This design comes from an exercise in tuning for small area on the open sky130 flow, not from production work. In this exercise RTL edits were held to simulation tests only and were not proved equivalent to the original. Some runs may be left out. An edit can pass the tests and still lose a function that they never use. The flow treats the clock pin as an ideal source, which a real chip does not have. Power and IR drop assume default switching activity.

Figure 1. Cells coloured by class (run 1).
Scale bar: 50 um. Fill, decap, tap and diode cells in grey.
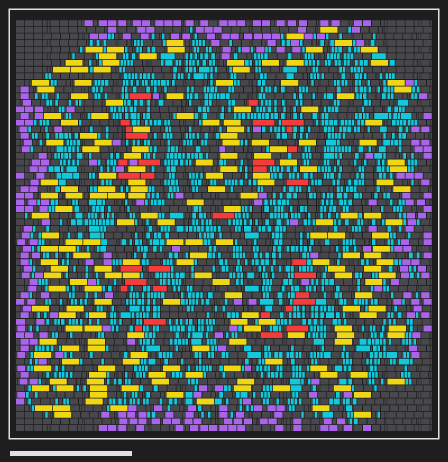
Figure 2. Gate-type map (run 1).
Scale bar: 50 um.
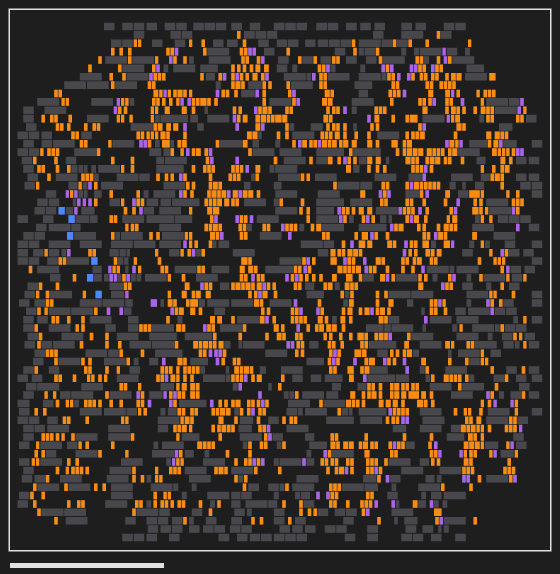
Figure 3. Metal 3 (run 1).
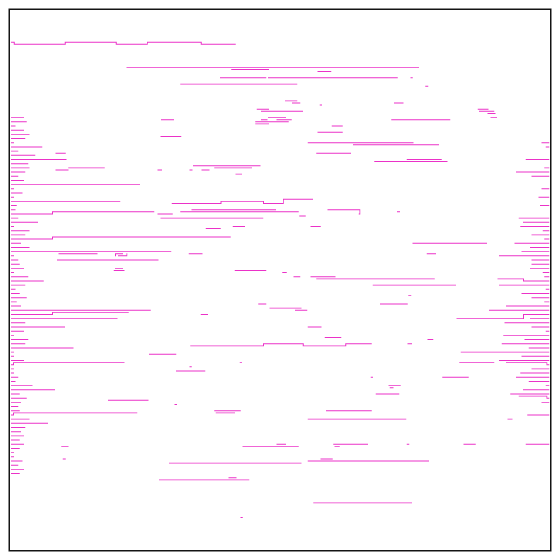
===== flow/design.v =====
module boron_gate (x3, x2, x1, x0, y3, y2, y1, y0);
input x3, x2, x1, x0;
output y3, y2, y1, y0;
reg [3:0] y;
always @(*)
  case ({x3, x2, x1, x0})
    4'h0: y = 4'he; 4'h1: y = 4'h4; 4'h2: y = 4'hb; 4'h3: y = 4'h1;
    4'h4: y = 4'h7; 4'h5: y = 4'h9; 4'h6: y = 4'hc; 4'h7: y = 4'ha;
    4'h8: y = 4'hd; 4'h9: y = 4'h2; 4'ha: y = 4'h0; 4'hb: y = 4'hf;
    4'hc: y = 4'h8; 4'hd: y = 4'h5; 4'he: y = 4'h3; default: y = 4'h6;
  endcase
assign {y3, y2, y1, y0} = y;
endmodule
module block_shuffle (so, bso);
input [15:0] so;
output [15:0] bso;
assign bso[3:0] = so[11:8];
assign bso[7:4] = so[15:12];
assign bso[11:8] = so[3:0];
assign bso[15:12] = so[7:4];
endmodule
module round_p (bso, rpo);
input [63:0] bso;
output [63:0] rpo;
wire [15:0] a,b,c,d;
assign d ={bso[54:48],bso[63:55]};
assign c ={bso[40:32],bso[47:41]};
assign b ={bso[27:16],bso[31:28]};
assign a ={bso[14:0],bso[15]};
assign rpo = {d, c, b, a};
endmodule
module boron_xor (rpo, xor_op);
input [63:0] rpo;
output [63:0] xor_op;
wire [15:0] t1 = rpo[47:32] ^ rpo[15:0];
wire [15:0] t2 = rpo[63:48] ^ rpo[31:16];
assign xor_op[63:48] = rpo[63:48] ^ t1;
assign xor_op[47:32] = t1;
assign xor_op[31:16] = t2;
assign xor_op[15:0] = t2 ^ rpo[15:0];
endmodule
module counter (clk,reset,count);
  input clk;
  input reset;
  output reg [4:0]count;
  always @(posedge clk)
    begin
      if(reset)
        count<=5'b00000;
      else
        count<=count+5'b00001;
    end
endmodule
module key_boron (key_in, count, clk, select, RKi);
  input [127:0] key_in;
  input clk, select;
  input [4:0] count;
  output [63:0] RKi;
  reg [127:0] key;
  wire [127:0] s = {key[114:0], key[127:115]};
  wire [3:0] n1, n2;
  boron_gate sbox1 (s[3], s[2], s[1], s[0], n1[3], n1[2], n1[1], n1[0]);
  boron_gate sbox2 (s[7], s[6], s[5], s[4], n2[3], n2[2], n2[1], n2[0]);
  wire [127:0] next_key = {s[127:64], s[63:59] ^ count, s[58:8], n2, n1};
  always @(posedge clk)
    key <= select ? key_in : next_key;
  assign RKi = key[63:0];
endmodule
module boron_top (clk, plain_txt, key_in, cipher_txt, select, count1, reset);
input [63:0] plain_txt;
input [127:0] key_in;
input clk, select, reset;
output [63:0] cipher_txt;
output [4:0] count1;
wire [63:0] so, xor_op, rpo, bso, si, RKi;
wire [4:0] count;
reg [63:0] state;
assign count1 = count;
always @(posedge clk)
  state <= select ? plain_txt : xor_op;
assign si = state ^ RKi;
assign cipher_txt = si;
counter c2 (clk, reset, count);
key_boron k1 (key_in, count, clk, select, RKi);
genvar i;
generate for (i = 0; i < 16; i = i + 1) begin : sb
  boron_gate s (si[4*i+3], si[4*i+2], si[4*i+1], si[4*i], so[4*i+3], so[4*i+2], so[4*i+1], so[4*i]);
end endgenerate
block_shuffle b1 (so[15:0], bso[15:0]);
block_shuffle b2 (so[31:16], bso[31:16]);
block_shuffle b3 (so[47:32], bso[47:32]);
block_shuffle b4 (so[63:48], bso[63:48]);
round_p r1 (bso, rpo);
boron_xor r2 (rpo, xor_op);
endmodule

===== flow/run.sh =====
#!/bin/bash
# synth_recipe.tcl (not shown) runs the flow's synth.tcl, then flattens the netlist and writes it again
# the make line also repeats each setting of config.mk as NAME=value (left out here)
make -C /OpenROAD-flow-scripts/flow DESIGN_CONFIG=/design/flow/config.mk WORK_HOME=/design/flow/orfs CLKGATE_MAP_FILE= SYNTH_SCRIPT=/design/flow/synth_recipe.tcl finish

===== flow/config.mk =====
export PLATFORM = sky130hd
export DESIGN_NAME = boron_top
export DESIGN_NICKNAME = boron_top
export VERILOG_FILES = /design/flow/design.v
export SDC_FILE = /design/flow/constraint.sdc
export NUM_CORES = 4
export LEC_CHECK = 0
export ABC_AREA = 1
export CAP_MARGIN = 20
export CORE_MARGIN = 2
export CORE_UTILIZATION = 40
export SLEW_MARGIN = 20

===== flow/constraint.sdc =====
create_clock -name core_clock -period 5.0 [get_ports {clk}]
set_input_delay 1.0000 -clock core_clock [delete_from_list [all_inputs] [get_ports {clk}]]
set_output_delay 1.0000 -clock core_clock [all_outputs]
set_load 0.01 [all_outputs]

==> impl_metrics.py, run 1 <==
metrics = {
    "status": {
        "outcome": "timing/DRC/antenna clean",
    },
    "placed_design": {
        "hpwl_um": 31800,
        "place_area_sq_um": 14200,
        "gp_congestion": 0.878,
        "dp.cells": 2489,
        "numPortBuffers": 263,
    },
    "pwr": {
        "pwr-share-seq": 0.253,
        "switching_share": 0.496,
        "internal_power_w": 0.00463,
        "ir_drop_v": 0.000270,
        "p_per_area_nw_per_um2": 620,
        "power_switching_w": 0.00455,
        "combinationalPower_w": 0.00544,
        "power_leader": "combinational logic",
        "power_frac_comb": 0.593,
        "seq_cell_power_w": 0.00232,
        "p_leak_nw": 7.87,
        "p_clk_w": 0.00142,
        "power.share.clock": 0.155,
    },
    "synthesis": {
        "ys_seq_elements": 197,
        "synthTopCellsByCount": "nand2_1, inv_1, dfxtp_1",
        "yosys-top-cells-area": "dfxtp_1, nand2_1, nand3_1",
        "synth_edf_count": 0,
        "synth-main-ff-cell": "dfxtp_1",
        "yosysTopAreaCell": "dfxtp_1",
        "syn_area_sq_um": 11700,
        "yosysUniqueCellTypes": 33,
        "avgSynthCellArea_sq_um": 6.04,
        "yosysTopAreaCellShare": 0.336,
        "synth_async_sr_flop_share": 0,
    },
    "timing": {
        "slew_headroom": 0.468,
        "setup_tns_ps": 0,
        "grt_setup_unrepaired": "false",
        "finalHoldViolations": 0,
        "fmax_ghz": 0.329,
        "finalCritPeriodShare": 0.609,
        "finalMaxSlewViolations": 0,
        "worst_pin_slew_ps": 799,
        "final-setup-viol-count": 0,
    },
    "clock_tree": {
        "htree_levels": 4,
        "cts_made_buffers": 17,
        "clkSlewWorstSetupHoldPaths_ps": 70,
        "clk_path_buf_depth": 2,
        "post_cts_resized": 0,
        "clock_latency_ps": 450,
        "hold_buffers": 0,
    },
    "worst_setup_path": {
        "cp.required_ps": 5380,
        "setup.worst_path.class": "in2reg",
        "setup.worst_path.end": "k1.n1[3]",
        "cp_data_arrival_time_ps": 3420,
        "critPathLaunch": "select",
        "reg2regPathDepth": 13,
        "cp-end-kind": "flop",
        "rr_startpoint": "k1.key[49]",
    },
    "routing": {
        "drtPass1Iterations": 5,
        "vias": 12052,
        "vias_per_cell": 4.78,
        "routed.top_layer": "met5",
        "remaining_drc_errors": 0,
        "wl_met3_um": 2540,
    },
    "layout": {
        "final_cell_mix": "nand2_1, clkdlybuf4s50_1, inv_1",
        "n_antenna_cell": 0,
        "utilization": 0.514,
        "multi_input_area_sq_um": 6350,
        "fin_area_sq_um": 14800,
    },
    "floorplanning": {
        "coreArea_sq_um": 28800,
        "floorplan.initialDensity": 0.408,
        "ioPinCount": 264,
        "die_w_um": 175,
        "dieArea_sq_um": 30800,
        "rows": 62,
    },
    "global_route": {
        "antenna_found_initial": 1,
        "grtUsageTotal": 0.251,
        "grt_util_met3": 0.0472,
        "top_usage_layer": "met2",
        "grt_pass1_wl_um": 59400,
        "grt_use_met2": 0.436,
        "use_met1": 0.322,
    },
    "hold_path": {
        "min-delay-start": "k1.key[114]",
    },
    "run": {
        "timing.max_cap.violations": 0,
    },
}
Back to the opening pictures, Figure 1:
- yellow: registers (cells 197; share of their area 28%)
- cyan: remaining logic cells (cells 1642; share of their area 50%)
- red: clock drivers and dummy loads (cells 32; share of their area 4.2%)
- purple: remaining buffers and delay cells (cells 266; share of their area 19%)

Back to the opening pictures, Figure 2:
- orange: nand cells (cells 1231; where all over the die)
- purple: inv cells (cells 204)
- blue: and/or cells (cells 6; where left middle)
most common cell after layout, fill and taps aside: nand2_1
fraction of area in multi-input gates: 0.429
post-route insts no fill: 2521

Back to the opening pictures, Figure 3:
- longest straight run: 94.8 um
- wire length on this layer: 2540 um
- share of all routed wire: 6.5%
- main direction: horizontal
- nets with wire on the layer: 224

==> run 1: logic make-up (layout without fill, tap and decap cells) <==
logic type,Yosys count,in the layout,synth area share
xor+xnor,30,30,0.0294
buf+inv,311,502,0.124
fa+ha+maj,21,21,0.0224
flops,197,197,0.336
simple gates,1264,1264,0.432
compound gates,123,123,0.0569
==> run 1: sequential cells by signal (all words and copies together), names as in the netlist <==
signal	cells
k1.n2	4
k1.n1	4
c2.count	5
k1.key	120
state	64
==> run 1: worst max-delay path, stage by stage <==
cell     delay [ps]
buf_6           550
inv_4           470
or2_2           420
o21a_1          150
inv_1            90
ha_1            230
inv_1            70
nand2_1          90
a21oi_1         200
a21o_1          120
==> run 1: metrics by stage <==
stage	hold slack, ps	setup slack (ps)
floorplan	396	2570
detailed placement	406	1500
CTS	423	1950
finish	422	1960
global route	433	1750
global placement	403	1590
==> run 1: area by class of cell <==
class,instances,share of cell area
Sequential cell,197,0.266
Inverter,204,0.0519
Tap cell,384,0.0325
Clock buffer,17,0.0287
Clock inverter,15,0.0121
Timing Repair Buffer,266,0.179
Multi-Input combinational cell,1438,0.429
## Run 2: what changed since run 1
--- a/flow/config.mk
+++ b/flow/config.mk
@@ -5,7 +5,6 @@
 export SDC_FILE = /design/flow/constraint.sdc
 export NUM_CORES = 4
 export LEC_CHECK = 0
-export ABC_AREA = 1
 export CAP_MARGIN = 20
 export CORE_MARGIN = 2
 export CORE_UTILIZATION = 40
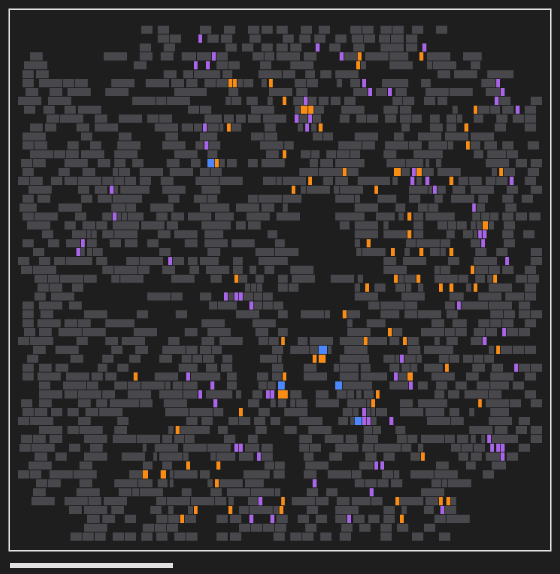
Figure 4: run 2, gate-type map.
Scale bar: 50 um.
- purple: inv cells (cells 73)
- orange: nand cells (cells 73)
- blue: and/or cells (cells 5)

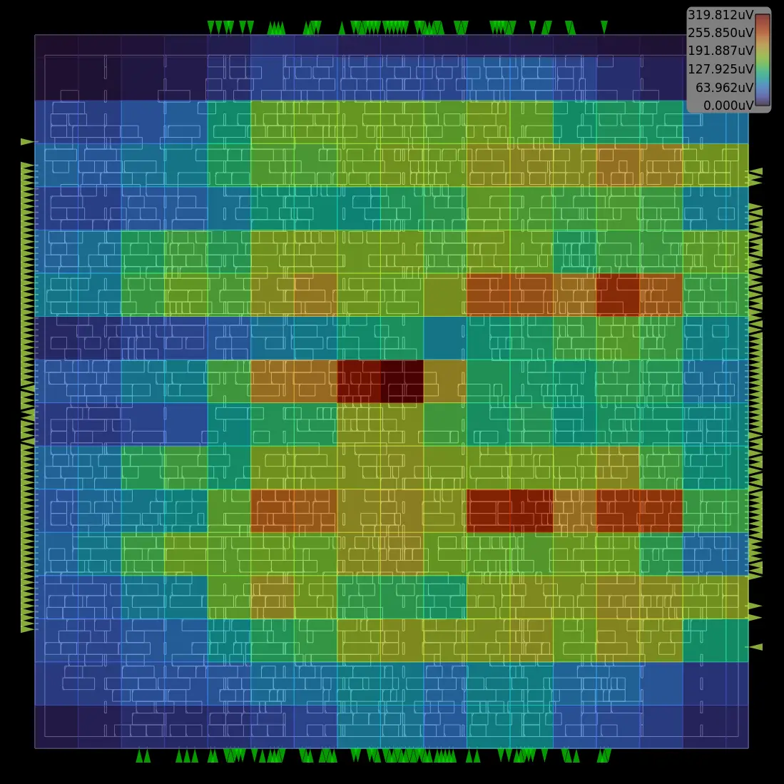
Figure 5: run 2, supply voltage drop heat map.
Switching Power: 0.00472 W
power per cell area: 805 nW/um^2
Internal Pwr Total: 0.00613 W

==> run 2 against run 1 <==
- still clean
- first-iteration DRC count decreased by 41%
- combinational power increased by 31%
- sequential share of layout area increased by 2.6 points
- synthesized cell count decreased by 49%
- global-route usage decreased by 5.0 points
- total power increased by 18%
- critical path type is now reg2out
- critical endpoint is now cipher_txt[2]
==> impl_metrics.py, run 2 <==
metrics = {
    "timing": {
        "period_minus_slack_ps": 3200,
        "worst_pin_slew_ps": 1040,
        "fin_worst_skew_ps": 11.7,
        "final-setup-viol-count": 0,
        "finalHoldViolations": 0,
        "finalMaxSlewViolations": 0,
        "finalCritPeriodShare": 0.640,
        "setup_tns_ps": 0,
        "hold_ws_ps": 458,
        "fmax_ghz": 0.312,
        "grt_setup_unrepaired": "false",
        "finalWorstSetupSlack_ps": 1800,
        "slew_headroom": 0.307,
    },
    "placed_design": {
        "numPortBuffers": 263,
        "dp.cells": 1488,
        "gp_congestion": 0.828,
        "place_area_sq_um": 12900,
        "hpwl_um": 22000,
        "pre_cts_slack_ps": 2120,
    },
    "synthesis": {
        "syn_area_sq_um": 10400,
        "yosysMostFrequentCell": "dfxtp_1",
        "yosysUniqueCellTypes": 43,
        "synth_edf_count": 0,
        "yosysTopAreaCell": "dfxtp_1",
        "synth_warnings": 4,
        "ys_seq_area_frac": 0.380,
        "synth_async_sr_flop_share": 0,
        "synth-main-ff-cell": "dfxtp_1",
        "avgSynthCellArea_sq_um": 10.5,
        "synthTopCellsByCount": "dfxtp_1, mux2_2, xnor2_1",
        "ys_seq_elements": 197,
        "yosys-top-cells-area": "dfxtp_1, mux2_2, xnor2_1",
        "syn_inst": 986,
        "yosysTopAreaCellShare": 0.380,
    },
    "floorplanning": {
        "dieArea_sq_um": 27300,
        "die_w_um": 165,
        "floorplan.initialDensity": 0.410,
        "fp.dieH_um": 165,
        "ioPinCount": 264,
    },
    "hold_path": {
        "worstHoldPathCells": 1,
        "hold_path_class": "reg2reg",
        "holdPathEnd": "k1.key[112]",
        "min-delay-start": "k1.key[99]",
    },
    "routing": {
        "wl_met2_um": 12500,
        "routed.top_layer": "met5",
        "vias": 7189,
        "remaining_drc_errors": 0,
        "final_antenna_net_count": 0,
        "drt_wl_total_um": 27400,
        "vias_per_cell": 4.73,
        "drtIter0Drc": 415,
        "drtPass1Iterations": 4,
        "wl_met3_um": 2220,
        "wl_per_cell_um": 18.1,
        "wl_met1_um": 12500,
    },
    "layout": {
        "nFillCells": 2270,
        "n_antenna_cell": 0,
        "syn2layout_area_growth_pct": 29.8,
        "reg_top3": "k1.key x120, state x64, c2.count x5",
        "register_area_sq_um": 3940,
        "final_cell_mix": "clkdlybuf4s50_1, dfxtp_1, mux2_2",
        "instances_no_fill": 1520,
        "drive_above_1_share": 0.176,
        "largest_reg_flops": 120,
        "multi_input_area_sq_um": 5580,
        "finalNetCount": 1393,
        "top_register": "k1.key",
        "final_common_cell": "clkdlybuf4s50_1",
    },
    "worst_setup_path": {
        "cp.required_ps": 4000,
        "setup.worst_path.class": "reg2out",
        "path_depth": 2,
        "reg2regPathDepth": 6,
        "crit_family": "XOR/XNOR gates",
        "cp_data_arrival_time_ps": 2200,
        "cp-end-kind": "primary output",
        "path_max_fanout": 11,
        "start_kind": "flop",
        "timing.rr.end": "state[2]",
        "critPathLaunch": "k1.key[2]",
        "cp_slowest_stage_delay_ps": 710,
        "regToRegSetupSlack_ps": 2490,
        "critPathBufInv": 1,
        "rr_startpoint": "k1.key[49]",
        "setup.worst_path.end": "cipher_txt[2]",
        "worstPathCellList": "xor2_1 > clkdlybuf4s50_1",
        "crit_slowest_cell": "xor2_1",
    },
    "global_route": {
        "grt_remaining_overflow": 0,
        "grt_util_met3": 0.0689,
        "grt_use_met2": 0.323,
        "grtUsageTotal": 0.201,
        "grt_max_degree": 94,
        "grt_pass1_wl_um": 40300,
        "grt_pass1_vias": 7081,
        "top_usage_layer": "met2",
        "antenna_found_initial": 3,
        "use_met1": 0.264,
    },
    "run": {
        "timing.max_cap.violations": 0,
    },
    "clock_tree": {
        "htree_levels": 4,
        "clock_latency_ps": 440,
        "clkSlewWorstSetupHoldPaths_ps": 80,
        "cts.sinks": 197,
        "cts_root_buffer": "clkbuf_16",
        "clk_path_buf_depth": 2,
        "cts_tree": "done",
        "cts_made_buffers": 17,
        "post_cts_buffers": 0,
        "hold_buffers": 0,
        "post_cts_resized": 0,
    },
    "pwr": {
        "power.total_w": 0.0108,
        "p_leak_nw": 5.46,
        "ir_drop_v": 0.000437,
    },
    "status": {
        "outcome": "timing/DRC/antenna clean",
    },
}
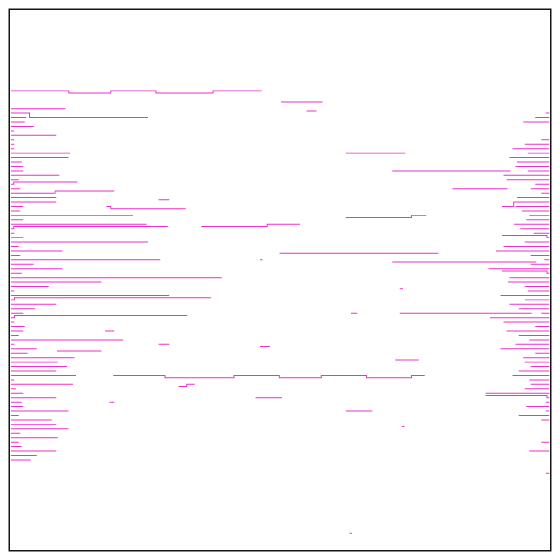
Figure 6: run 2, metal 3.
- nets with wire on the layer: 165
- wire length on this layer: 2220 um
- main direction: horizontal
- share of all routed wire: 8.1%

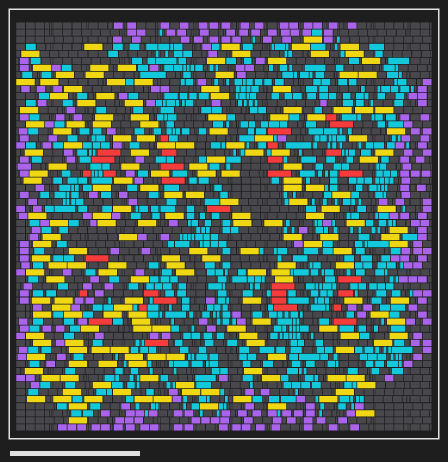
Figure 7: run 2, cells coloured by class.
Scale bar: 50 um. Fill, decap, tap and diode cells in grey.
- purple: remaining buffers and delay cells (cells 265; share of their area 20%)
- red: clock drivers and dummy loads (cells 32; share of their area 4.7%)
- cyan: remaining logic cells (cells 696; share of their area 45%)
- yellow: registers (cells 197; share of their area 30%)
fin util: 0.532
final instance area: 13500 sq um
row count: 58
Core Area: 25300 sq um
Seq area share: 0.293

==> run 2: cell types whose count changed after synthesis, moves of 21 or more <==
cell,delta
a211oi_1,+21
inv_1,-131
mux2_2,+125
mux2i_1,+74
nand2_1,-953
nand3_1,-185
o21ai_0,-33
xnor2_1,+98
xor2_1,+26
==> run 2: final cells by class <==
| type | count | area share |
|---|---|---|
| Tap cell | 330 | 0.0306 |
| Sequential cell | 197 | 0.293 |
| Clock inverter | 14 | 0.0134 |
| Timing Repair Buffer | 265 | 0.197 |
| Inverter | 73 | 0.0203 |
| Clock buffer | 18 | 0.0326 |
| Multi-Input combinational cell | 623 | 0.414 |
==> run 2: cell families (layout without fill, tap and decap cells) <==
kind of cell    after synthesis  after routing  share of synthesized area
buf+inv                     166            370                     0.0835
flops                       197            197                      0.380
simple gates                115            115                     0.0481
fa+ha+maj                    21             21                     0.0253
compound gates              105            105                     0.0648
xor+xnor                    173            173                      0.170
mux                         209            209                      0.228
==> run 2: report_power, final <==
group | internal [W] | switching (W)
sequential | 0.00204 | 0.000289
combinational | 0.00339 | 0.00372
clock | 0.000694 | 0.000707
total | 0.00613 | 0.00472
## Run 3: what changed since run 2
==> flow/flow/run.sh (new file) <==
#!/bin/bash
# Own layout flow: the standard synthesis, then the standard ORFS steps with
# smaller port buffers, synthesis buffers removed, every cell first downsized to
# its smallest drive strength, and power (area) recovery after global routing.
set -euo pipefail
cd "$(dirname "$0")/.."
F=$PWD/flow
bash standard.sh synth > synth.log 2>&1
bash standard.sh \
  REMOVE_ABC_BUFFERS=1 \
  POST_FLOORPLAN_TCL=$F/post_floorplan.tcl \
  BUFFER_PORTS_ARGS="-buffer_cell sky130_fd_sc_hd__buf_1" \
  RECOVER_POWER=100 \
  finish > layout.log 2>&1
==> flow/flow/downsize.tcl (new file) <==
proc my_downsize_all {} {
  set dont_use {}
  if { [info exists ::env(DONT_USE_CELLS)] } { set dont_use $::env(DONT_USE_CELLS) }
  set best [dict create]
  set n 0
  set saved 0.0
  foreach inst [get_cells *] {
    set lc [get_lib_cells -of_objects $inst]
    set name [get_name $lc]
    if { ![regexp {^(sky130_fd_sc_hd__[a-z0-9]+)_[0-9]+$} $name -> fam] } { continue }
    if { [string match "*df*" $fam] || [string match "*tap*" $fam] || [string match "*conb*" $fam] } { continue }
    if { ![dict exists $best $fam] } {
      set bc ""
      set ba 1e9
      foreach c [get_lib_cells ${fam}_*] {
        set cn [get_name $c]
        if { ![regexp "^${fam}_\[0-9\]+\$" $cn] } { continue }
        if { [lsearch -exact $dont_use $cn] >= 0 } { continue }
        set a [get_property $c area]
        if { $a < $ba } { set ba $a; set bc $cn }
      }
      dict set best $fam [list $bc $ba]
    }
    lassign [dict get $best $fam] bc ba
    if { $bc ne "" && $bc ne $name } {
      set a0 [get_property $lc area]
      if { $ba < $a0 } {
        replace_cell $inst $bc
        incr n
        set saved [expr { $saved + $a0 - $ba }]
      }
    }
  }
  puts "my_downsize_all: resized $n cells, saved $saved um^2"
}
my_downsize_all
==> flow/flow/post_floorplan.tcl (new file) <==
source [file join [file dirname [info script]] downsize.tcl]
==> flow/standard.sh (new file) <==
#!/bin/bash
# synth_recipe.tcl (not shown) runs the flow's synth.tcl, then flattens the netlist and writes it again
# the make line also repeats each setting of config.mk as NAME=value (left out here)
make -C /OpenROAD-flow-scripts/flow DESIGN_CONFIG=/design/flow/config.mk WORK_HOME=/design/flow/orfs CLKGATE_MAP_FILE= SYNTH_SCRIPT=/design/flow/synth_recipe.tcl "${@:-finish}"
removed: flow/run.sh
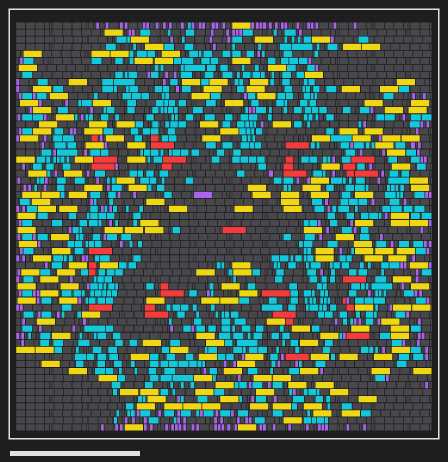
Figure 8: run 3, cells coloured by class.
Scale bar: 50 um. Fill, decap, tap and diode cells in grey.
- yellow: registers (cells 197; share of their area 35%)
- cyan: remaining logic cells (cells 696; share of their area 50%)
- purple: remaining buffers and delay cells (cells 266; share of their area 9.1%)
- red: clock drivers and dummy loads (cells 32; share of their area 5.2%)
fin util: 0.456
final instance area: 11500 sq um
Seq area share: 0.342

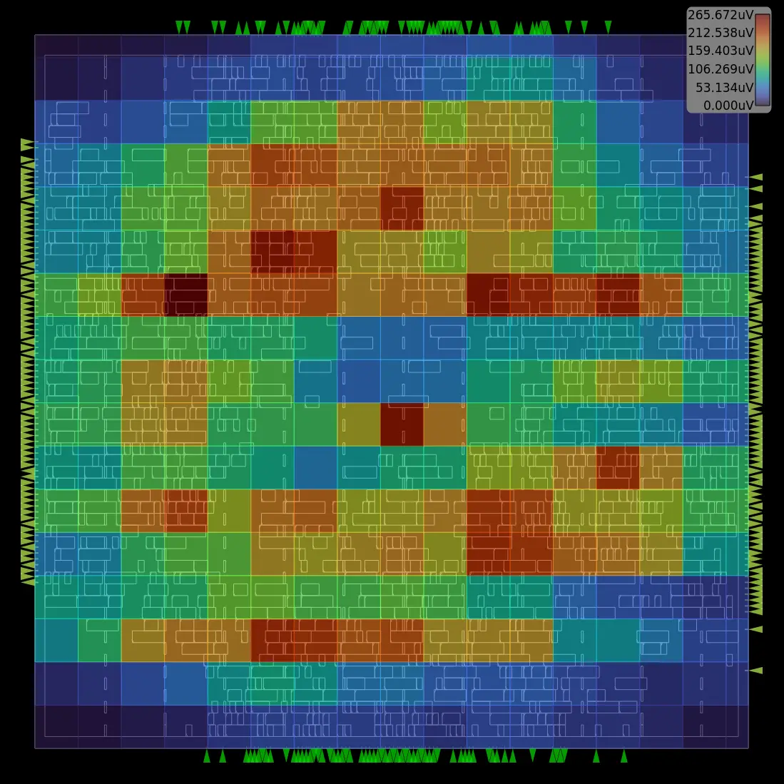
Figure 9: run 3, supply voltage drop heat map.
Power Total: 0.0102 W
power per cell area: 883 nW/um^2
Switching Power: 0.00466 W
Internal Pwr Total: 0.00553 W

==> run 3 against run 2 <==
- the layout now fails its checks (capacitance limit, slew limit)
- critical path type is now in2reg
- utilization is 7.7 points lower
- largest cell class unchanged
- first-iteration DRC count is 37% lower
- global-route usage is 0.87 points lower
- worst setup slack worse by 500 ps
==> impl_metrics.py, run 3 <==
metrics = {
    "status": {
        "so_faults": "capacitance limit, slew limit",
        "outcome": "complete, but fails checks",
    },
    "global_route": {
        "grt_remaining_overflow": 0,
        "grt_pass1_vias": 7100,
        "antenna_found_initial": 1,
        "grtUsageTotal": 0.193,
        "grt_pass1_wl_um": 38700,
        "grt_max_degree": 117,
    },
    "clock_tree": {
        "clkSlewWorstSetupHoldPaths_ps": 80,
        "cts_root_buffer": "clkbuf_16",
        "clk_path_buf_depth": 2,
        "cts_made_buffers": 17,
        "cts_tree": "done",
        "hold_buffers": 0,
        "clock_latency_ps": 440,
        "post_cts_resized": 0,
        "htree_levels": 4,
        "post_cts_buffers": 0,
        "cts.sinks": 197,
    },
    "floorplanning": {
        "rows": 58,
        "floorplan.initialDensity": 0.410,
        "ioPinCount": 264,
        "coreArea_sq_um": 25300,
        "fp.dieH_um": 165,
        "die_w_um": 165,
        "dieArea_sq_um": 27300,
    },
    "worst_setup_path": {
        "critPathLaunch": "select",
        "crit_family": "buffers and inverters",
        "rr_startpoint": "k1.key[31]",
        "regToRegSetupSlack_ps": 2470,
        "critPathBufInv": 2,
        "cp.required_ps": 5320,
        "worstPathCellList": "clkbuf_1 > clkbuf_2 > mux2_2",
        "setup.worst_path.end": "k1.key[85]",
        "cp-end-kind": "flop",
        "cp_data_arrival_time_ps": 4020,
        "crit_slowest_cell": "clkbuf_1",
        "reg2regPathDepth": 7,
        "setup.worst_path.class": "in2reg",
        "cp_slowest_stage_delay_ps": 1490,
        "path_depth": 3,
        "start_kind": "input pin",
        "path_max_fanout": 51,
        "timing.rr.end": "state[10]",
    },
    "synthesis": {
        "yosysUniqueCellTypes": 43,
        "yosysTopAreaCellShare": 0.380,
        "yosysTopAreaCell": "dfxtp_1",
        "syn_area_sq_um": 10400,
        "synth-main-ff-cell": "dfxtp_1",
        "synth_async_sr_flop_share": 0,
        "ys_seq_elements": 197,
        "avgSynthCellArea_sq_um": 10.5,
        "yosys-top-cells-area": "dfxtp_1, mux2_2, xnor2_1",
        "syn_inst": 986,
        "synthTopCellsByCount": "dfxtp_1, mux2_2, xnor2_1",
        "synth_edf_count": 0,
        "ys_seq_area_frac": 0.380,
        "synth_warnings": 4,
        "yosysMostFrequentCell": "dfxtp_1",
    },
    "routing": {
        "final_antenna_net_count": 0,
        "remaining_drc_errors": 0,
        "wl_per_cell_um": 17.2,
        "vias_per_cell": 4.72,
        "drtIter0Drc": 261,
        "drtPass1Iterations": 4,
    },
    "timing": {
        "hold_ws_ps": 454,
        "slew_headroom": -0.424,
        "fin_worst_skew_ps": 13.3,
        "finalCritPeriodShare": 0.740,
        "finalMaxSlewViolations": 34,
        "fmax_ghz": 0.270,
        "final-setup-viol-count": 0,
        "period_minus_slack_ps": 3700,
        "finalWorstSetupSlack_ps": 1300,
        "setup_tns_ps": 0,
        "grt_setup_unrepaired": "false",
        "worst_pin_slew_ps": 2140,
        "finalHoldViolations": 0,
    },
    "hold_path": {
        "hold_path_class": "reg2reg",
        "min-delay-start": "k1.key[85]",
        "worstHoldPathCells": 1,
        "holdPathEnd": "k1.key[98]",
    },
    "placed_design": {
        "hpwl_um": 21000,
        "gp_congestion": 0.855,
        "dp.cells": 1489,
        "pre_cts_slack_ps": 2170,
        "numPortBuffers": 263,
        "place_area_sq_um": 11000,
    },
    "layout": {
        "reg_top3": "k1.key x120, state x64, c2.count x5",
        "syn2layout_area_growth_pct": 11.1,
        "multi_input_area_sq_um": 5310,
        "top_register": "k1.key",
        "register_area_sq_um": 3940,
        "final_cell_mix": "buf_1, dfxtp_1, xnor2_1",
        "finalNetCount": 1394,
        "nFillCells": 2534,
        "drive_above_1_share": 0.141,
        "largest_reg_flops": 120,
    },
    "run": {
        "timing.max_cap.violations": 1,
    },
    "pwr": {
        "p_leak_nw": 4.58,
        "ir_drop_v": 0.000287,
    },
}
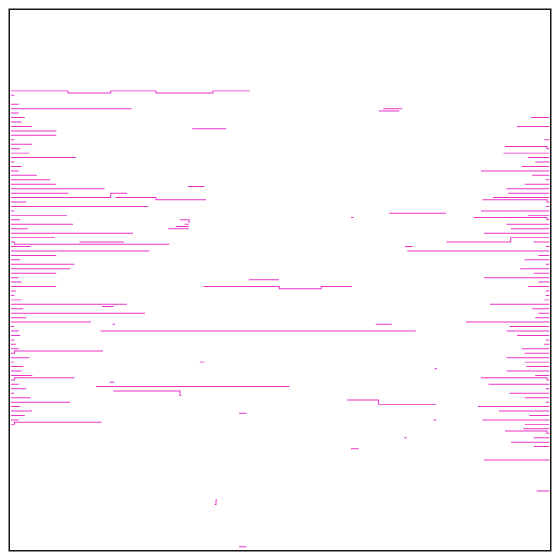
Figure 10: run 3, metal 3.
- nets with wire on the layer: 164
- main direction: horizontal
- longest straight run: 96.1 um
drt total wl: 26200 um
vias post-DR: 7182

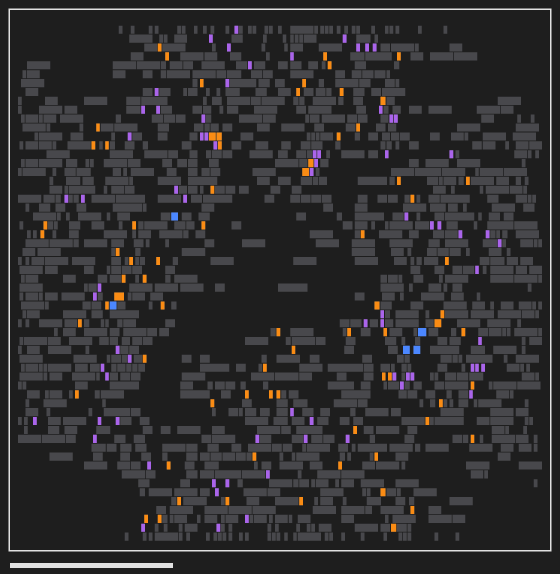
Figure 11: run 3, gate-type map.
Scale bar: 50 um.
- blue: and/or cells (cells 5)
- orange: nand cells (cells 73; where all over the die)
- purple: inv cells (cells 73; where all over the die)
post-route insts no fill: 1523
fraction of area in multi-input gates: 0.460
most common cell after layout, fill and taps aside: buf_1

run 3: area by class of cell:
| class | count | share of cell area |
|---|---|---|
| Multi-Input combinational cell | 623 | 0.460 |
| Clock inverter | 13 | 0.0121 |
| Tap cell | 330 | 0.0358 |
| Clock buffer | 19 | 0.0384 |
| Sequential cell | 197 | 0.342 |
| Antenna cell | 2 | 0.000434 |
| Inverter | 73 | 0.0237 |
| Timing Repair Buffer | 266 | 0.0881 |
run 3: report_power, final:
group          internal (W)  switching, W  total (W)
Combinational       0.00277       0.00377    0.00654
Sequential          0.00204      0.000227    0.00227
Clock              0.000719      0.000662    0.00138
Total               0.00553       0.00466     0.0102
run 3: cells by family after synthesis:
logic type | after synthesis | synth area share
multiplexers | 209 | 0.228
flip-flops | 197 | 0.380
XOR/XNOR | 173 | 0.170
buffers and inverters | 166 | 0.0835
AND/OR/NAND/NOR | 115 | 0.0481
AO/OA/AOI/OAI | 105 | 0.0648
adder cells (fa/ha/maj) | 21 | 0.0253
run 3: layer usage:
metal / vias up / GRT usage / part of all wire
met5: - / 0 / 0
met4: 0 / 0.0510 / 0.012
met3: 20 / 0.0552 / 0.077
met2: 194 / 0.319 / 0.46
met1: 3305 / 0.246 / 0.45
li1: 3663 / - / -
## Run 4: what changed since run 3
==> flow/flow/run.sh (replaced) <==
#!/bin/bash
# Own layout flow: the standard synthesis, then the standard ORFS steps with
# smaller port buffers, synthesis buffers removed, every cell first downsized to
# its smallest drive strength, and a clock tree of small buffers.
set -euo pipefail
cd "$(dirname "$0")/.."
F=$PWD/flow
bash standard.sh synth > synth.log 2>&1
bash standard.sh \
  REMOVE_ABC_BUFFERS=1 \
  POST_FLOORPLAN_TCL=$F/post_floorplan.tcl \
  BUFFER_PORTS_ARGS="-buffer_cell sky130_fd_sc_hd__buf_1" \
  CTS_ARGS="-sink_clustering_enable -repair_clock_nets -dont_use_dummy_load -buf_list sky130_fd_sc_hd__clkbuf_8" \
  finish > layout.log 2>&1
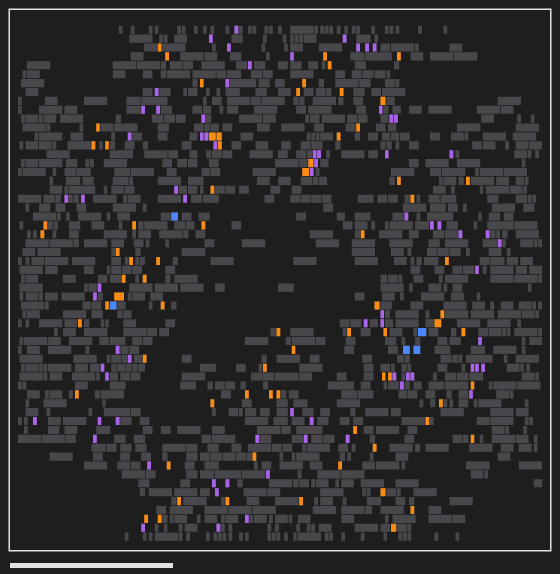
Figure 12: run 4, gate-type map.
Scale bar: 50 um.
- orange: nand cells (cells 73; where all over the die)
- blue: and/or cells (cells 5)
- purple: inv cells (cells 73; where all over the die)
post-route insts no fill: 1506
fraction of area in multi-input gates: 0.474

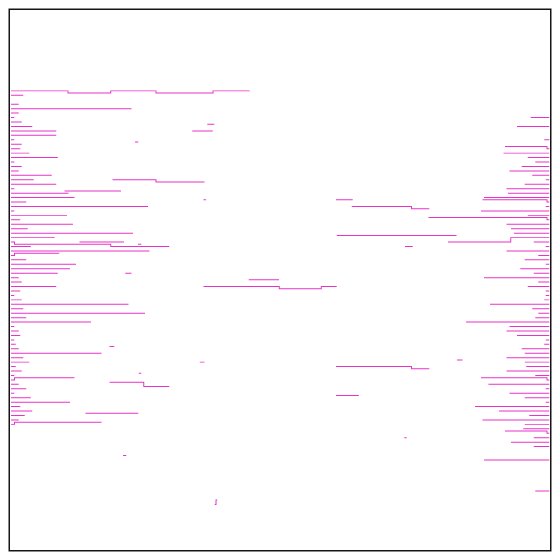
Figure 13: run 4, metal 3.
- wire length on this layer: 1810 um
- main direction: horizontal
- longest straight run: 42.1 um
drt total wl: 26000 um
vias post-DR: 7125
GRT met3 Usage: 0.0549

==> run 4 against run 3 <==
- now clean on timing, DRC and antenna
- final area down 3.0%
- via count shrank 0.79%
- routed wire length is 0.74% lower
- synthesized cell count is the same
- total power decreased by 5.3%
- utilization shrank 1.4 points
- first-iteration DRC count increased by 1.5%
- clock skew is 29 ps higher
- critical endpoint is now cipher_txt[2]
==> impl_metrics.py, run 4 <==
metrics = {
    "pwr": {
        "p_clk_w": 0.000804,
        "power_leader": "combinational logic",
        "ir_drop_v": 0.000326,
        "power_frac_comb": 0.682,
        "p_leak_nw": 4.43,
        "seq_cell_power_w": 0.00226,
        "switching_share": 0.469,
        "combinationalPower_w": 0.00657,
    },
    "clock_tree": {
        "cts_made_buffers": 17,
        "cts_root_buffer": "clkbuf_8",
        "htree_levels": 4,
        "hold_buffers": 0,
        "cts.sinks": 197,
        "post_cts_resized": 0,
        "clock_latency_ps": 470,
        "cts_tree": "done",
        "post_cts_buffers": 0,
    },
    "worst_setup_path": {
        "cp.required_ps": 4000,
        "rr_startpoint": "k1.key[31]",
        "reg2regPathDepth": 7,
        "timing.rr.end": "state[10]",
        "critPathLaunch": "k1.key[2]",
        "regToRegSetupSlack_ps": 2470,
        "setup.worst_path.class": "reg2out",
    },
    "timing": {
        "finalHoldViolations": 0,
        "hold_ws_ps": 438,
        "fin_worst_skew_ps": 42.5,
        "finalMaxSlewViolations": 0,
        "finalWorstSetupSlack_ps": 2100,
        "fmax_ghz": 0.345,
        "finalCritPeriodShare": 0.579,
        "period_minus_slack_ps": 2900,
    },
    "routing": {
        "vias_per_cell": 4.73,
        "drtPass1Iterations": 4,
        "final_antenna_net_count": 0,
        "remaining_drc_errors": 0,
    },
    "layout": {
        "largest_reg_flops": 120,
        "final_cell_mix": "buf_1, dfxtp_1, xnor2_1",
        "syn2layout_area_growth_pct": 7.77,
        "n_antenna_cell": 0,
        "finalNetCount": 1394,
        "drive_above_1_share": 0.137,
        "reg_top3": "k1.key x120, state x64, c2.count x5",
        "nFillCells": 2551,
    },
    "floorplanning": {
        "coreArea_sq_um": 25300,
        "ioPinCount": 264,
        "rows": 58,
        "dieArea_sq_um": 27300,
    },
    "hold_path": {
        "hold_path_class": "reg2reg",
        "min-delay-start": "k1.key[124]",
    },
    "synthesis": {
        "ys_seq_elements": 197,
        "synthTopCellsByCount": "dfxtp_1, mux2_2, xnor2_1",
        "syn_area_sq_um": 10400,
        "synth_async_sr_flop_share": 0,
        "yosysTopAreaCell": "dfxtp_1",
        "synth_warnings": 4,
        "yosys-top-cells-area": "dfxtp_1, mux2_2, xnor2_1",
    },
    "global_route": {
        "antenna_found_initial": 1,
        "grtUsageTotal": 0.190,
    },
    "placed_design": {
        "gp_congestion": 0.855,
        "pre_cts_slack_ps": 2170,
        "dp.cells": 1489,
        "place_area_sq_um": 11000,
    },
    "status": {
        "outcome": "timing/DRC/antenna clean",
    },
}
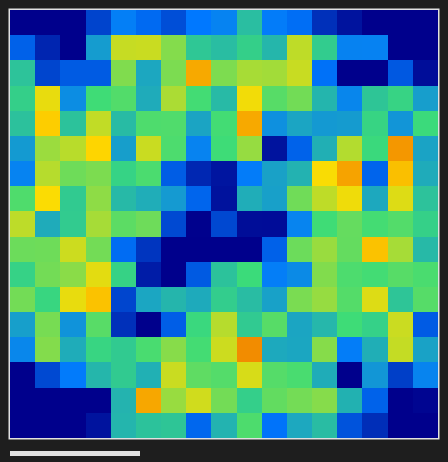
Figure 14: run 4, local utilization.
Scale bar: 50 um. The die is cut into 17 by 17 equal tiles; dark blue is low, red is high, 0 to 100% covered.
- mean over tiles: 40%
- emptiest ninth of the die: middle
- fullest tile: 84%
- nearly empty tiles: 11%

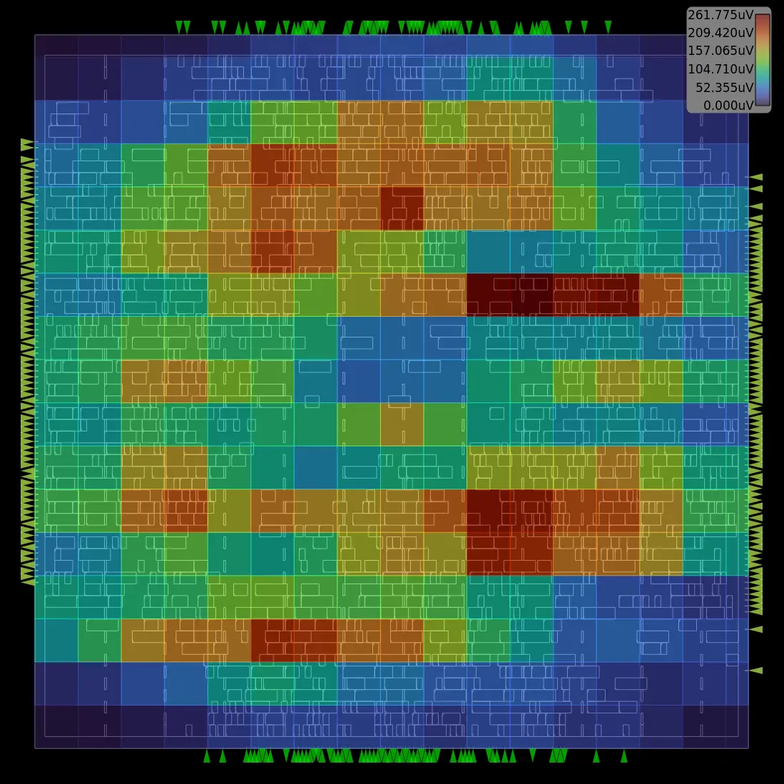
Figure 15: run 4, supply voltage drop heat map.
Internal Pwr Total: 0.00512 W
power per cell area: 861 nW/um^2
Power Total: 0.00964 W
Switching Power: 0.00452 W

==> run 4: cell counts after synthesis <==
Identical to the previous run, type by type.
==> run 4: cell families (layout without fill, tap and decap cells) <==
family / after synthesis / in the layout / synth area share
AO/OA/AOI/OAI: 105 / 105 / 0.0648
XOR/XNOR: 173 / 173 / 0.170
adder cells (fa/ha/maj): 21 / 21 / 0.0253
buffers and inverters: 166 / 356 / 0.0835
flip-flops: 197 / 197 / 0.380
multiplexers: 209 / 209 / 0.228
AND/OR/NAND/NOR: 115 / 115 / 0.0481
==> run 4: area by class of cell <==
type / count / area [sq um] / area share
Clock buffer: 17 / 234 / 0.0209
Sequential cell: 197 / 3940 / 0.352
Multi-Input combinational cell: 623 / 5310 / 0.474
Tap cell: 330 / 413 / 0.0369
Inverter: 73 / 274 / 0.0245
Timing Repair Buffer: 266 / 1030 / 0.0916
==> run 4: layer usage <==
metal	global-route usage	vias to the layer above	share of wire
met5	0	-	0
met3	0.0549	20	0.070
met4	0.0494	0	0.016
li1	-	3633	-
met1	0.244	3287	0.45
met2	0.313	185	0.46
==> run 4: worst max-delay path, cell delays in order, from the launching register on <==
cell     delay (ps)
dfxtp_1         440
xor2_1          740
buf_1           260
--- run 5: outline of the changes from run 4 ---
flow/design.v: 95 -> 545 lines; modules unchanged: 1
  sbox_s: new, 29 lines
  sbox_k: new, 29 lines
  c_a21oi: new, 7 lines
  c_a22oi: new, 8 lines
  c_clkinv: new, 5 lines
  c_nand2: new, 6 lines
  c_nand2b: new, 6 lines
  c_nor2: new, 6 lines
  c_o21ai: new, 7 lines
  c_o22a: new, 8 lines
  c_o22ai: new, 8 lines
  c_xnor2: new, 6 lines
  c_xor2: new, 6 lines
  boron_top: edited, 27 -> 402 lines
  removed: boron_gate, block_shuffle, round_p, boron_xor, key_boron
==> module c_xnor2 as of run 5 <==
module c_xnor2 (A, B, Y);
input A;
input B;
output Y;
assign Y = (~A&~B) | (A&B);
endmodule
==> module c_o21ai as of run 5 <==
module c_o21ai (A1, A2, B1, Y);
input A1;
input A2;
input B1;
output Y;
assign Y = (~A1&~A2) | (~B1);
endmodule
==> module c_o22a as of run 5 <==
module c_o22a (A1, A2, B1, B2, X);
input A1;
input A2;
input B1;
input B2;
output X;
assign X = (A1&B1) | (A2&B1) | (A1&B2) | (A2&B2);
endmodule
==> module c_nand2 as of run 5 <==
module c_nand2 (A, B, Y);
input A;
input B;
output Y;
assign Y = (~A) | (~B);
endmodule
==> module c_nand2b as of run 5 <==
module c_nand2b (A_N, B, Y);
input A_N;
input B;
output Y;
assign Y = (A_N) | (~B);
endmodule
==> module sbox_s as of run 5 <==
module sbox_s (x, y);
  input [3:0] x;
  output [3:0] y;
  wire n10, n11, n12, n13, n14, n15, n16, n17, n18, n19, n20, n21, n22, n23, n24, n25, n6, n7, n8, n9;
  c_clkinv g0 (.A(x[1]), .Y(n10));
  c_clkinv g1 (.A(x[2]), .Y(n11));
  c_clkinv g2 (.A(x[3]), .Y(n12));
  c_nand2 g3 (.A(x[0]), .B(x[3]), .Y(n13));
  c_nor2 g4 (.A(x[2]), .B(n13), .Y(n14));
  c_nor2 g5 (.A(x[1]), .B(x[2]), .Y(n15));
  c_nand2b g6 (.A_N(x[0]), .B(n12), .Y(n16));
  c_o21ai g7 (.A1(n11), .A2(n16), .B1(n13), .Y(n17));
  c_nor2 g8 (.A(n15), .B(n17), .Y(n18));
  c_a21oi g9 (.A1(n10), .A2(n14), .B1(n18), .Y(n8));
  c_nor2 g10 (.A(n10), .B(n11), .Y(n19));
  c_o21ai g11 (.A1(n14), .A2(n19), .B1(n16), .Y(n20));
  c_o21ai g12 (.A1(n16), .A2(n19), .B1(n20), .Y(n7));
  c_nor2 g13 (.A(x[0]), .B(n12), .Y(n21));
  c_nor2 g14 (.A(n15), .B(n19), .Y(n22));
  c_nor2 g15 (.A(n21), .B(n22), .Y(n23));
  c_a21oi g16 (.A1(n21), .A2(n22), .B1(n23), .Y(n6));
  c_a22oi g17 (.A1(n11), .A2(x[0]), .B1(x[1]), .B2(x[3]), .Y(n24));
  c_nor2 g18 (.A(n14), .B(n24), .Y(n25));
  c_a21oi g19 (.A1(n10), .A2(n17), .B1(n25), .Y(n9));
  assign y[0] = n6;
  assign y[1] = n7;
  assign y[2] = n8;
  assign y[3] = n9;
endmodule
==> module c_xor2 as of run 5 <==
module c_xor2 (A, B, X);
input A;
input B;
output X;
assign X = (A&~B) | (~A&B);
endmodule
==> module c_nor2 as of run 5 <==
module c_nor2 (A, B, Y);
input A;
input B;
output Y;
assign Y = (~A&~B);
endmodule
==> module c_a22oi as of run 5 <==
module c_a22oi (A1, A2, B1, B2, Y);
input A1;
input A2;
input B1;
input B2;
output Y;
assign Y = (~A1&~B1) | (~A1&~B2) | (~A2&~B1) | (~A2&~B2);
endmodule
==> module c_clkinv as of run 5 <==
module c_clkinv (A, Y);
input A;
output Y;
assign Y = (~A);
endmodule
==> module c_a21oi as of run 5 <==
module c_a21oi (A1, A2, B1, Y);
input A1;
input A2;
input B1;
output Y;
assign Y = (~A1&~B1) | (~A2&~B1);
endmodule
==> module sbox_k as of run 5 <==
module sbox_k (x, y);
  input [3:0] x;
  output [3:0] y;
  wire n10, n11, n12, n13, n14, n15, n16, n17, n18, n19, n20, n21, n22, n23, n24, n25, n6, n7, n8, n9;
  c_clkinv g0 (.A(x[1]), .Y(n10));
  c_clkinv g1 (.A(x[2]), .Y(n11));
  c_clkinv g2 (.A(x[3]), .Y(n12));
  c_nand2 g3 (.A(x[0]), .B(x[3]), .Y(n13));
  c_nor2 g4 (.A(x[2]), .B(n13), .Y(n14));
  c_nor2 g5 (.A(x[1]), .B(x[2]), .Y(n15));
  c_nand2b g6 (.A_N(x[0]), .B(n12), .Y(n16));
  c_o21ai g7 (.A1(n11), .A2(n16), .B1(n13), .Y(n17));
  c_nor2 g8 (.A(n15), .B(n17), .Y(n18));
  c_a21oi g9 (.A1(n10), .A2(n14), .B1(n18), .Y(n8));
  c_nor2 g10 (.A(n10), .B(n11), .Y(n19));
  c_o21ai g11 (.A1(n14), .A2(n19), .B1(n16), .Y(n20));
  c_o21ai g12 (.A1(n16), .A2(n19), .B1(n20), .Y(n7));
  c_nor2 g13 (.A(x[0]), .B(n12), .Y(n21));
  c_nor2 g14 (.A(n15), .B(n19), .Y(n22));
  c_nor2 g15 (.A(n21), .B(n22), .Y(n23));
  c_a21oi g16 (.A1(n21), .A2(n22), .B1(n23), .Y(n6));
  c_a22oi g17 (.A1(n11), .A2(x[0]), .B1(x[1]), .B2(x[3]), .Y(n24));
  c_nor2 g18 (.A(n14), .B(n24), .Y(n25));
  c_a21oi g19 (.A1(n10), .A2(n17), .B1(n25), .Y(n9));
  assign y[0] = n6;
  assign y[1] = n7;
  assign y[2] = n8;
  assign y[3] = n9;
endmodule
==> module c_o22ai as of run 5 <==
module c_o22ai (A1, A2, B1, B2, Y);
input A1;
input A2;
input B1;
input B2;
output Y;
assign Y = (~B1&~B2) | (~A1&~A2);
endmodule
--- a/flow/config.mk
+++ b/flow/config.mk
@@ -8,4 +8,5 @@
 export CAP_MARGIN = 20
 export CORE_MARGIN = 2
-export CORE_UTILIZATION = 40
+export CORE_UTILIZATION = 70
 export SLEW_MARGIN = 20
+export SYNTH_HIERARCHICAL = 1
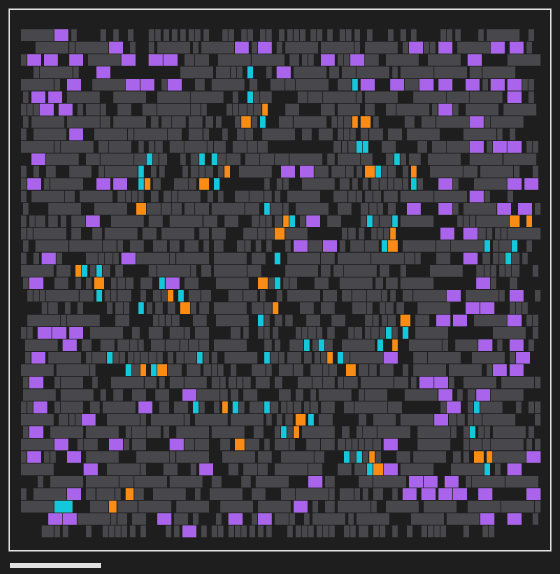
Figure 16: run 5, gate-type map.
Scale bar: 20 um.
- cyan: inv cells (cells 55)
- orange: nand cells (cells 38)
- purple: non-inverting ao/oa cells (cells 128; where all over the die)

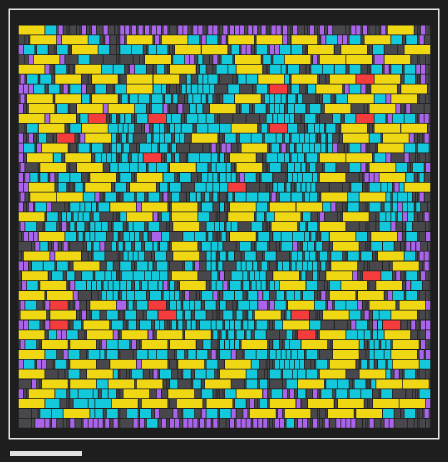
Figure 17: run 5, cells coloured by class.
Scale bar: 20 um. Fill, decap, tap and diode cells in grey.
- yellow: registers (cells 197; share of their area 41%)
- red: clock-net drivers (cells 17; share of their area 2.4%)
- purple: remaining buffers and delay cells (cells 267; share of their area 11%)
- cyan: remaining logic cells (cells 699; share of their area 46%)

==> run 5 against run 4 <==
- clock skew fell by 12 ps
- clock power shrank 5.0%
- synthesized cell count down 1.8%
- critical endpoint is now cipher_txt[32]
- critical path type unchanged
==> impl_metrics.py, run 5 <==
metrics = {
    "status": {
        "outcome": "timing/DRC/antenna clean",
    },
    "synthesis": {
        "synthTopCellsByCount": "dfxtp_1, nor2_1, o22a_1",
        "synth_xor_area_frac": 0.128,
        "ys_seq_elements": 197,
        "synthMuxAreaShare": 0.00328,
        "yosys.area_share.simple": 0.0834,
        "yosys-top-cells-area": "dfxtp_1, o22a_1, xor2_1",
        "synth_top_family_by_area": "compound AO/OA/AOI/OAI gates",
        "synth_compound_area_frac": 0.272,
        "yosysTopAreaCellShare": 0.430,
        "synthAdderAreaFrac": 0.00137,
        "synth_warnings": 8,
        "synth_edf_count": 0,
        "syn_area_sq_um": 9160,
        "avgSynthCellArea_sq_um": 9.46,
    },
    "clock_tree": {
        "post_cts_buffers": 0,
        "clkSlewWorstSetupHoldPaths_ps": 90,
        "cts_root_buffer": "clkbuf_8",
        "post_cts_resized": 0,
        "cts_tree": "done",
        "cts_made_buffers": 17,
        "hold_buffers": 0,
        "cts.sinks": 197,
        "clk_path_buf_depth": 2,
    },
    "global_route": {
        "grt_pass1_wl_um": 34700,
        "use_met1": 0.389,
        "grtUsageTotal": 0.316,
        "grt_util_met3": 0.0946,
        "grt_use_met2": 0.516,
        "antenna_found_initial": 0,
        "grt_remaining_overflow": 0,
        "top_usage_layer": "met2",
    },
    "worst_setup_path": {
        "critPathBufInv": 1,
        "reg2regPathDepth": 8,
        "timing.rr.end": "state_n[11]",
        "cp_data_arrival_time_ps": 1460,
        "critPathLaunch": "key[32]",
        "path_max_fanout": 5,
        "regToRegSetupSlack_ps": 2610,
        "path_depth": 2,
        "worstPathCellList": "xnor2_1 > buf_1",
        "setup.worst_path.end": "cipher_txt[32]",
        "cp-end-kind": "primary output",
    },
    "layout": {
        "final_cell_mix": "buf_1, dfxtp_1, nor2_1",
        "final_common_cell": "buf_1",
        "instances_no_fill": 1352,
        "largest_reg_flops": 128,
        "fin_area_sq_um": 9800,
        "num-nonclk-buffers": 267,
        "largest_class": "multi-input gates",
        "drive_above_1_share": 0.0195,
        "finalNetCount": 1378,
        "n_antenna_cell": 0,
        "nFillCells": 1038,
        "seq_share": 0.403,
        "nNonClkInverters": 55,
        "register_area_sq_um": 3940,
    },
    "floorplanning": {
        "rows": 41,
        "fp.dieH_um": 118,
        "coreArea_sq_um": 12700,
        "die_w_um": 118,
        "dieArea_sq_um": 14000,
        "ioPinCount": 264,
    },
    "timing": {
        "finalWorstSetupSlack_ps": 2540,
        "fin_worst_skew_ps": 30.9,
        "finalMaxSlewViolations": 0,
        "slew_headroom": 0.394,
        "finalHoldViolations": 0,
        "hold_ws_ps": 452,
        "final-setup-viol-count": 0,
        "grt_setup_unrepaired": "false",
        "setup_tns_ps": 0,
    },
    "pwr": {
        "p_leak_nw": 3.84,
        "power.total_w": 0.00785,
        "p_per_area_nw_per_um2": 801,
    },
    "routing": {
        "final_antenna_net_count": 0,
        "drtIter0Drc": 620,
        "wl_met2_um": 10400,
        "routed.top_layer": "met4",
        "wl_per_cell_um": 16.7,
        "drt_wl_total_um": 22600,
        "vias": 7585,
        "vias_per_cell": 5.61,
        "wl_met3_um": 2050,
    },
    "placed_design": {
        "pre_cts_slack_ps": 1970,
        "numPortBuffers": 263,
    },
    "hold_path": {
        "min-delay-start": "key[77]",
    },
}
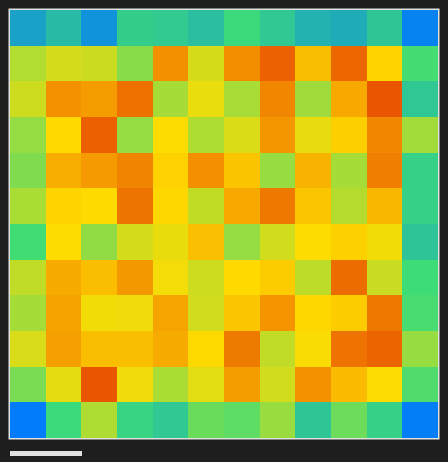
Figure 18: run 5, local utilization.
Scale bar: 20 um. The die is cut into 12 by 12 equal tiles; dark blue is low, red is high, 0 to 100% covered.
- tiles over 75% full: 42%
- fullest tile: 90%
- mean over tiles: 68%

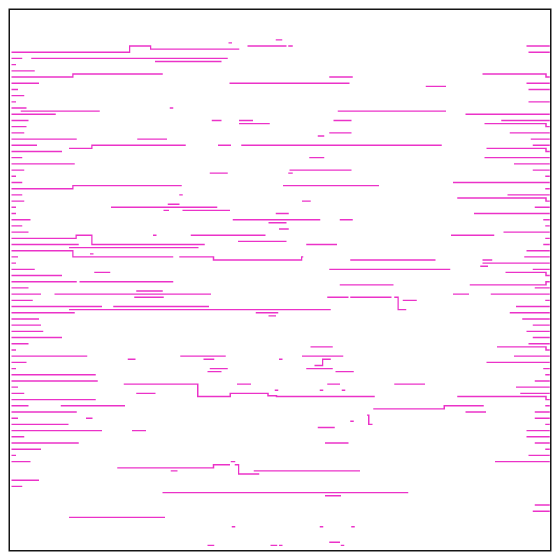
Figure 19: run 5, metal 3.
- longest straight run: 57.0 um
- wire length on this layer: 2050 um

## run 5: cell count changes after synthesis, moves of 46 or more
cell     before  now
o21ai_0      47    0
mux2i_1      74    0
mux2_2      125    0
o21ai_1       8   54
nor2_1       20  148
o22a_1        0  128
o22ai_1       0   64
a21oi_2       0   54
xnor2_1     115   65
## run 5: where the power goes
group,switching (W),internal [W],total (W)
logic,0.00306,0.00184,0.00490
clock network,0.000462,0.000301,0.000764
registers,0.000201,0.00199,0.00219
## run 5: Yosys stat by module, one instance, submodules excluded, excerpt
module / cells inside / flip-flops and latches / area, sq um
c_xnor2: 1 / 0 / 8.76
sbox_s: 4 / 0 / 30.0
c_a21oi: 1 / 0 / 8.76
c_o22ai: 1 / 0 / 6.26
c_clkinv: 1 / 0 / 3.75
c_o21ai: 1 / 0 / 5.00
c_nand2: 1 / 0 / 3.75
c_xor2: 1 / 0 / 8.76
c_o22a: 1 / 0 / 8.76
sbox_k: 4 / 0 / 30.0
counter: 18 / 5 / 195
boron_top: 192 / 192 / 3840
## run 5: logic make-up after synthesis
kind of cell    Yosys count
fa+ha+maj                 1
xor+xnor                134
mux                       2
flops                   197
compound gates          318
buf+inv                 127
simple gates            189
## Run 6: what changed since run 5
--- a/flow/config.mk
+++ b/flow/config.mk
@@ -7,6 +7,6 @@
 export LEC_CHECK = 0
 export CAP_MARGIN = 20
 export CORE_MARGIN = 2
-export CORE_UTILIZATION = 70
+export CORE_UTILIZATION = 55
 export SLEW_MARGIN = 20
 export SYNTH_HIERARCHICAL = 1
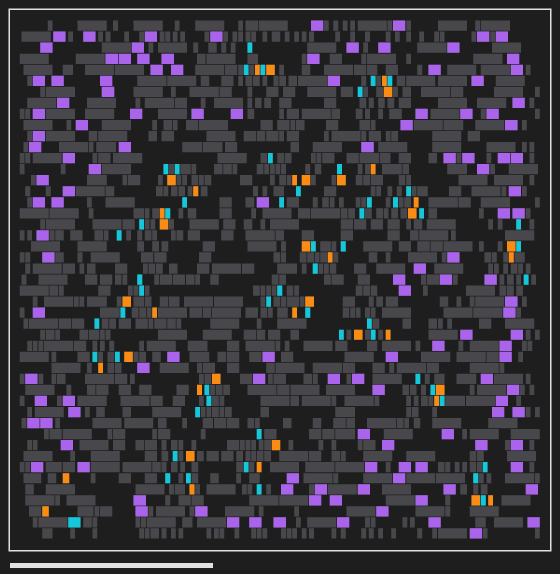
Figure 20: run 6, gate-type map.
Scale bar: 50 um.
- cyan: inv cells (cells 55; where all over the die)
- orange: nand cells (cells 38)
- purple: non-inverting ao/oa cells (cells 128; where all over the die)
fraction of area in multi-input gates: 0.423
post-route insts no fill: 1400

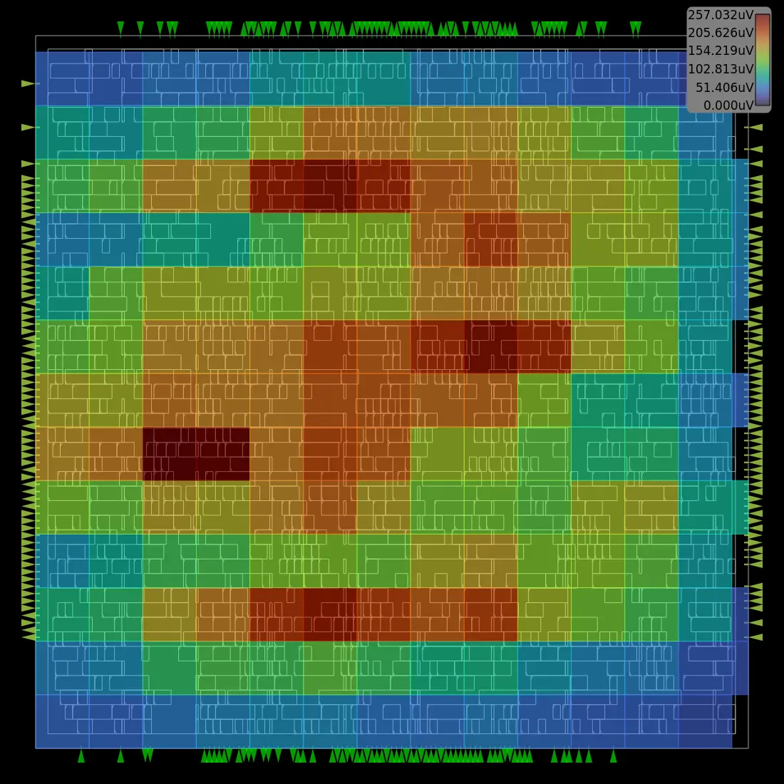
Figure 21: run 6, supply voltage drop heat map.
Internal Pwr Total: 0.00413 W
Power Total: 0.00782 W
Switching Power: 0.00369 W
power per cell area: 794 nW/um^2

==> run 6 against run 5 <==
- die area up 26%
- total power down 0.36%
- maximum frequency down 6.6%
- routed wire length up 5.3%
- cell count up 3.6%
- global-route usage down 5.4 points
- synthesized cell count unchanged
- sequential share of layout area down 0.24 points
- worst hold slack worse by 6.8 ps
- clock skew up 1.1 ps
- critical path type is now in2reg
- still clean
- via count down 3.0%
- critical endpoint is now state_n[6]
- combinational power down 0.8%
==> impl_metrics.py, run 6 <==
metrics = {
    "global_route": {
        "grt_pass1_vias": 6873,
        "grt_use_met2": 0.431,
        "grt_max_degree": 116,
        "grtUsageTotal": 0.263,
        "top_usage_layer": "met2",
        "antenna_found_initial": 0,
        "grt_pass1_wl_um": 35800,
        "grt_remaining_overflow": 0,
        "grt_util_met3": 0.0602,
        "use_met1": 0.341,
    },
    "synthesis": {
        "yosysTopAreaCell": "dfxtp_1",
        "ys_seq_elements": 197,
        "synth_async_sr_flop_share": 0,
        "synthTopCellsByCount": "dfxtp_1, nor2_1, o22a_1",
        "syn_area_sq_um": 9160,
        "yosysTopAreaCellShare": 0.430,
        "yosys-top-cells-area": "dfxtp_1, o22a_1, xor2_1",
        "yosysUniqueCellTypes": 17,
        "yosysMostFrequentCell": "dfxtp_1",
        "avgSynthCellArea_sq_um": 9.46,
        "syn_inst": 968,
        "ys_seq_area_frac": 0.430,
        "synth-main-ff-cell": "dfxtp_1",
        "synth_edf_count": 0,
        "synth_warnings": 8,
    },
    "worst_setup_path": {
        "cp_slowest_stage_delay_ps": 760,
        "timing.rr.end": "state_n[5]",
        "crit_slowest_cell": "inv_6",
        "setup.worst_path.class": "in2reg",
        "worstPathCellList": "clkbuf_4 > inv_6 > buf_4 > o22ai_1",
        "reg2regPathDepth": 8,
        "path_max_fanout": 115,
        "rr_startpoint": "key[53]",
        "regToRegSetupSlack_ps": 2670,
        "cp.required_ps": 5290,
        "critPathLaunch": "select",
        "start_kind": "input pin",
        "cp_data_arrival_time_ps": 2920,
        "setup.worst_path.end": "state_n[6]",
        "cp-end-kind": "flop",
    },
    "layout": {
        "finalNetCount": 1378,
        "clk_share": 0.0237,
        "seq_cells": 197,
        "reg_top3": "key x128, state_n x64, c2.count x5",
        "largest_class": "multi-input gates",
        "non_clock_buffer_area_share": 0.104,
        "multi_input_gates": 644,
        "final_common_cell": "buf_1",
        "multi_input_area_sq_um": 4170,
        "nNonClkInverters": 55,
        "nFillCells": 1556,
        "drive_above_1_share": 0.0195,
        "n_antenna_cell": 0,
        "seq_share": 0.400,
        "nClkBuffers": 17,
        "syn2layout_area_growth_pct": 7.58,
        "final_cell_mix": "buf_1, dfxtp_1, nor2_1",
        "register_area_sq_um": 3940,
        "largest_reg_flops": 128,
        "top_register": "key",
        "utilization": 0.601,
        "num-nonclk-buffers": 267,
    },
    "floorplanning": {
        "coreArea_sq_um": 16400,
        "dieArea_sq_um": 17700,
        "die_w_um": 133,
        "nWellTaps": 220,
        "ioPinCount": 264,
        "rows": 47,
        "fp.dieH_um": 133,
        "floorplan.initialDensity": 0.558,
    },
    "clock_tree": {
        "cts.sinks": 197,
        "post_cts_buffers": 0,
        "cts_tree": "done",
        "clk_path_buf_depth": 2,
        "hold_buffers": 0,
        "clock_latency_ps": 460,
        "cts_made_buffers": 17,
        "cts_root_buffer": "clkbuf_8",
        "htree_levels": 4,
        "post_cts_resized": 0,
        "clkSlewWorstSetupHoldPaths_ps": 90,
    },
    "run": {
        "timing.max_cap.violations": 0,
    },
    "pwr": {
        "power_leader": "combinational logic",
        "seq_cell_power_w": 0.00219,
        "p_leak_nw": 3.84,
        "power.share.clock": 0.099,
        "ir_drop_v": 0.000356,
        "pwr-share-seq": 0.280,
        "p_clk_w": 0.000777,
        "combinationalPower_w": 0.00486,
        "switching_share": 0.472,
        "power_frac_comb": 0.621,
    },
    "routing": {
        "remaining_drc_errors": 0,
        "wl_per_cell_um": 17.0,
        "vias": 7361,
        "drt_wl_total_um": 23800,
        "vias_per_cell": 5.26,
        "drtIter0Drc": 441,
        "wl_met2_um": 11100,
        "wl_met3_um": 1520,
        "routed.top_layer": "met4",
        "drtPass1Iterations": 6,
        "final_antenna_net_count": 0,
        "wl_met1_um": 10600,
    },
    "status": {
        "outcome": "timing/DRC/antenna clean",
    },
    "placed_design": {
        "hpwl_um": 18000,
        "gp_congestion": 0.918,
        "numPortBuffers": 263,
    },
    "timing": {
        "period_minus_slack_ps": 2630,
        "slew_headroom": 0.411,
        "grt_setup_unrepaired": "false",
        "fmax_ghz": 0.380,
        "finalCritPeriodShare": 0.526,
        "worst_pin_slew_ps": 883,
        "finalMaxSlewViolations": 0,
        "fin_worst_skew_ps": 31.9,
        "setup_tns_ps": 0,
        "finalHoldViolations": 0,
        "final-setup-viol-count": 0,
    },
    "hold_path": {
        "worstHoldPathCells": 1,
        "hold_path_class": "reg2reg",
    },
}
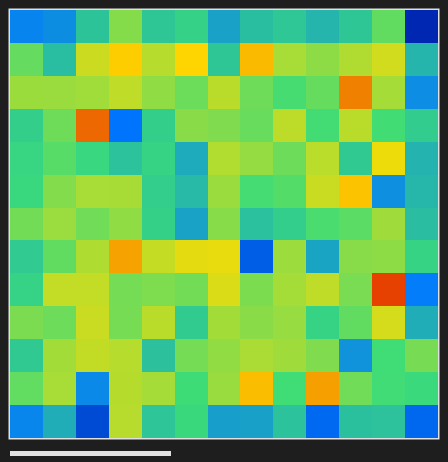
Figure 22: run 6, local utilization.
Scale bar: 50 um. The die is cut into 13 by 13 equal tiles; dark blue is low, red is high, 0 to 100% covered.
- tiles over 75% full: 5.9%
- mean over tiles: 54%
- fullest tile: 93%

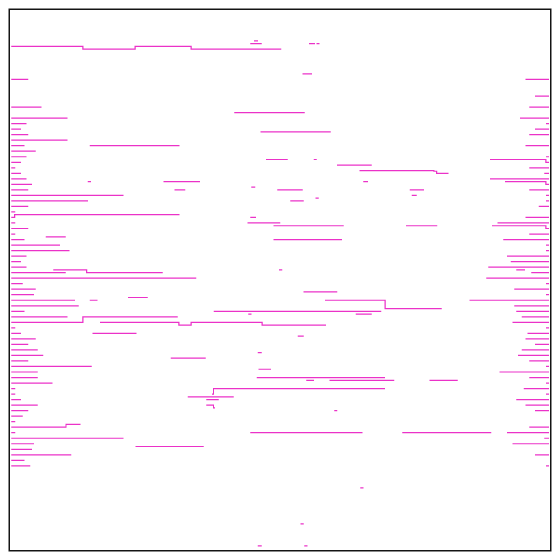
Figure 23: run 6, metal 3.
- share of all routed wire: 6.4%
- longest straight run: 45.3 um
- nets with wire on the layer: 167

run 6: worst min path at each step:
stage          startpoint  endpoint
2_1_floorplan     key[87]  key[100]
3_3_place_gp      key[96]  key[109]
3_5_place_dp     key[125]   key[10]
4_1_cts          key[101]  key[114]
5_1_grt          key[102]  key[115]
6_report         key[101]  key[114]
run 6: cells by family (layout without fill, tap and decap cells):
group / count (synthesis) / in the layout / share of synthesized area
AO/OA/AOI/OAI: 318 / 318 / 0.272
flip-flops: 197 / 197 / 0.430
AND/OR/NAND/NOR: 189 / 189 / 0.0834
XOR/XNOR: 134 / 134 / 0.128
buffers and inverters: 127 / 339 / 0.0815
multiplexers: 2 / 2 / 0.00328
adder cells (fa/ha/maj): 1 / 1 / 0.00137
run 6: metrics by stage:
step	power (W)	setup WS [ps]	cells	hold slack (ps)	instance area [sq um]
final	0.00782	2370	1400	445	9860
after CTS	0.00782	2410	1400	441	9860
after global routing	0.00846	2240	1400	464	9860
after floorplan	0.00613	806	896	426	8620
after global placement	0.00701	1950	1383	429	9620
after detailed placement	0.00701	1930	1383	433	9620
run 6: critical path: cells and delay by family:
family | cells | cell delay (ps)
AO/OA/AOI/OAI | 1 | 150
buffers and inverters | 3 | 1700
## Run 7: what changed since run 6
--- a/flow/flow/run.sh
+++ b/flow/flow/run.sh
@@ -10,5 +10,5 @@
   REMOVE_ABC_BUFFERS=1 \
   POST_FLOORPLAN_TCL=$F/post_floorplan.tcl \
   BUFFER_PORTS_ARGS="-buffer_cell sky130_fd_sc_hd__buf_1" \
-  CTS_ARGS="-sink_clustering_enable -repair_clock_nets -dont_use_dummy_load -buf_list sky130_fd_sc_hd__clkbuf_8" \
+  CTS_ARGS="-sink_clustering_enable -repair_clock_nets -dont_use_dummy_load -buf_list {sky130_fd_sc_hd__clkbuf_4 sky130_fd_sc_hd__clkbuf_8}" \
   finish > layout.log 2>&1
--- a/flow/config.mk
+++ b/flow/config.mk
@@ -7,6 +7,6 @@
 export LEC_CHECK = 0
 export CAP_MARGIN = 20
 export CORE_MARGIN = 2
-export CORE_UTILIZATION = 55
+export CORE_UTILIZATION = 70
 export SLEW_MARGIN = 20
 export SYNTH_HIERARCHICAL = 1
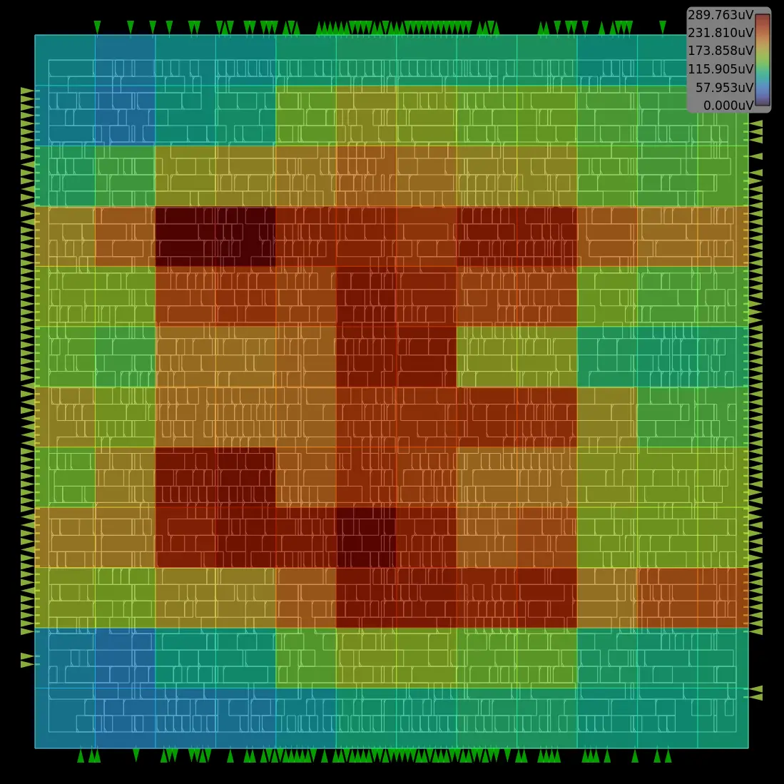
Figure 24: run 7, supply voltage drop heat map.
Switching Power: 0.00372 W
Power Total: 0.00785 W
Internal Pwr Total: 0.00413 W
power per cell area: 801 nW/um^2

==> run 7 against run 6 <==
- total power increased by 0.37%
- count of clock-buffer cells in the layout unchanged
- register-to-register slack worse by 60 ps
- routed wire length decreased by 5.0%
- utilization up 17 points
- cell count is 3.4% lower
- final area fell by 0.58%
- die area fell by 21%
- worst hold slack improved by 6.8 ps
==> impl_metrics.py, run 7 <==
metrics = {
    "floorplanning": {
        "die_w_um": 118,
        "rows": 41,
        "dieArea_sq_um": 14000,
        "floorplan.initialDensity": 0.720,
        "ioPinCount": 264,
        "fp.dieH_um": 118,
        "coreArea_sq_um": 12700,
    },
    "timing": {
        "finalHoldViolations": 0,
        "setup_tns_ps": 0,
        "finalCritPeriodShare": 0.491,
        "grt_setup_unrepaired": "false",
        "fmax_ghz": 0.407,
        "finalMaxSlewViolations": 0,
        "fin_worst_skew_ps": 30.9,
        "period_minus_slack_ps": 2460,
        "final-setup-viol-count": 0,
        "worst_pin_slew_ps": 908,
        "slew_headroom": 0.394,
    },
    "layout": {
        "largest_reg_flops": 128,
        "syn2layout_area_growth_pct": 6.95,
        "n_antenna_cell": 0,
        "fin_area_sq_um": 9800,
        "top_register": "key",
        "final_common_cell": "buf_1",
        "utilization": 0.770,
        "drive_above_1_share": 0.0195,
        "final_cell_mix": "buf_1, dfxtp_1, nor2_1",
        "reg_top3": "key x128, state_n x64, c2.count x5",
        "finalNetCount": 1378,
    },
    "synthesis": {
        "avgSynthCellArea_sq_um": 9.46,
        "syn_inst": 968,
        "yosys-top-cells-area": "dfxtp_1, o22a_1, xor2_1",
        "synthTopCellsByCount": "dfxtp_1, nor2_1, o22a_1",
        "synth_warnings": 8,
        "yosysMostFrequentCell": "dfxtp_1",
        "synth-main-ff-cell": "dfxtp_1",
        "yosysTopAreaCellShare": 0.430,
        "yosysUniqueCellTypes": 17,
        "ys_seq_elements": 197,
        "ys_seq_area_frac": 0.430,
        "yosysTopAreaCell": "dfxtp_1",
        "syn_area_sq_um": 9160,
        "synth_edf_count": 0,
        "synth_async_sr_flop_share": 0,
    },
    "clock_tree": {
        "cts_root_buffer": "clkbuf_8",
        "clk_path_buf_depth": 2,
        "hold_buffers": 0,
        "htree_levels": 4,
        "post_cts_resized": 0,
        "cts_tree": "done",
        "post_cts_buffers": 0,
        "clkSlewWorstSetupHoldPaths_ps": 90,
        "cts_made_buffers": 17,
        "cts.sinks": 197,
        "clock_latency_ps": 460,
    },
    "global_route": {
        "grt_remaining_overflow": 0,
        "grt_max_degree": 163,
        "grt_pass1_wl_um": 34700,
        "use_met1": 0.389,
        "top_usage_layer": "met2",
        "grtUsageTotal": 0.316,
        "antenna_found_initial": 0,
        "grt_use_met2": 0.516,
        "grt_pass1_vias": 7064,
        "grt_util_met3": 0.0946,
    },
    "worst_setup_path": {
        "start_kind": "flop",
        "cp.required_ps": 4000,
        "cp_slowest_stage_delay_ps": 470,
        "cp-end-kind": "primary output",
        "crit_family": "XOR/XNOR gates",
        "path_max_fanout": 5,
        "reg2regPathDepth": 8,
        "rr_startpoint": "key[58]",
        "path_depth": 2,
        "crit_slowest_cell": "xnor2_1",
        "cp_data_arrival_time_ps": 1460,
        "setup.worst_path.class": "reg2out",
        "timing.rr.end": "state_n[11]",
        "setup.worst_path.end": "cipher_txt[32]",
        "critPathLaunch": "key[32]",
        "critPathBufInv": 1,
        "worstPathCellList": "xnor2_1 > buf_1",
        "regToRegSetupSlack_ps": 2610,
    },
    "pwr": {
        "ir_drop_v": 0.000446,
        "p_leak_nw": 3.84,
    },
    "placed_design": {
        "hpwl_um": 17000,
        "numPortBuffers": 263,
        "place_area_sq_um": 9560,
        "gp_congestion": 0.969,
    },
    "hold_path": {
        "hold_path_class": "reg2reg",
        "worstHoldPathCells": 1,
        "holdPathEnd": "key[90]",
        "min-delay-start": "key[77]",
    },
    "routing": {
        "remaining_drc_errors": 0,
        "vias_per_cell": 5.61,
        "drtPass1Iterations": 5,
        "drt_wl_total_um": 22600,
        "vias": 7585,
        "wl_per_cell_um": 16.7,
        "drtIter0Drc": 620,
        "final_antenna_net_count": 0,
    },
    "run": {
        "timing.max_cap.violations": 0,
    },
    "status": {
        "outcome": "timing/DRC/antenna clean",
    },
}
run 7: cell counts after synthesis:
Identical to the previous run, type by type.
run 7: area by class of cell:
cell class / instances / area [sq um]
inverters: 55 / 214
flip-flops and latches: 197 / 3940
well taps: 172 / 215
multi-input cells: 644 / 4170
repair buffers: 267 / 1020
fillers: 1038 / 2920
clock buffers: 17 / 234
run 7: per-layer routing:
layer  share of wire  wire [um]
met4           0.035        799
met3           0.091       2050
met1            0.41       9360
met2            0.46      10400
met5               0          0
run 7: through the flow:
stage                     total power, W  hold slack, ps  instances  setup slack [ps]
after floorplan                  0.00613             426        896               806
after global placement           0.00692             427       1335              1960
after detailed placement         0.00698             433       1335              1970
after CTS                        0.00777             455       1352              2450
after global routing             0.00842             461       1352              2460
final                            0.00785             452       1352              2540
run 7: report_power, final:
group	switching (W)	internal, W
registers	0.000201	0.00199
logic	0.00306	0.00184
clock network	0.000462	0.000301
run 7: kinds of logic after synthesis:
group           after synthesis  share of synthesized area
flops                       197                      0.430
simple gates                189                     0.0834
compound gates              318                      0.272
xor+xnor                    134                      0.128
fa+ha+maj                     1                    0.00137
mux                           2                    0.00328
buf+inv                     127                     0.0815
## Run 8: what changed since run 7
--- a/flow/design.v
+++ b/flow/design.v
@@ -1,27 +1,24 @@
 module sbox_s (x, y);
   input [3:0] x;
   output [3:0] y;
-  wire n10, n11, n12, n13, n14, n15, n16, n17, n18, n19, n20, n21, n22, n23, n24, n25, n6, n7, n8, n9;
-  c_clkinv g0 (.A(x[1]), .Y(n10));
-  c_clkinv g1 (.A(x[2]), .Y(n11));
-  c_clkinv g2 (.A(x[3]), .Y(n12));
-  c_nand2 g3 (.A(x[0]), .B(x[3]), .Y(n13));
-  c_nor2 g4 (.A(x[2]), .B(n13), .Y(n14));
-  c_nor2 g5 (.A(x[1]), .B(x[2]), .Y(n15));
-  c_nand2b g6 (.A_N(x[0]), .B(n12), .Y(n16));
-  c_o21ai g7 (.A1(n11), .A2(n16), .B1(n13), .Y(n17));
-  c_nor2 g8 (.A(n15), .B(n17), .Y(n18));
-  c_a21oi g9 (.A1(n10), .A2(n14), .B1(n18), .Y(n8));
-  c_nor2 g10 (.A(n10), .B(n11), .Y(n19));
-  c_o21ai g11 (.A1(n14), .A2(n19), .B1(n16), .Y(n20));
-  c_o21ai g12 (.A1(n16), .A2(n19), .B1(n20), .Y(n7));
-  c_nor2 g13 (.A(x[0]), .B(n12), .Y(n21));
-  c_nor2 g14 (.A(n15), .B(n19), .Y(n22));
-  c_nor2 g15 (.A(n21), .B(n22), .Y(n23));
-  c_a21oi g16 (.A1(n21), .A2(n22), .B1(n23), .Y(n6));
-  c_a22oi g17 (.A1(n11), .A2(x[0]), .B1(x[1]), .B2(x[3]), .Y(n24));
-  c_nor2 g18 (.A(n14), .B(n24), .Y(n25));
-  c_a21oi g19 (.A1(n10), .A2(n17), .B1(n25), .Y(n9));
+  wire n10, n11, n12, n13, n14, n15, n16, n17, n18, n19, n20, n21, n22, n6, n7, n8, n9;
+  c_clkinv g0 (.A(x[2]), .Y(n10));
+  c_nor2 g1 (.A(x[1]), .B(x[2]), .Y(n11));
+  c_nand2b g2 (.A_N(x[0]), .B(x[3]), .Y(n12));
+  c_nor2 g3 (.A(n10), .B(x[0]), .Y(n13));
+  c_o21ai g4 (.A1(x[3]), .A2(n13), .B1(n12), .Y(n14));
+  c_and3 g5 (.A(n10), .B(x[0]), .C(x[3]), .X(n15));
+  c_nand2 g6 (.A(n11), .B(n14), .Y(n16));
+  c_o21ai g7 (.A1(n11), .A2(n14), .B1(n16), .Y(n8));
+  c_nor2 g8 (.A(x[0]), .B(x[3]), .Y(n17));
+  c_nor2b g9 (.A(n10), .B_N(x[1]), .Y(n18));
+  c_nor3 g10 (.A(n17), .B(n18), .C(n15), .Y(n19));
+  c_a21oi g11 (.A1(n17), .A2(n18), .B1(n19), .Y(n7));
+  c_nor2 g12 (.A(n11), .B(n18), .Y(n20));
+  c_nor2 g13 (.A(n12), .B(n20), .Y(n21));
+  c_a21oi g14 (.A1(n12), .A2(n20), .B1(n21), .Y(n6));
+  c_a22oi g15 (.A1(n10), .A2(x[0]), .B1(x[1]), .B2(x[3]), .Y(n22));
+  c_o22ai g16 (.A1(x[1]), .A2(n14), .B1(n15), .B2(n22), .Y(n9));
   assign y[0] = n6;
   assign y[1] = n7;
   assign y[2] = n8;
@@ -71,6 +68,13 @@
 output Y;
 assign Y = (~A1&~B1) | (~A1&~B2) | (~A2&~B1) | (~A2&~B2);
 endmodule
+module c_and3 (A, B, C, X);
+input A;
+input B;
+input C;
+output X;
+assign X = (A&B&C);
+endmodule
 module c_clkinv (A, Y);
 input A;
 output Y;
@@ -94,6 +98,19 @@
 output Y;
 assign Y = (~A&~B);
 endmodule
+module c_nor2b (A, B_N, Y);
+input A;
+input B_N;
+output Y;
+assign Y = (~A&B_N);
+endmodule
+module c_nor3 (A, B, C, Y);
+input A;
+input B;
+input C;
+output Y;
+assign Y = (~A&~B&~C);
+endmodule
 module c_o21ai (A1, A2, B1, Y);
 input A1;
 input A2;
@@ -243,98 +260,98 @@
 sbox_s u_sb13 (.x(si[55:52]), .y(so[55:52]));
 sbox_s u_sb14 (.x(si[59:56]), .y(so[59:56]));
 sbox_s u_sb15 (.x(si[63:60]), .y(so[63:60]));
-c_xor2 u_t1_0 (.A(so[33]), .B(so[7]), .X(t1[0]));
+c_xnor2 u_t1_0 (.A(so[33]), .B(so[7]), .Y(t1[0]));
 c_xor2 u_t2_0 (.A(so[63]), .B(so[20]), .X(t2[0]));
-c_xor2 u_x63_0 (.A(so[63]), .B(t1[0]), .X(x[48]));
+c_xnor2 u_x63_0 (.A(so[63]), .B(t1[0]), .Y(x[48]));
 assign x[32] = t1[0];
 assign x[16] = t2[0];
-c_xor2 u_x15_0 (.A(t2[0]), .B(so[7]), .X(x[0]));
-c_xor2 u_t1_1 (.A(so[34]), .B(so[8]), .X(t1[1]));
-c_xor2 u_t2_1 (.A(so[48]), .B(so[21]), .X(t2[1]));
-c_xor2 u_x63_1 (.A(so[48]), .B(t1[1]), .X(x[49]));
+c_xnor2 u_x15_0 (.A(t2[0]), .B(so[7]), .Y(x[0]));
+c_xnor2 u_t1_1 (.A(so[34]), .B(so[8]), .Y(t1[1]));
+c_xnor2 u_t2_1 (.A(so[48]), .B(so[21]), .Y(t2[1]));
+c_xnor2 u_x63_1 (.A(so[48]), .B(t1[1]), .Y(x[49]));
 assign x[33] = t1[1];
 assign x[17] = t2[1];
-c_xor2 u_x15_1 (.A(t2[1]), .B(so[8]), .X(x[1]));
-c_xor2 u_t1_2 (.A(so[35]), .B(so[9]), .X(t1[2]));
+c_xnor2 u_x15_1 (.A(t2[1]), .B(so[8]), .Y(x[1]));
+c_xnor2 u_t1_2 (.A(so[35]), .B(so[9]), .Y(t1[2]));
 c_xor2 u_t2_2 (.A(so[49]), .B(so[22]), .X(t2[2]));
 c_xor2 u_x63_2 (.A(so[49]), .B(t1[2]), .X(x[50]));
 assign x[34] = t1[2];
 assign x[18] = t2[2];
 c_xor2 u_x15_2 (.A(t2[2]), .B(so[9]), .X(x[2]));
-c_xor2 u_t1_3 (.A(so[36]), .B(so[10]), .X(t1[3]));
-c_xor2 u_t2_3 (.A(so[50]), .B(so[23]), .X(t2[3]));
+c_xnor2 u_t1_3 (.A(so[36]), .B(so[10]), .Y(t1[3]));
+c_xnor2 u_t2_3 (.A(so[50]), .B(so[23]), .Y(t2[3]));
 c_xor2 u_x63_3 (.A(so[50]), .B(t1[3]), .X(x[51]));
 assign x[35] = t1[3];
 assign x[19] = t2[3];
 c_xor2 u_x15_3 (.A(t2[3]), .B(so[10]), .X(x[3]));
-c_xor2 u_t1_4 (.A(so[37]), .B(so[11]), .X(t1[4]));
+c_xnor2 u_t1_4 (.A(so[37]), .B(so[11]), .Y(t1[4]));
 c_xor2 u_t2_4 (.A(so[51]), .B(so[24]), .X(t2[4]));
-c_xor2 u_x63_4 (.A(so[51]), .B(t1[4]), .X(x[52]));
+c_xnor2 u_x63_4 (.A(so[51]), .B(t1[4]), .Y(x[52]));
 assign x[36] = t1[4];
 assign x[20] = t2[4];
-c_xor2 u_x15_4 (.A(t2[4]), .B(so[11]), .X(x[4]));
-c_xor2 u_t1_5 (.A(so[38]), .B(so[12]), .X(t1[5]));
-c_xor2 u_t2_5 (.A(so[52]), .B(so[25]), .X(t2[5]));
-c_xor2 u_x63_5 (.A(so[52]), .B(t1[5]), .X(x[53]));
+c_xnor2 u_x15_4 (.A(t2[4]), .B(so[11]), .Y(x[4]));
+c_xnor2 u_t1_5 (.A(so[38]), .B(so[12]), .Y(t1[5]));
+c_xnor2 u_t2_5 (.A(so[52]), .B(so[25]), .Y(t2[5]));
+c_xnor2 u_x63_5 (.A(so[52]), .B(t1[5]), .Y(x[53]));
 assign x[37] = t1[5];
 assign x[21] = t2[5];
-c_xor2 u_x15_5 (.A(t2[5]), .B(so[12]), .X(x[5]));
-c_xor2 u_t1_6 (.A(so[39]), .B(so[13]), .X(t1[6]));
+c_xnor2 u_x15_5 (.A(t2[5]), .B(so[12]), .Y(x[5]));
+c_xnor2 u_t1_6 (.A(so[39]), .B(so[13]), .Y(t1[6]));
 c_xor2 u_t2_6 (.A(so[53]), .B(so[26]), .X(t2[6]));
 c_xor2 u_x63_6 (.A(so[53]), .B(t1[6]), .X(x[54]));
 assign x[38] = t1[6];
 assign x[22] = t2[6];
 c_xor2 u_x15_6 (.A(t2[6]), .B(so[13]), .X(x[6]));
-c_xor2 u_t1_7 (.A(so[40]), .B(so[14]), .X(t1[7]));
-c_xor2 u_t2_7 (.A(so[54]), .B(so[27]), .X(t2[7]));
+c_xnor2 u_t1_7 (.A(so[40]), .B(so[14]), .Y(t1[7]));
+c_xnor2 u_t2_7 (.A(so[54]), .B(so[27]), .Y(t2[7]));
 c_xor2 u_x63_7 (.A(so[54]), .B(t1[7]), .X(x[55]));
 assign x[39] = t1[7];
 assign x[23] = t2[7];
 c_xor2 u_x15_7 (.A(t2[7]), .B(so[14]), .X(x[7]));
-c_xor2 u_t1_8 (.A(so[41]), .B(so[15]), .X(t1[8]));
+c_xnor2 u_t1_8 (.A(so[41]), .B(so[15]), .Y(t1[8]));
 c_xor2 u_t2_8 (.A(so[55]), .B(so[28]), .X(t2[8]));
-c_xor2 u_x63_8 (.A(so[55]), .B(t1[8]), .X(x[56]));
+c_xnor2 u_x63_8 (.A(so[55]), .B(t1[8]), .Y(x[56]));
 assign x[40] = t1[8];
 assign x[24] = t2[8];
-c_xor2 u_x15_8 (.A(t2[8]), .B(so[15]), .X(x[8]));
-c_xor2 u_t1_9 (.A(so[42]), .B(so[0]), .X(t1[9]));
-c_xor2 u_t2_9 (.A(so[56]), .B(so[29]), .X(t2[9]));
-c_xor2 u_x63_9 (.A(so[56]), .B(t1[9]), .X(x[57]));
+c_xnor2 u_x15_8 (.A(t2[8]), .B(so[15]), .Y(x[8]));
+c_xnor2 u_t1_9 (.A(so[42]), .B(so[0]), .Y(t1[9]));
+c_xnor2 u_t2_9 (.A(so[56]), .B(so[29]), .Y(t2[9]));
+c_xnor2 u_x63_9 (.A(so[56]), .B(t1[9]), .Y(x[57]));
 assign x[41] = t1[9];
 assign x[25] = t2[9];
-c_xor2 u_x15_9 (.A(t2[9]), .B(so[0]), .X(x[9]));
-c_xor2 u_t1_10 (.A(so[43]), .B(so[1]), .X(t1[10]));
+c_xnor2 u_x15_9 (.A(t2[9]), .B(so[0]), .Y(x[9]));
+c_xnor2 u_t1_10 (.A(so[43]), .B(so[1]), .Y(t1[10]));
 c_xor2 u_t2_10 (.A(so[57]), .B(so[30]), .X(t2[10]));
 c_xor2 u_x63_10 (.A(so[57]), .B(t1[10]), .X(x[58]));
 assign x[42] = t1[10];
 assign x[26] = t2[10];
 c_xor2 u_x15_10 (.A(t2[10]), .B(so[1]), .X(x[10]));
-c_xor2 u_t1_11 (.A(so[44]), .B(so[2]), .X(t1[11]));
-c_xor2 u_t2_11 (.A(so[58]), .B(so[31]), .X(t2[11]));
+c_xnor2 u_t1_11 (.A(so[44]), .B(so[2]), .Y(t1[11]));
+c_xnor2 u_t2_11 (.A(so[58]), .B(so[31]), .Y(t2[11]));
 c_xor2 u_x63_11 (.A(so[58]), .B(t1[11]), .X(x[59]));
 assign x[43] = t1[11];
 assign x[27] = t2[11];
 c_xor2 u_x15_11 (.A(t2[11]), .B(so[2]), .X(x[11]));
-c_xor2 u_t1_12 (.A(so[45]), .B(so[3]), .X(t1[12]));
+c_xnor2 u_t1_12 (.A(so[45]), .B(so[3]), .Y(t1[12]));
 c_xor2 u_t2_12 (.A(so[59]), .B(so[16]), .X(t2[12]));
-c_xor2 u_x63_12 (.A(so[59]), .B(t1[12]), .X(x[60]));
+c_xnor2 u_x63_12 (.A(so[59]), .B(t1[12]), .Y(x[60]));
 assign x[44] = t1[12];
 assign x[28] = t2[12];
-c_xor2 u_x15_12 (.A(t2[12]), .B(so[3]), .X(x[12]));
-c_xor2 u_t1_13 (.A(so[46]), .B(so[4]), .X(t1[13]));
-c_xor2 u_t2_13 (.A(so[60]), .B(so[17]), .X(t2[13]));
-c_xor2 u_x63_13 (.A(so[60]), .B(t1[13]), .X(x[61]));
+c_xnor2 u_x15_12 (.A(t2[12]), .B(so[3]), .Y(x[12]));
+c_xnor2 u_t1_13 (.A(so[46]), .B(so[4]), .Y(t1[13]));
+c_xnor2 u_t2_13 (.A(so[60]), .B(so[17]), .Y(t2[13]));
+c_xnor2 u_x63_13 (.A(so[60]), .B(t1[13]), .Y(x[61]));
 assign x[45] = t1[13];
 assign x[29] = t2[13];
-c_xor2 u_x15_13 (.A(t2[13]), .B(so[4]), .X(x[13]));
-c_xor2 u_t1_14 (.A(so[47]), .B(so[5]), .X(t1[14]));
+c_xnor2 u_x15_13 (.A(t2[13]), .B(so[4]), .Y(x[13]));
+c_xnor2 u_t1_14 (.A(so[47]), .B(so[5]), .Y(t1[14]));
 c_xor2 u_t2_14 (.A(so[61]), .B(so[18]), .X(t2[14]));
 c_xor2 u_x63_14 (.A(so[61]), .B(t1[14]), .X(x[62]));
 assign x[46] = t1[14];
 assign x[30] = t2[14];
 c_xor2 u_x15_14 (.A(t2[14]), .B(so[5]), .X(x[14]));
-c_xor2 u_t1_15 (.A(so[32]), .B(so[6]), .X(t1[15]));
-c_xor2 u_t2_15 (.A(so[62]), .B(so[19]), .X(t2[15]));
+c_xnor2 u_t1_15 (.A(so[32]), .B(so[6]), .Y(t1[15]));
+c_xnor2 u_t2_15 (.A(so[62]), .B(so[19]), .Y(t2[15]));
 c_xor2 u_x63_15 (.A(so[62]), .B(t1[15]), .X(x[63]));
 assign x[47] = t1[15];
 assign x[31] = t2[15];
--- a/flow/flow/run.sh
+++ b/flow/flow/run.sh
@@ -10,5 +10,5 @@
   REMOVE_ABC_BUFFERS=1 \
   POST_FLOORPLAN_TCL=$F/post_floorplan.tcl \
   BUFFER_PORTS_ARGS="-buffer_cell sky130_fd_sc_hd__buf_1" \
-  CTS_ARGS="-sink_clustering_enable -repair_clock_nets -dont_use_dummy_load -buf_list {sky130_fd_sc_hd__clkbuf_4 sky130_fd_sc_hd__clkbuf_8}" \
+  CTS_ARGS="-sink_clustering_enable -repair_clock_nets -dont_use_dummy_load -buf_list sky130_fd_sc_hd__clkbuf_8" \
   finish > layout.log 2>&1
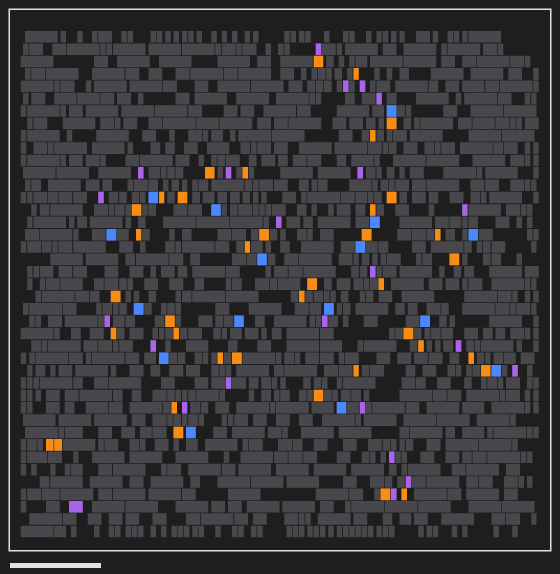
Figure 25: run 8, gate-type map.
Scale bar: 20 um.
- purple: inv cells (cells 23; where all over the die)
- orange: nand cells (cells 38)
- blue: and/or cells (cells 16)

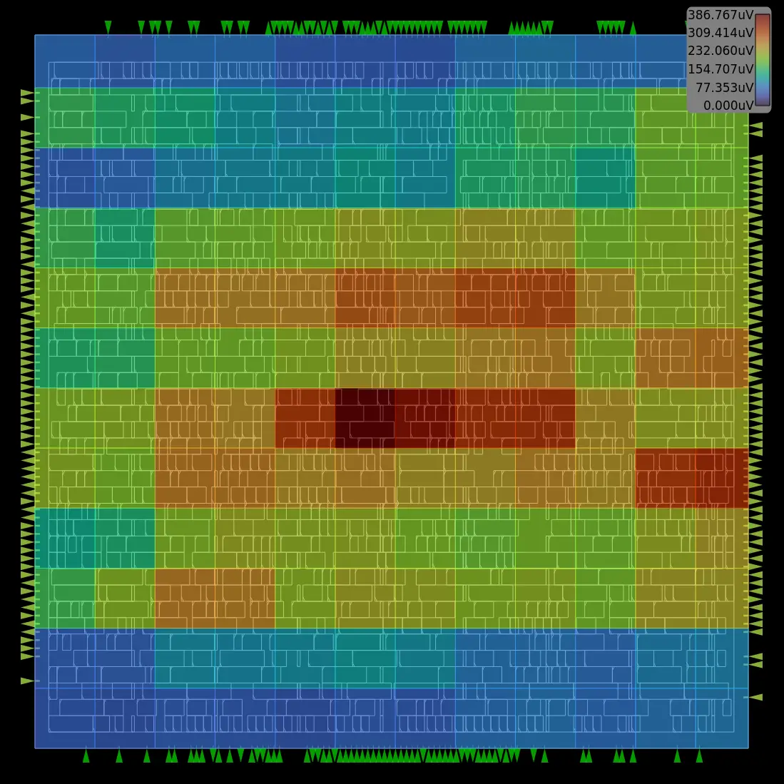
Figure 26: run 8, supply voltage drop heat map.
Switching Power: 0.00371 W
Power Total: 0.00810 W
Internal Pwr Total: 0.00439 W

==> run 8 against run 7 <==
- still clean
- cell count shrank 3.6%
- clock skew grew 0.69 ps
- clock power grew 1%
- worst setup slack lost 140 ps
- combinational power grew 4.7%
- register-to-register slack gained 130 ps
- routed wire length shrank 0.20%
- sequential power is essentially flat
- die area grew 0.63%
- synthesized area grew 0.66%
- utilization shrank 0.65 points
- sequential cell count is the same
- critical path type is now in2reg
- highest routed layer unchanged
==> impl_metrics.py, run 8 <==
metrics = {
    "timing": {
        "finalCritPeriodShare": 0.519,
        "finalHoldViolations": 0,
        "finalMaxSlewViolations": 0,
        "setup_tns_ps": 0,
        "slew_headroom": 0.332,
        "final-setup-viol-count": 0,
        "grt_setup_unrepaired": "false",
        "finalWorstSetupSlack_ps": 2410,
        "fin_worst_skew_ps": 31.5,
        "hold_ws_ps": 452,
        "fmax_ghz": 0.386,
        "worst_pin_slew_ps": 1000,
        "period_minus_slack_ps": 2590,
    },
    "worst_setup_path": {
        "timing.rr.end": "state_n[60]",
        "crit_family": "buffers and inverters",
        "setup.worst_path.end": "state_n[53]",
        "cp_data_arrival_time_ps": 2900,
        "start_kind": "input pin",
        "reg2regPathDepth": 8,
        "critPathLaunch": "select",
        "critPathBufInv": 3,
        "path_max_fanout": 135,
        "regToRegSetupSlack_ps": 2740,
        "worstPathCellList": "clkbuf_4 > inv_6 > buf_4 > o22ai_1",
        "cp.required_ps": 5300,
        "cp-end-kind": "flop",
        "rr_startpoint": "key[2]",
        "cp_slowest_stage_delay_ps": 780,
        "crit_slowest_cell": "inv_6",
        "setup.worst_path.class": "in2reg",
        "path_depth": 4,
    },
    "clock_tree": {
        "cts_tree": "done",
        "post_cts_buffers": 0,
        "cts.sinks": 197,
        "clkSlewWorstSetupHoldPaths_ps": 80,
        "cts_made_buffers": 17,
        "cts_root_buffer": "clkbuf_8",
        "clk_path_buf_depth": 2,
        "htree_levels": 4,
        "post_cts_resized": 0,
        "hold_buffers": 0,
        "clock_latency_ps": 470,
    },
    "global_route": {
        "grt_pass1_vias": 6818,
        "grt_pass1_wl_um": 34200,
        "grt_remaining_overflow": 0,
        "grtUsageTotal": 0.314,
        "grt_max_degree": 136,
        "antenna_found_initial": 0,
    },
    "floorplanning": {
        "coreArea_sq_um": 12700,
        "fp.dieH_um": 119,
        "floorplan.initialDensity": 0.725,
        "dieArea_sq_um": 14100,
        "ioPinCount": 264,
        "die_w_um": 119,
        "rows": 41,
    },
    "synthesis": {
        "yosysUniqueCellTypes": 20,
        "synthTopCellsByCount": "dfxtp_1, o22a_1, xnor2_1",
        "synth_warnings": 8,
        "synth_async_sr_flop_share": 0,
        "yosysMostFrequentCell": "dfxtp_1",
        "ys_seq_elements": 197,
        "syn_inst": 920,
        "synth_xor_area_frac": 0.127,
        "yosys-top-cells-area": "dfxtp_1, o22a_1, xnor2_1",
        "synthMuxAreaShare": 0.00326,
        "yosysTopAreaCellShare": 0.428,
        "synth-main-ff-cell": "dfxtp_1",
        "yosysTopAreaCell": "dfxtp_1",
        "ys_seq_area_frac": 0.428,
        "synthAdderAreaFrac": 0.00136,
        "synth_edf_count": 0,
        "syn_area_sq_um": 9220,
        "avgSynthCellArea_sq_um": 10.0,
        "yosys.area_share.simple": 0.115,
        "synth_compound_area_frac": 0.257,
        "synth_top_family_by_area": "compound AO/OA/AOI/OAI gates",
    },
    "layout": {
        "final_common_cell": "buf_1",
        "utilization": 0.764,
        "final_cell_mix": "buf_1, dfxtp_1, o22a_1",
        "instances_no_fill": 1304,
        "largest_reg_flops": 128,
        "reg_top3": "key x128, state_n x64, c2.count x5",
        "drive_above_1_share": 0.0203,
        "top_register": "key",
        "n_antenna_cell": 0,
        "finalNetCount": 1330,
        "fin_area_sq_um": 9720,
        "syn2layout_area_growth_pct": 5.36,
    },
    "routing": {
        "drt_wl_total_um": 22600,
        "vias_per_cell": 5.77,
        "drtIter0Drc": 677,
        "wl_met1_um": 9400,
        "remaining_drc_errors": 0,
        "vias": 7530,
        "routed.top_layer": "met4",
        "final_antenna_net_count": 0,
        "wl_met3_um": 2080,
        "wl_per_cell_um": 17.3,
        "drtPass1Iterations": 8,
        "wl_met2_um": 10600,
    },
    "placed_design": {
        "gp_congestion": 0.924,
        "pre_cts_slack_ps": 2030,
        "dp.cells": 1287,
        "hpwl_um": 16700,
        "numPortBuffers": 263,
        "place_area_sq_um": 9480,
    },
    "pwr": {
        "power_leader": "combinational logic",
        "ir_drop_v": 0.000492,
        "seq_cell_power_w": 0.00219,
        "p_per_area_nw_per_um2": 833,
        "p_leak_nw": 3.62,
        "combinationalPower_w": 0.00513,
        "p_clk_w": 0.000773,
        "power_frac_comb": 0.634,
        "power.share.clock": 0.095,
        "switching_share": 0.458,
        "pwr-share-seq": 0.271,
    },
    "hold_path": {
        "min-delay-start": "key[100]",
        "worstHoldPathCells": 1,
        "holdPathEnd": "key[113]",
        "hold_path_class": "reg2reg",
    },
    "status": {
        "outcome": "timing/DRC/antenna clean",
    },
    "run": {
        "timing.max_cap.violations": 0,
    },
}
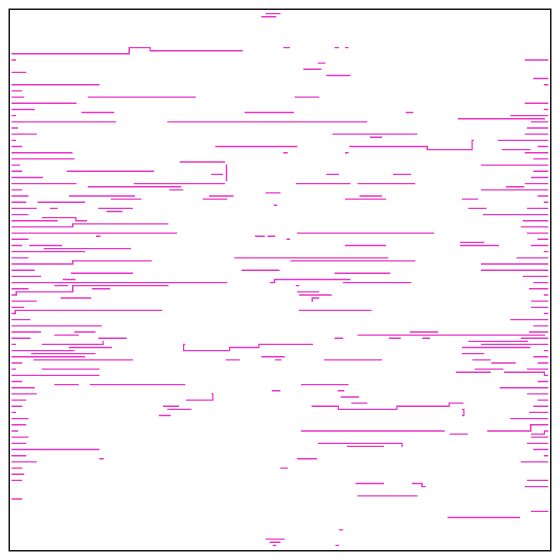
Figure 27: run 8, metal 3.
- main direction: horizontal
- share of all routed wire: 9.2%
- wire length on this layer: 2080 um
- longest straight run: 47.1 um

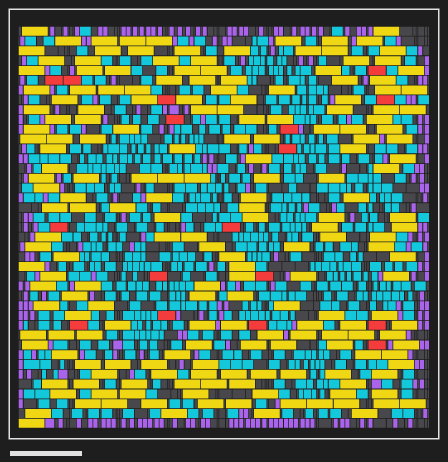
Figure 28: run 8, cells coloured by class.
Scale bar: 20 um. Fill, decap, tap and diode cells in grey.
- yellow: registers (cells 197; share of their area 42%)
- red: clock-net drivers (cells 17; share of their area 2.5%)
- cyan: remaining logic cells (cells 651; share of their area 45%)
- purple: remaining buffers and delay cells (cells 267; share of their area 11%)

[run 8: cell count changes after synthesis, moves of 32 or more]
cell	previous run	this run
nor2_1	148	100
xnor2_1	65	105
xor2_1	69	29
inv_1	55	23
[run 8: metal layers]
| metal | vias to the layer above | global-route usage |
|---|---|---|
| met5 | - | 0 |
| met4 | 0 | 0.109 |
| met3 | 32 | 0.0878 |
| met2 | 372 | 0.510 |
| met1 | 3430 | 0.400 |
| li1 | 3696 | - |
[run 8: per-module statistics from Yosys (local to each module, per instance), excerpt]
| module | cells | flops+latches |
|---|---|---|
| c_nand2 | 1 | 0 |
| sbox_s | 4 | 0 |
| c_xor2 | 1 | 0 |
| c_o22ai | 1 | 0 |
| c_a22oi | 1 | 0 |
| c_nor2b | 1 | 0 |
| sbox_k | 4 | 0 |
[run 8: layout make-up]
| cell class | instances | area (sq um) |
|---|---|---|
| repair buffers | 267 | 1020 |
| fillers | 1000 | 3010 |
| multi-input cells | 628 | 4210 |
| flip-flops and latches | 197 | 3940 |
| inverters | 23 | 91.3 |
| well taps | 172 | 215 |
| clock buffers | 17 | 234 |
## Run 9: what changed since run 8
==> flow/flow/run.sh (replaced) <==
#!/bin/bash
# Own layout flow: the standard synthesis, then the standard ORFS steps with
# smaller port buffers, synthesis buffers removed, every cell first downsized to
# its smallest drive strength, and a clock tree of small buffers,
# shrunk after CTS while the flip-flop clock slew stays low.
set -euo pipefail
cd "$(dirname "$0")/.."
F=$PWD/flow
bash standard.sh synth > synth.log 2>&1
bash standard.sh \
  REMOVE_ABC_BUFFERS=1 \
  POST_FLOORPLAN_TCL=$F/post_floorplan.tcl \
  POST_CTS_TCL=$F/post_cts.tcl \
  BUFFER_PORTS_ARGS="-buffer_cell sky130_fd_sc_hd__buf_1" \
  CTS_ARGS="-sink_clustering_enable -repair_clock_nets -dont_use_dummy_load -buf_list sky130_fd_sc_hd__clkbuf_8" \
  finish > layout.log 2>&1
==> flow/flow/post_cts.tcl (new file) <==
proc my_max_clk_slew {} {
  set m 0.0
  foreach p [get_pins -hierarchical */CLK] {
    set s [get_property $p slew_max]
    if { $s > $m } { set m $s }
  }
  return $m
}
proc my_shrink_clock_buffers { limit } {
  estimate_parasitics -placement
  puts "my_shrink_clock_buffers: start max clk slew [my_max_clk_slew]"
  foreach to {sky130_fd_sc_hd__clkbuf_4 sky130_fd_sc_hd__clkbuf_2} {
    foreach inst [get_cells *] {
      set from [get_name [get_lib_cells -of_objects $inst]]
      if { ![string match sky130_fd_sc_hd__clkbuf_* $from] } { continue }
      if { $from eq $to } { continue }
      if { [get_property [get_lib_cells */$from] area] <= [get_property [get_lib_cells */$to] area] } { continue }
      replace_cell $inst $to
      estimate_parasitics -placement
      if { [my_max_clk_slew] > $limit } {
        replace_cell $inst $from
        estimate_parasitics -placement
      } else {
        puts "my_shrink_clock_buffers: [get_name $inst] $from -> $to"
      }
    }
  }
  puts "my_shrink_clock_buffers: end max clk slew [my_max_clk_slew]"
}
my_shrink_clock_buffers 0.105
==> run 9 against run 8 <==
- synthesized cell count is the same
- synthesized area stayed put
- the run now fails in clock tree synthesis (4_1_cts)
==> impl_metrics.py, run 9 <==
metrics = {
    "status": {
        "outcome": "aborted with a tool error",
        "stop_stage": "clock tree synthesis (4_1_cts)",
        "error": "[ERROR STA-2204] get_property NULL is not an object.",
    },
    "synthesis": {
        "synth_async_sr_flop_share": 0,
        "ys_seq_elements": 197,
        "avgSynthCellArea_sq_um": 10.0,
        "synth-main-ff-cell": "dfxtp_1",
        "synth_edf_count": 0,
        "yosysTopAreaCell": "dfxtp_1",
        "synth_warnings": 8,
        "syn_inst": 920,
        "yosys-top-cells-area": "dfxtp_1, o22a_1, xnor2_1",
        "ys_seq_area_frac": 0.428,
        "yosysUniqueCellTypes": 20,
        "synthTopCellsByCount": "dfxtp_1, o22a_1, xnor2_1",
        "syn_area_sq_um": 9220,
        "yosysMostFrequentCell": "dfxtp_1",
        "yosysTopAreaCellShare": 0.428,
    },
    "floorplanning": {
        "ioPinCount": 264,
        "fp.dieH_um": 119,
        "rows": 41,
        "floorplan.initialDensity": 0.725,
        "die_w_um": 119,
    },
    "clock_tree": {
        "cts.sinks": 197,
    },
    "placed_design": {
        "gp_congestion": 0.924,
        "hpwl_um": 16700,
        "dp.cells": 1287,
        "numPortBuffers": 263,
    },
}
run 9: cell counts after synthesis:
No cell type changed its count.
run 9: worst max-delay path by stage:
stage	endpoint	depth (start not counted)	slack [ps]	startpoint
after detailed placement	state_n[54]	4	2030	select
after global placement	state_n[39]	4	2050	select
after floorplan	key[0]	2	810	select
run 9: through the flow:
stage | hold slack (ps) | total power, W | utilization | setup slack, ps | cell area (sq um)
floorplan | 426 | 0.00646 | - | 806 | 8680
global placement | 428 | 0.00719 | 0.745 | 2050 | 9480
detailed placement | 433 | 0.00724 | 0.745 | 2030 | 9480
run 9: power groups by stage:
| stage | sequential (W) | combinational [W] | clock (W) |
|---|---|---|---|
| 2_1_floorplan | 0.00217 | 0.00429 | 0 |
| 3_3_place_gp | 0.00222 | 0.00497 | 0 |
| 3_5_place_dp | 0.00222 | 0.00501 | 0 |
run 9: cells by family after synthesis:
| group | after synthesis | share of synthesized area |
|---|---|---|
| DFF | 197 | 0.428 |
| buffers and inverters | 95 | 0.0680 |
| and+or+nand+nor | 189 | 0.115 |
| muxes | 2 | 0.00326 |
| AOI/OAI and AO/OA | 302 | 0.257 |
| adders and majority gates | 1 | 0.00136 |
| xor gates and xnor gates | 134 | 0.127 |
## Run 10: what changed since run 9
--- a/flow/flow/post_cts.tcl
+++ b/flow/flow/post_cts.tcl
@@ -14,7 +14,7 @@
       set from [get_name [get_lib_cells -of_objects $inst]]
       if { ![string match sky130_fd_sc_hd__clkbuf_* $from] } { continue }
       if { $from eq $to } { continue }
-      if { [get_property [get_lib_cells */$from] area] <= [get_property [get_lib_cells */$to] area] } { continue }
+      if { [get_property [get_lib_cells $from] area] <= [get_property [get_lib_cells $to] area] } { continue }
       replace_cell $inst $to
       estimate_parasitics -placement
       if { [my_max_clk_slew] > $limit } {
==> run 10 against run 9 <==
- the run again fails in clock tree synthesis (4_1_cts)
- synthesized cell count unchanged
- synthesized area unchanged
==> impl_metrics.py, run 10 <==
metrics = {
    "floorplanning": {
        "fp.dieH_um": 119,
        "ioPinCount": 264,
        "rows": 41,
        "floorplan.initialDensity": 0.725,
        "die_w_um": 119,
    },
    "synthesis": {
        "ys_seq_elements": 197,
        "synth_compound_area_frac": 0.257,
        "synthAdderAreaFrac": 0.00136,
        "yosysTopAreaCell": "dfxtp_1",
        "yosys-top-cells-area": "dfxtp_1, o22a_1, xnor2_1",
        "synth_edf_count": 0,
        "yosysUniqueCellTypes": 20,
        "avgSynthCellArea_sq_um": 10.0,
        "yosys.area_share.simple": 0.115,
        "syn_area_sq_um": 9220,
        "ys_seq_area_frac": 0.428,
        "synth_top_family_by_area": "compound AO/OA/AOI/OAI gates",
        "synth-main-ff-cell": "dfxtp_1",
        "synthTopCellsByCount": "dfxtp_1, o22a_1, xnor2_1",
        "yosysMostFrequentCell": "dfxtp_1",
        "yosysTopAreaCellShare": 0.428,
        "synth_xor_area_frac": 0.127,
        "synth_warnings": 8,
        "synthMuxAreaShare": 0.00326,
        "syn_inst": 920,
        "synth_async_sr_flop_share": 0,
    },
    "placed_design": {
        "numPortBuffers": 263,
        "hpwl_um": 16700,
        "place_area_sq_um": 9480,
        "dp.cells": 1287,
        "gp_congestion": 0.924,
    },
    "status": {
        "outcome": "aborted with a tool error",
        "stop_stage": "clock tree synthesis (4_1_cts)",
        "error": "[ERROR STA-2204] get_property NULL is not an object.",
    },
    "clock_tree": {
        "cts.sinks": 197,
    },
}
## run 10: power groups by stage
stage	registers, W	logic (W)	clock network (W)
floorplan	0.00217	0.00429	0
global placement	0.00222	0.00497	0
detailed placement	0.00222	0.00501	0
## run 10: cells by family after synthesis
group | Yosys count
XOR/XNOR | 134
AND/OR/NAND/NOR | 189
AO/OA/AOI/OAI | 302
flip-flops | 197
multiplexers | 2
adder cells (fa/ha/maj) | 1
buffers and inverters | 95
## run 10: worst max path at each step
| stage | startpoint | end | slack (ps) | depth (start not counted) |
|---|---|---|---|---|
| floorplan | select | key[0] | 810 | 2 |
| global placement | select | state_n[39] | 2050 | 4 |
| detailed placement | select | state_n[54] | 2030 | 4 |
## run 10: per-stage QoR
step                      hold slack [ps]  setup slack [ps]
after floorplan                       426               806
after detailed placement              433              2030
after global placement                428              2050
## Run 11: what changed since run 10
--- a/flow/flow/post_cts.tcl
+++ b/flow/flow/post_cts.tcl
@@ -11,7 +11,9 @@
   puts "my_shrink_clock_buffers: start max clk slew [my_max_clk_slew]"
   foreach to {sky130_fd_sc_hd__clkbuf_4 sky130_fd_sc_hd__clkbuf_2} {
     foreach inst [get_cells *] {
-      set from [get_name [get_lib_cells -of_objects $inst]]
+      # only the buffers CTS made (named clkbuf_*), not port or repair buffers
+      if { ![string match clkbuf_* [get_name $inst]] } { continue }
+      set from [get_property $inst ref_name]
       if { ![string match sky130_fd_sc_hd__clkbuf_* $from] } { continue }
       if { $from eq $to } { continue }
       if { [get_property [get_lib_cells $from] area] <= [get_property [get_lib_cells $to] area] } { continue }
@@ -27,4 +29,4 @@
   }
   puts "my_shrink_clock_buffers: end max clk slew [my_max_clk_slew]"
 }
-my_shrink_clock_buffers 0.105
+my_shrink_clock_buffers 0.118
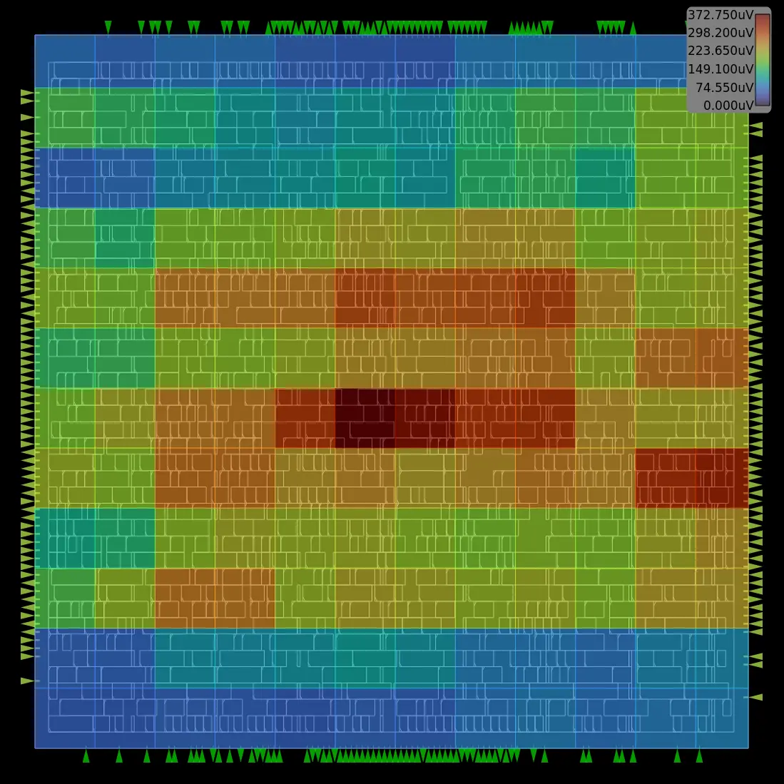
Figure 29: run 11, supply voltage drop heat map.
Internal Pwr Total: 0.00432 W
Switching Power: 0.00372 W
power per cell area: 832 nW/um^2
Power Total: 0.00805 W

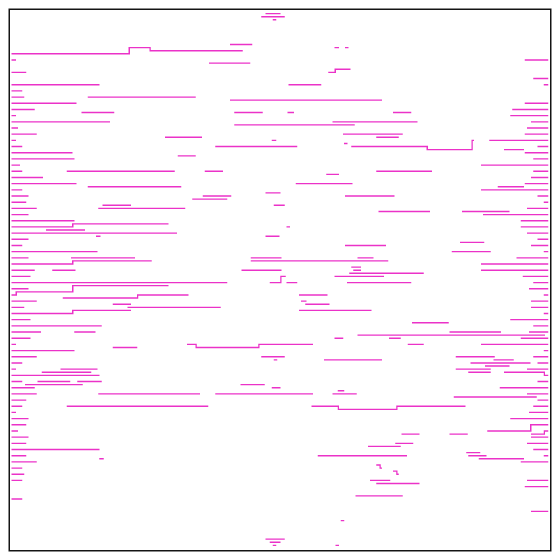
Figure 30: run 11, metal 3.
- wire length on this layer: 2010 um
- nets with wire on the layer: 221
- share of all routed wire: 8.9%
- main direction: horizontal
- longest straight run: 47.1 um
drt total wl: 22500 um
GRT met3 Usage: 0.0936
vias post-DR: 7513

==> run 11 against run 10 <==
- now clean on timing, DRC and antenna
- synthesized area stayed put
- synthesized cell count stayed put
==> impl_metrics.py, run 11 <==
metrics = {
    "layout": {
        "multi_input_gates": 628,
        "non_clock_buffer_area_share": 0.106,
        "n_antenna_cell": 0,
        "finalNetCount": 1330,
        "register_area_sq_um": 3940,
        "largest_class": "multi-input gates",
        "syn2layout_area_growth_pct": 4.88,
        "clk_share": 0.0197,
        "multi_input_area_share": 0.435,
        "nNonClkInverters": 23,
        "nClkBuffers": 17,
        "reg_top3": "key x128, state_n x64, c2.count x5",
        "top_register": "key",
        "multi_input_area_sq_um": 4210,
    },
    "worst_setup_path": {
        "regToRegSetupSlack_ps": 2660,
        "start_kind": "flop",
        "crit_family": "XOR/XNOR gates",
        "reg2regPathDepth": 7,
        "cp_data_arrival_time_ps": 1720,
        "path_depth": 2,
        "critPathBufInv": 1,
        "setup.worst_path.end": "cipher_txt[31]",
        "path_max_fanout": 6,
        "rr_startpoint": "key[31]",
        "critPathLaunch": "key[31]",
        "worstPathCellList": "xnor2_1 > buf_1",
        "crit_slowest_cell": "xnor2_1",
        "timing.rr.end": "state_n[11]",
        "setup.worst_path.class": "reg2out",
    },
    "floorplanning": {
        "fp.dieH_um": 119,
        "ioPinCount": 264,
        "rows": 41,
    },
    "timing": {
        "hold_ws_ps": 430,
        "fmax_ghz": 0.368,
        "grt_setup_unrepaired": "false",
        "finalMaxSlewViolations": 0,
        "worst_pin_slew_ps": 980,
        "setup_tns_ps": 0,
        "slew_headroom": 0.347,
        "finalCritPeriodShare": 0.544,
        "period_minus_slack_ps": 2720,
    },
    "routing": {
        "wl_per_cell_um": 17.3,
        "drtIter0Drc": 639,
        "remaining_drc_errors": 0,
        "final_antenna_net_count": 0,
        "wl_met2_um": 10500,
        "vias_per_cell": 5.76,
        "routed.top_layer": "met4",
        "wl_met3_um": 2010,
    },
    "clock_tree": {
        "clock_latency_ps": 610,
        "cts_tree": "done",
        "cts.sinks": 197,
    },
    "synthesis": {
        "synth_edf_count": 0,
        "yosysTopAreaCellShare": 0.428,
        "ys_seq_area_frac": 0.428,
        "syn_inst": 920,
        "synth_warnings": 8,
        "synth-main-ff-cell": "dfxtp_1",
        "syn_area_sq_um": 9220,
        "yosys-top-cells-area": "dfxtp_1, o22a_1, xnor2_1",
        "synth_async_sr_flop_share": 0,
    },
    "pwr": {
        "ir_drop_v": 0.000487,
        "p_leak_nw": 3.60,
    },
    "hold_path": {
        "min-delay-start": "key[87]",
        "worstHoldPathCells": 1,
        "holdPathEnd": "key[100]",
    },
    "status": {
        "outcome": "timing/DRC/antenna clean",
    },
    "placed_design": {
        "gp_congestion": 0.924,
    },
    "global_route": {
        "top_usage_layer": "met2",
        "grtUsageTotal": 0.314,
        "grt_pass1_wl_um": 34200,
    },
    "run": {
        "timing.max_cap.violations": 0,
    },
}
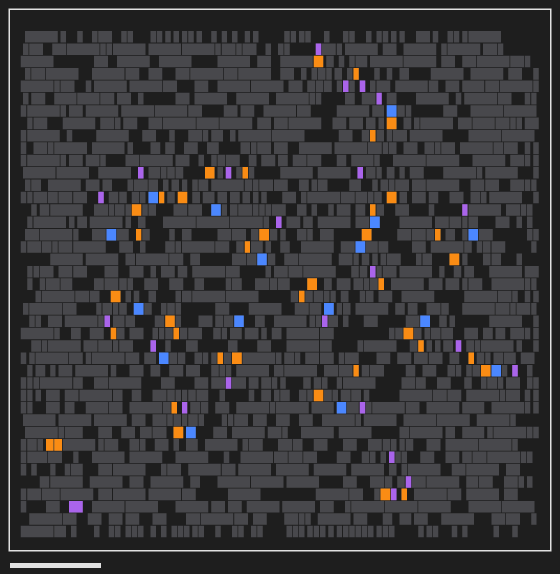
Figure 31: run 11, gate-type map.
Scale bar: 20 um.
- purple: inv cells (cells 23; where all over the die)
- orange: nand cells (cells 38)
- blue: and/or cells (cells 16)

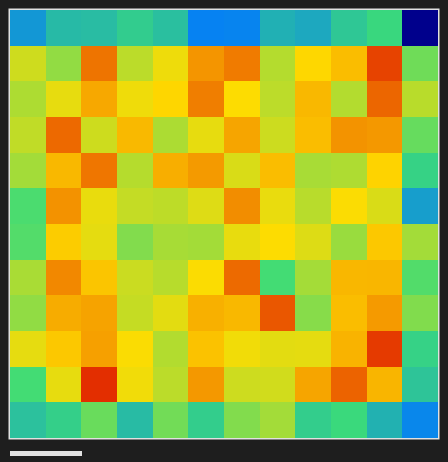
Figure 32: run 11, local utilization.
Scale bar: 20 um. The die is cut into 12 by 12 equal tiles; dark blue is low, red is high, 0 to 100% covered.
- nearly empty tiles: 0.70%
- mean over tiles: 67%
- fullest tile: 95%
- tiles over 75% full: 34%
Core Area: 12700 sq um
Starting Density: 0.725
fin util: 0.760

[run 11: cells by family (layout without fill, tap and decap cells)]
group	after synthesis	in the layout	synth area share
flip-flops	197	197	0.428
multiplexers	2	2	0.00326
AO/OA/AOI/OAI	302	302	0.257
buffers and inverters	95	307	0.0680
XOR/XNOR	134	134	0.127
AND/OR/NAND/NOR	189	189	0.115
adder cells (fa/ha/maj)	1	1	0.00136
[run 11: per-module statistics from Yosys (local to each module, per instance), excerpt]
module | cells | copies in the design | flip-flops and latches
c_nor2b | 1 | 16 | 0
boron_top | 192 | 1 | 192
c_a22oi | 1 | 18 | 0
c_nand2b | 1 | 18 | 0
c_clkinv | 1 | 23 | 0
c_xnor2 | 1 | 104 | 0
c_nand2 | 1 | 18 | 0
c_nor2 | 1 | 96 | 0
[run 11: stage by stage]
stage                     total power (W)  utilization  std cells  area [sq um]
after floorplan                   0.00646            -        848          8680
final                             0.00805        0.760       1304          9670
after global placement            0.00719        0.745       1287          9480
after global routing              0.00860        0.760       1304          9670
after detailed placement          0.00724        0.745       1287          9480
[run 11: power breakdown]
part	switching [W]	internal [W]
Sequential	0.000202	0.00199
Combinational	0.00306	0.00209
Clock	0.000466	0.000240

==> gallery <==
Cells coloured by class.
(a)
Scale bar: 50 um. Fill, decap, tap and diode cells in grey.
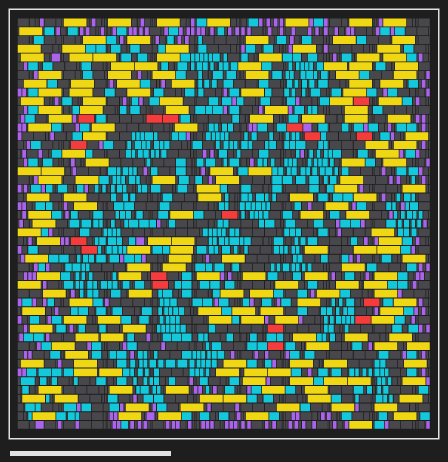
(b)
Scale bar: 50 um. Fill, decap, tap and diode cells in grey.
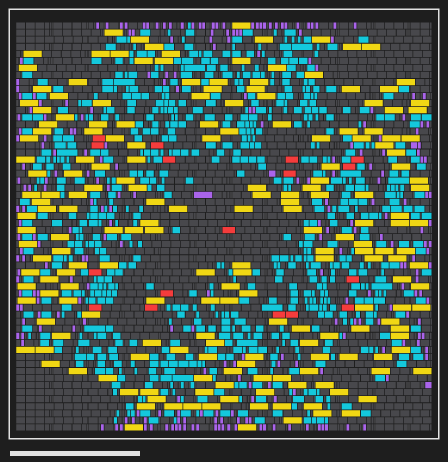
(c)
Scale bar: 20 um. Fill, decap, tap and diode cells in grey.
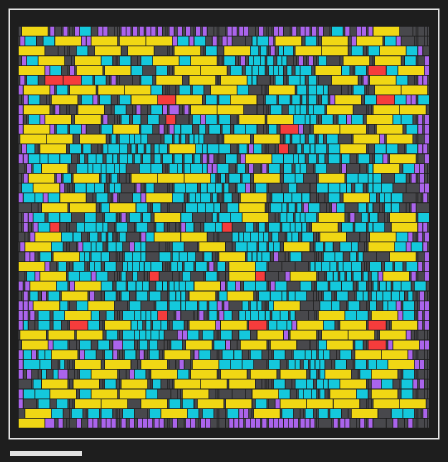
- highest utilization: (c)
- largest die: (b)
run 11: (c)
run 6: (a)
run 4: (b)


==> notes/layouts.md <==
Pictures saved along the way, in no particular order.

Local utilization.
picture 1
Scale bar: 50 um. The die is cut into 17 by 17 equal tiles; dark blue is low, red is high, 0 to 100% covered.
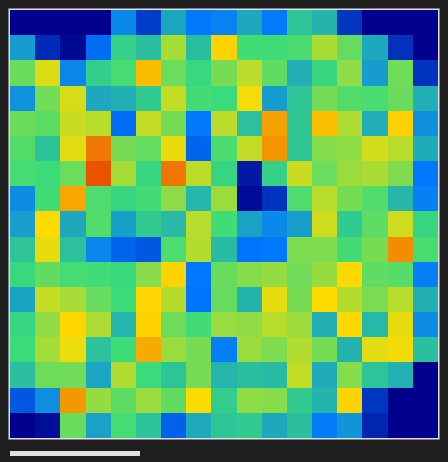
picture 2
Scale bar: 50 um. The die is cut into 17 by 17 equal tiles; dark blue is low, red is high, 0 to 100% covered.
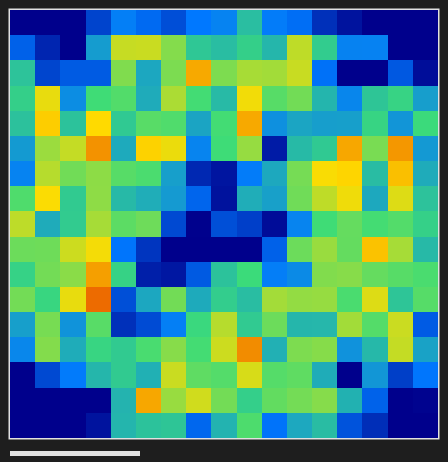
picture 3
Scale bar: 20 um. The die is cut into 12 by 12 equal tiles; dark blue is low, red is high, 0 to 100% covered.
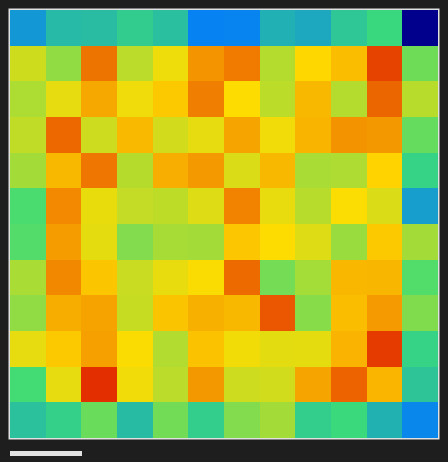
picture 4
Scale bar: 50 um. The die is cut into 18 by 18 equal tiles; dark blue is low, red is high, 0 to 100% covered.
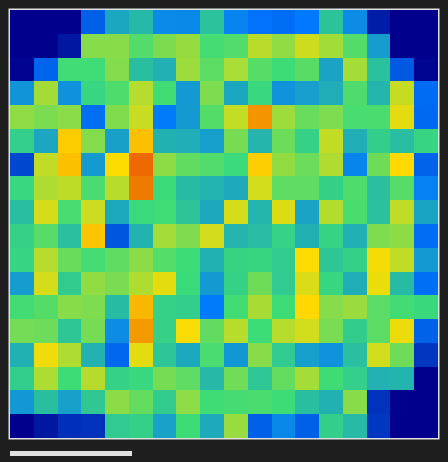
For run 1, see picture 4.
For run 3, see picture 2.
For run 8, see picture 3.
For run 2, see picture 1.

-- separate check: timing with driven ports --
No port has a modelled driver above. Below, the same layouts with a new extraction and two added sets of constraints.
Step 1 sets driving cells, clkbuf_16 on the clock port and buf_2 on the other inputs (assumed; they add their load-dependent delay and slew).
Step 2 also shifts input and output timing later by t, the mid clock arrival at the registers, as if the neighbouring blocks saw the same clock.
Slacks: ideal ports / drivers / drivers and shift; pairs: ideal ports / drivers.
run | shift t [ns] | setup slack, ns | hold WS [ns] | clock arrival spread, ns
run 1 | 0.492 | 1.957 / 1.968 / 1.476 | 0.422 / 0.422 / 0.422 | 0.021 / 0.021
run 2 | 0.481 | 1.798 / 1.752 / 2.040 | 0.458 / 0.458 / 0.458 | 0.014 / 0.014
run 3 | 0.476 | 1.300 / 1.307 / 0.830 | 0.454 / 0.454 / 0.454 | 0.014 / 0.015
run 4 | 0.485 | 2.103 / 2.063 / 2.183 | 0.438 / 0.438 / 0.438 | 0.043 / 0.043
run 5 | 0.482 | 2.543 / 2.505 / 2.109 | 0.452 / 0.452 / 0.452 | 0.032 / 0.031
run 6 | 0.485 | 2.370 / 2.391 / 1.906 | 0.445 / 0.445 / 0.445 | 0.032 / 0.032
run 7 | 0.482 | 2.543 / 2.505 / 2.109 | 0.452 / 0.452 / 0.452 | 0.032 / 0.031
run 8 | 0.491 | 2.407 / 2.426 / 1.934 | 0.452 / 0.452 / 0.452 | 0.033 / 0.033
run 11 | 0.625 | 2.281 / 2.243 / 1.957 | 0.430 / 0.429 / 0.429 | 0.040 / 0.040
The setup slack of run 1, which loses most, moves by +0.011 ns with the drivers and by -0.481 ns with both steps.
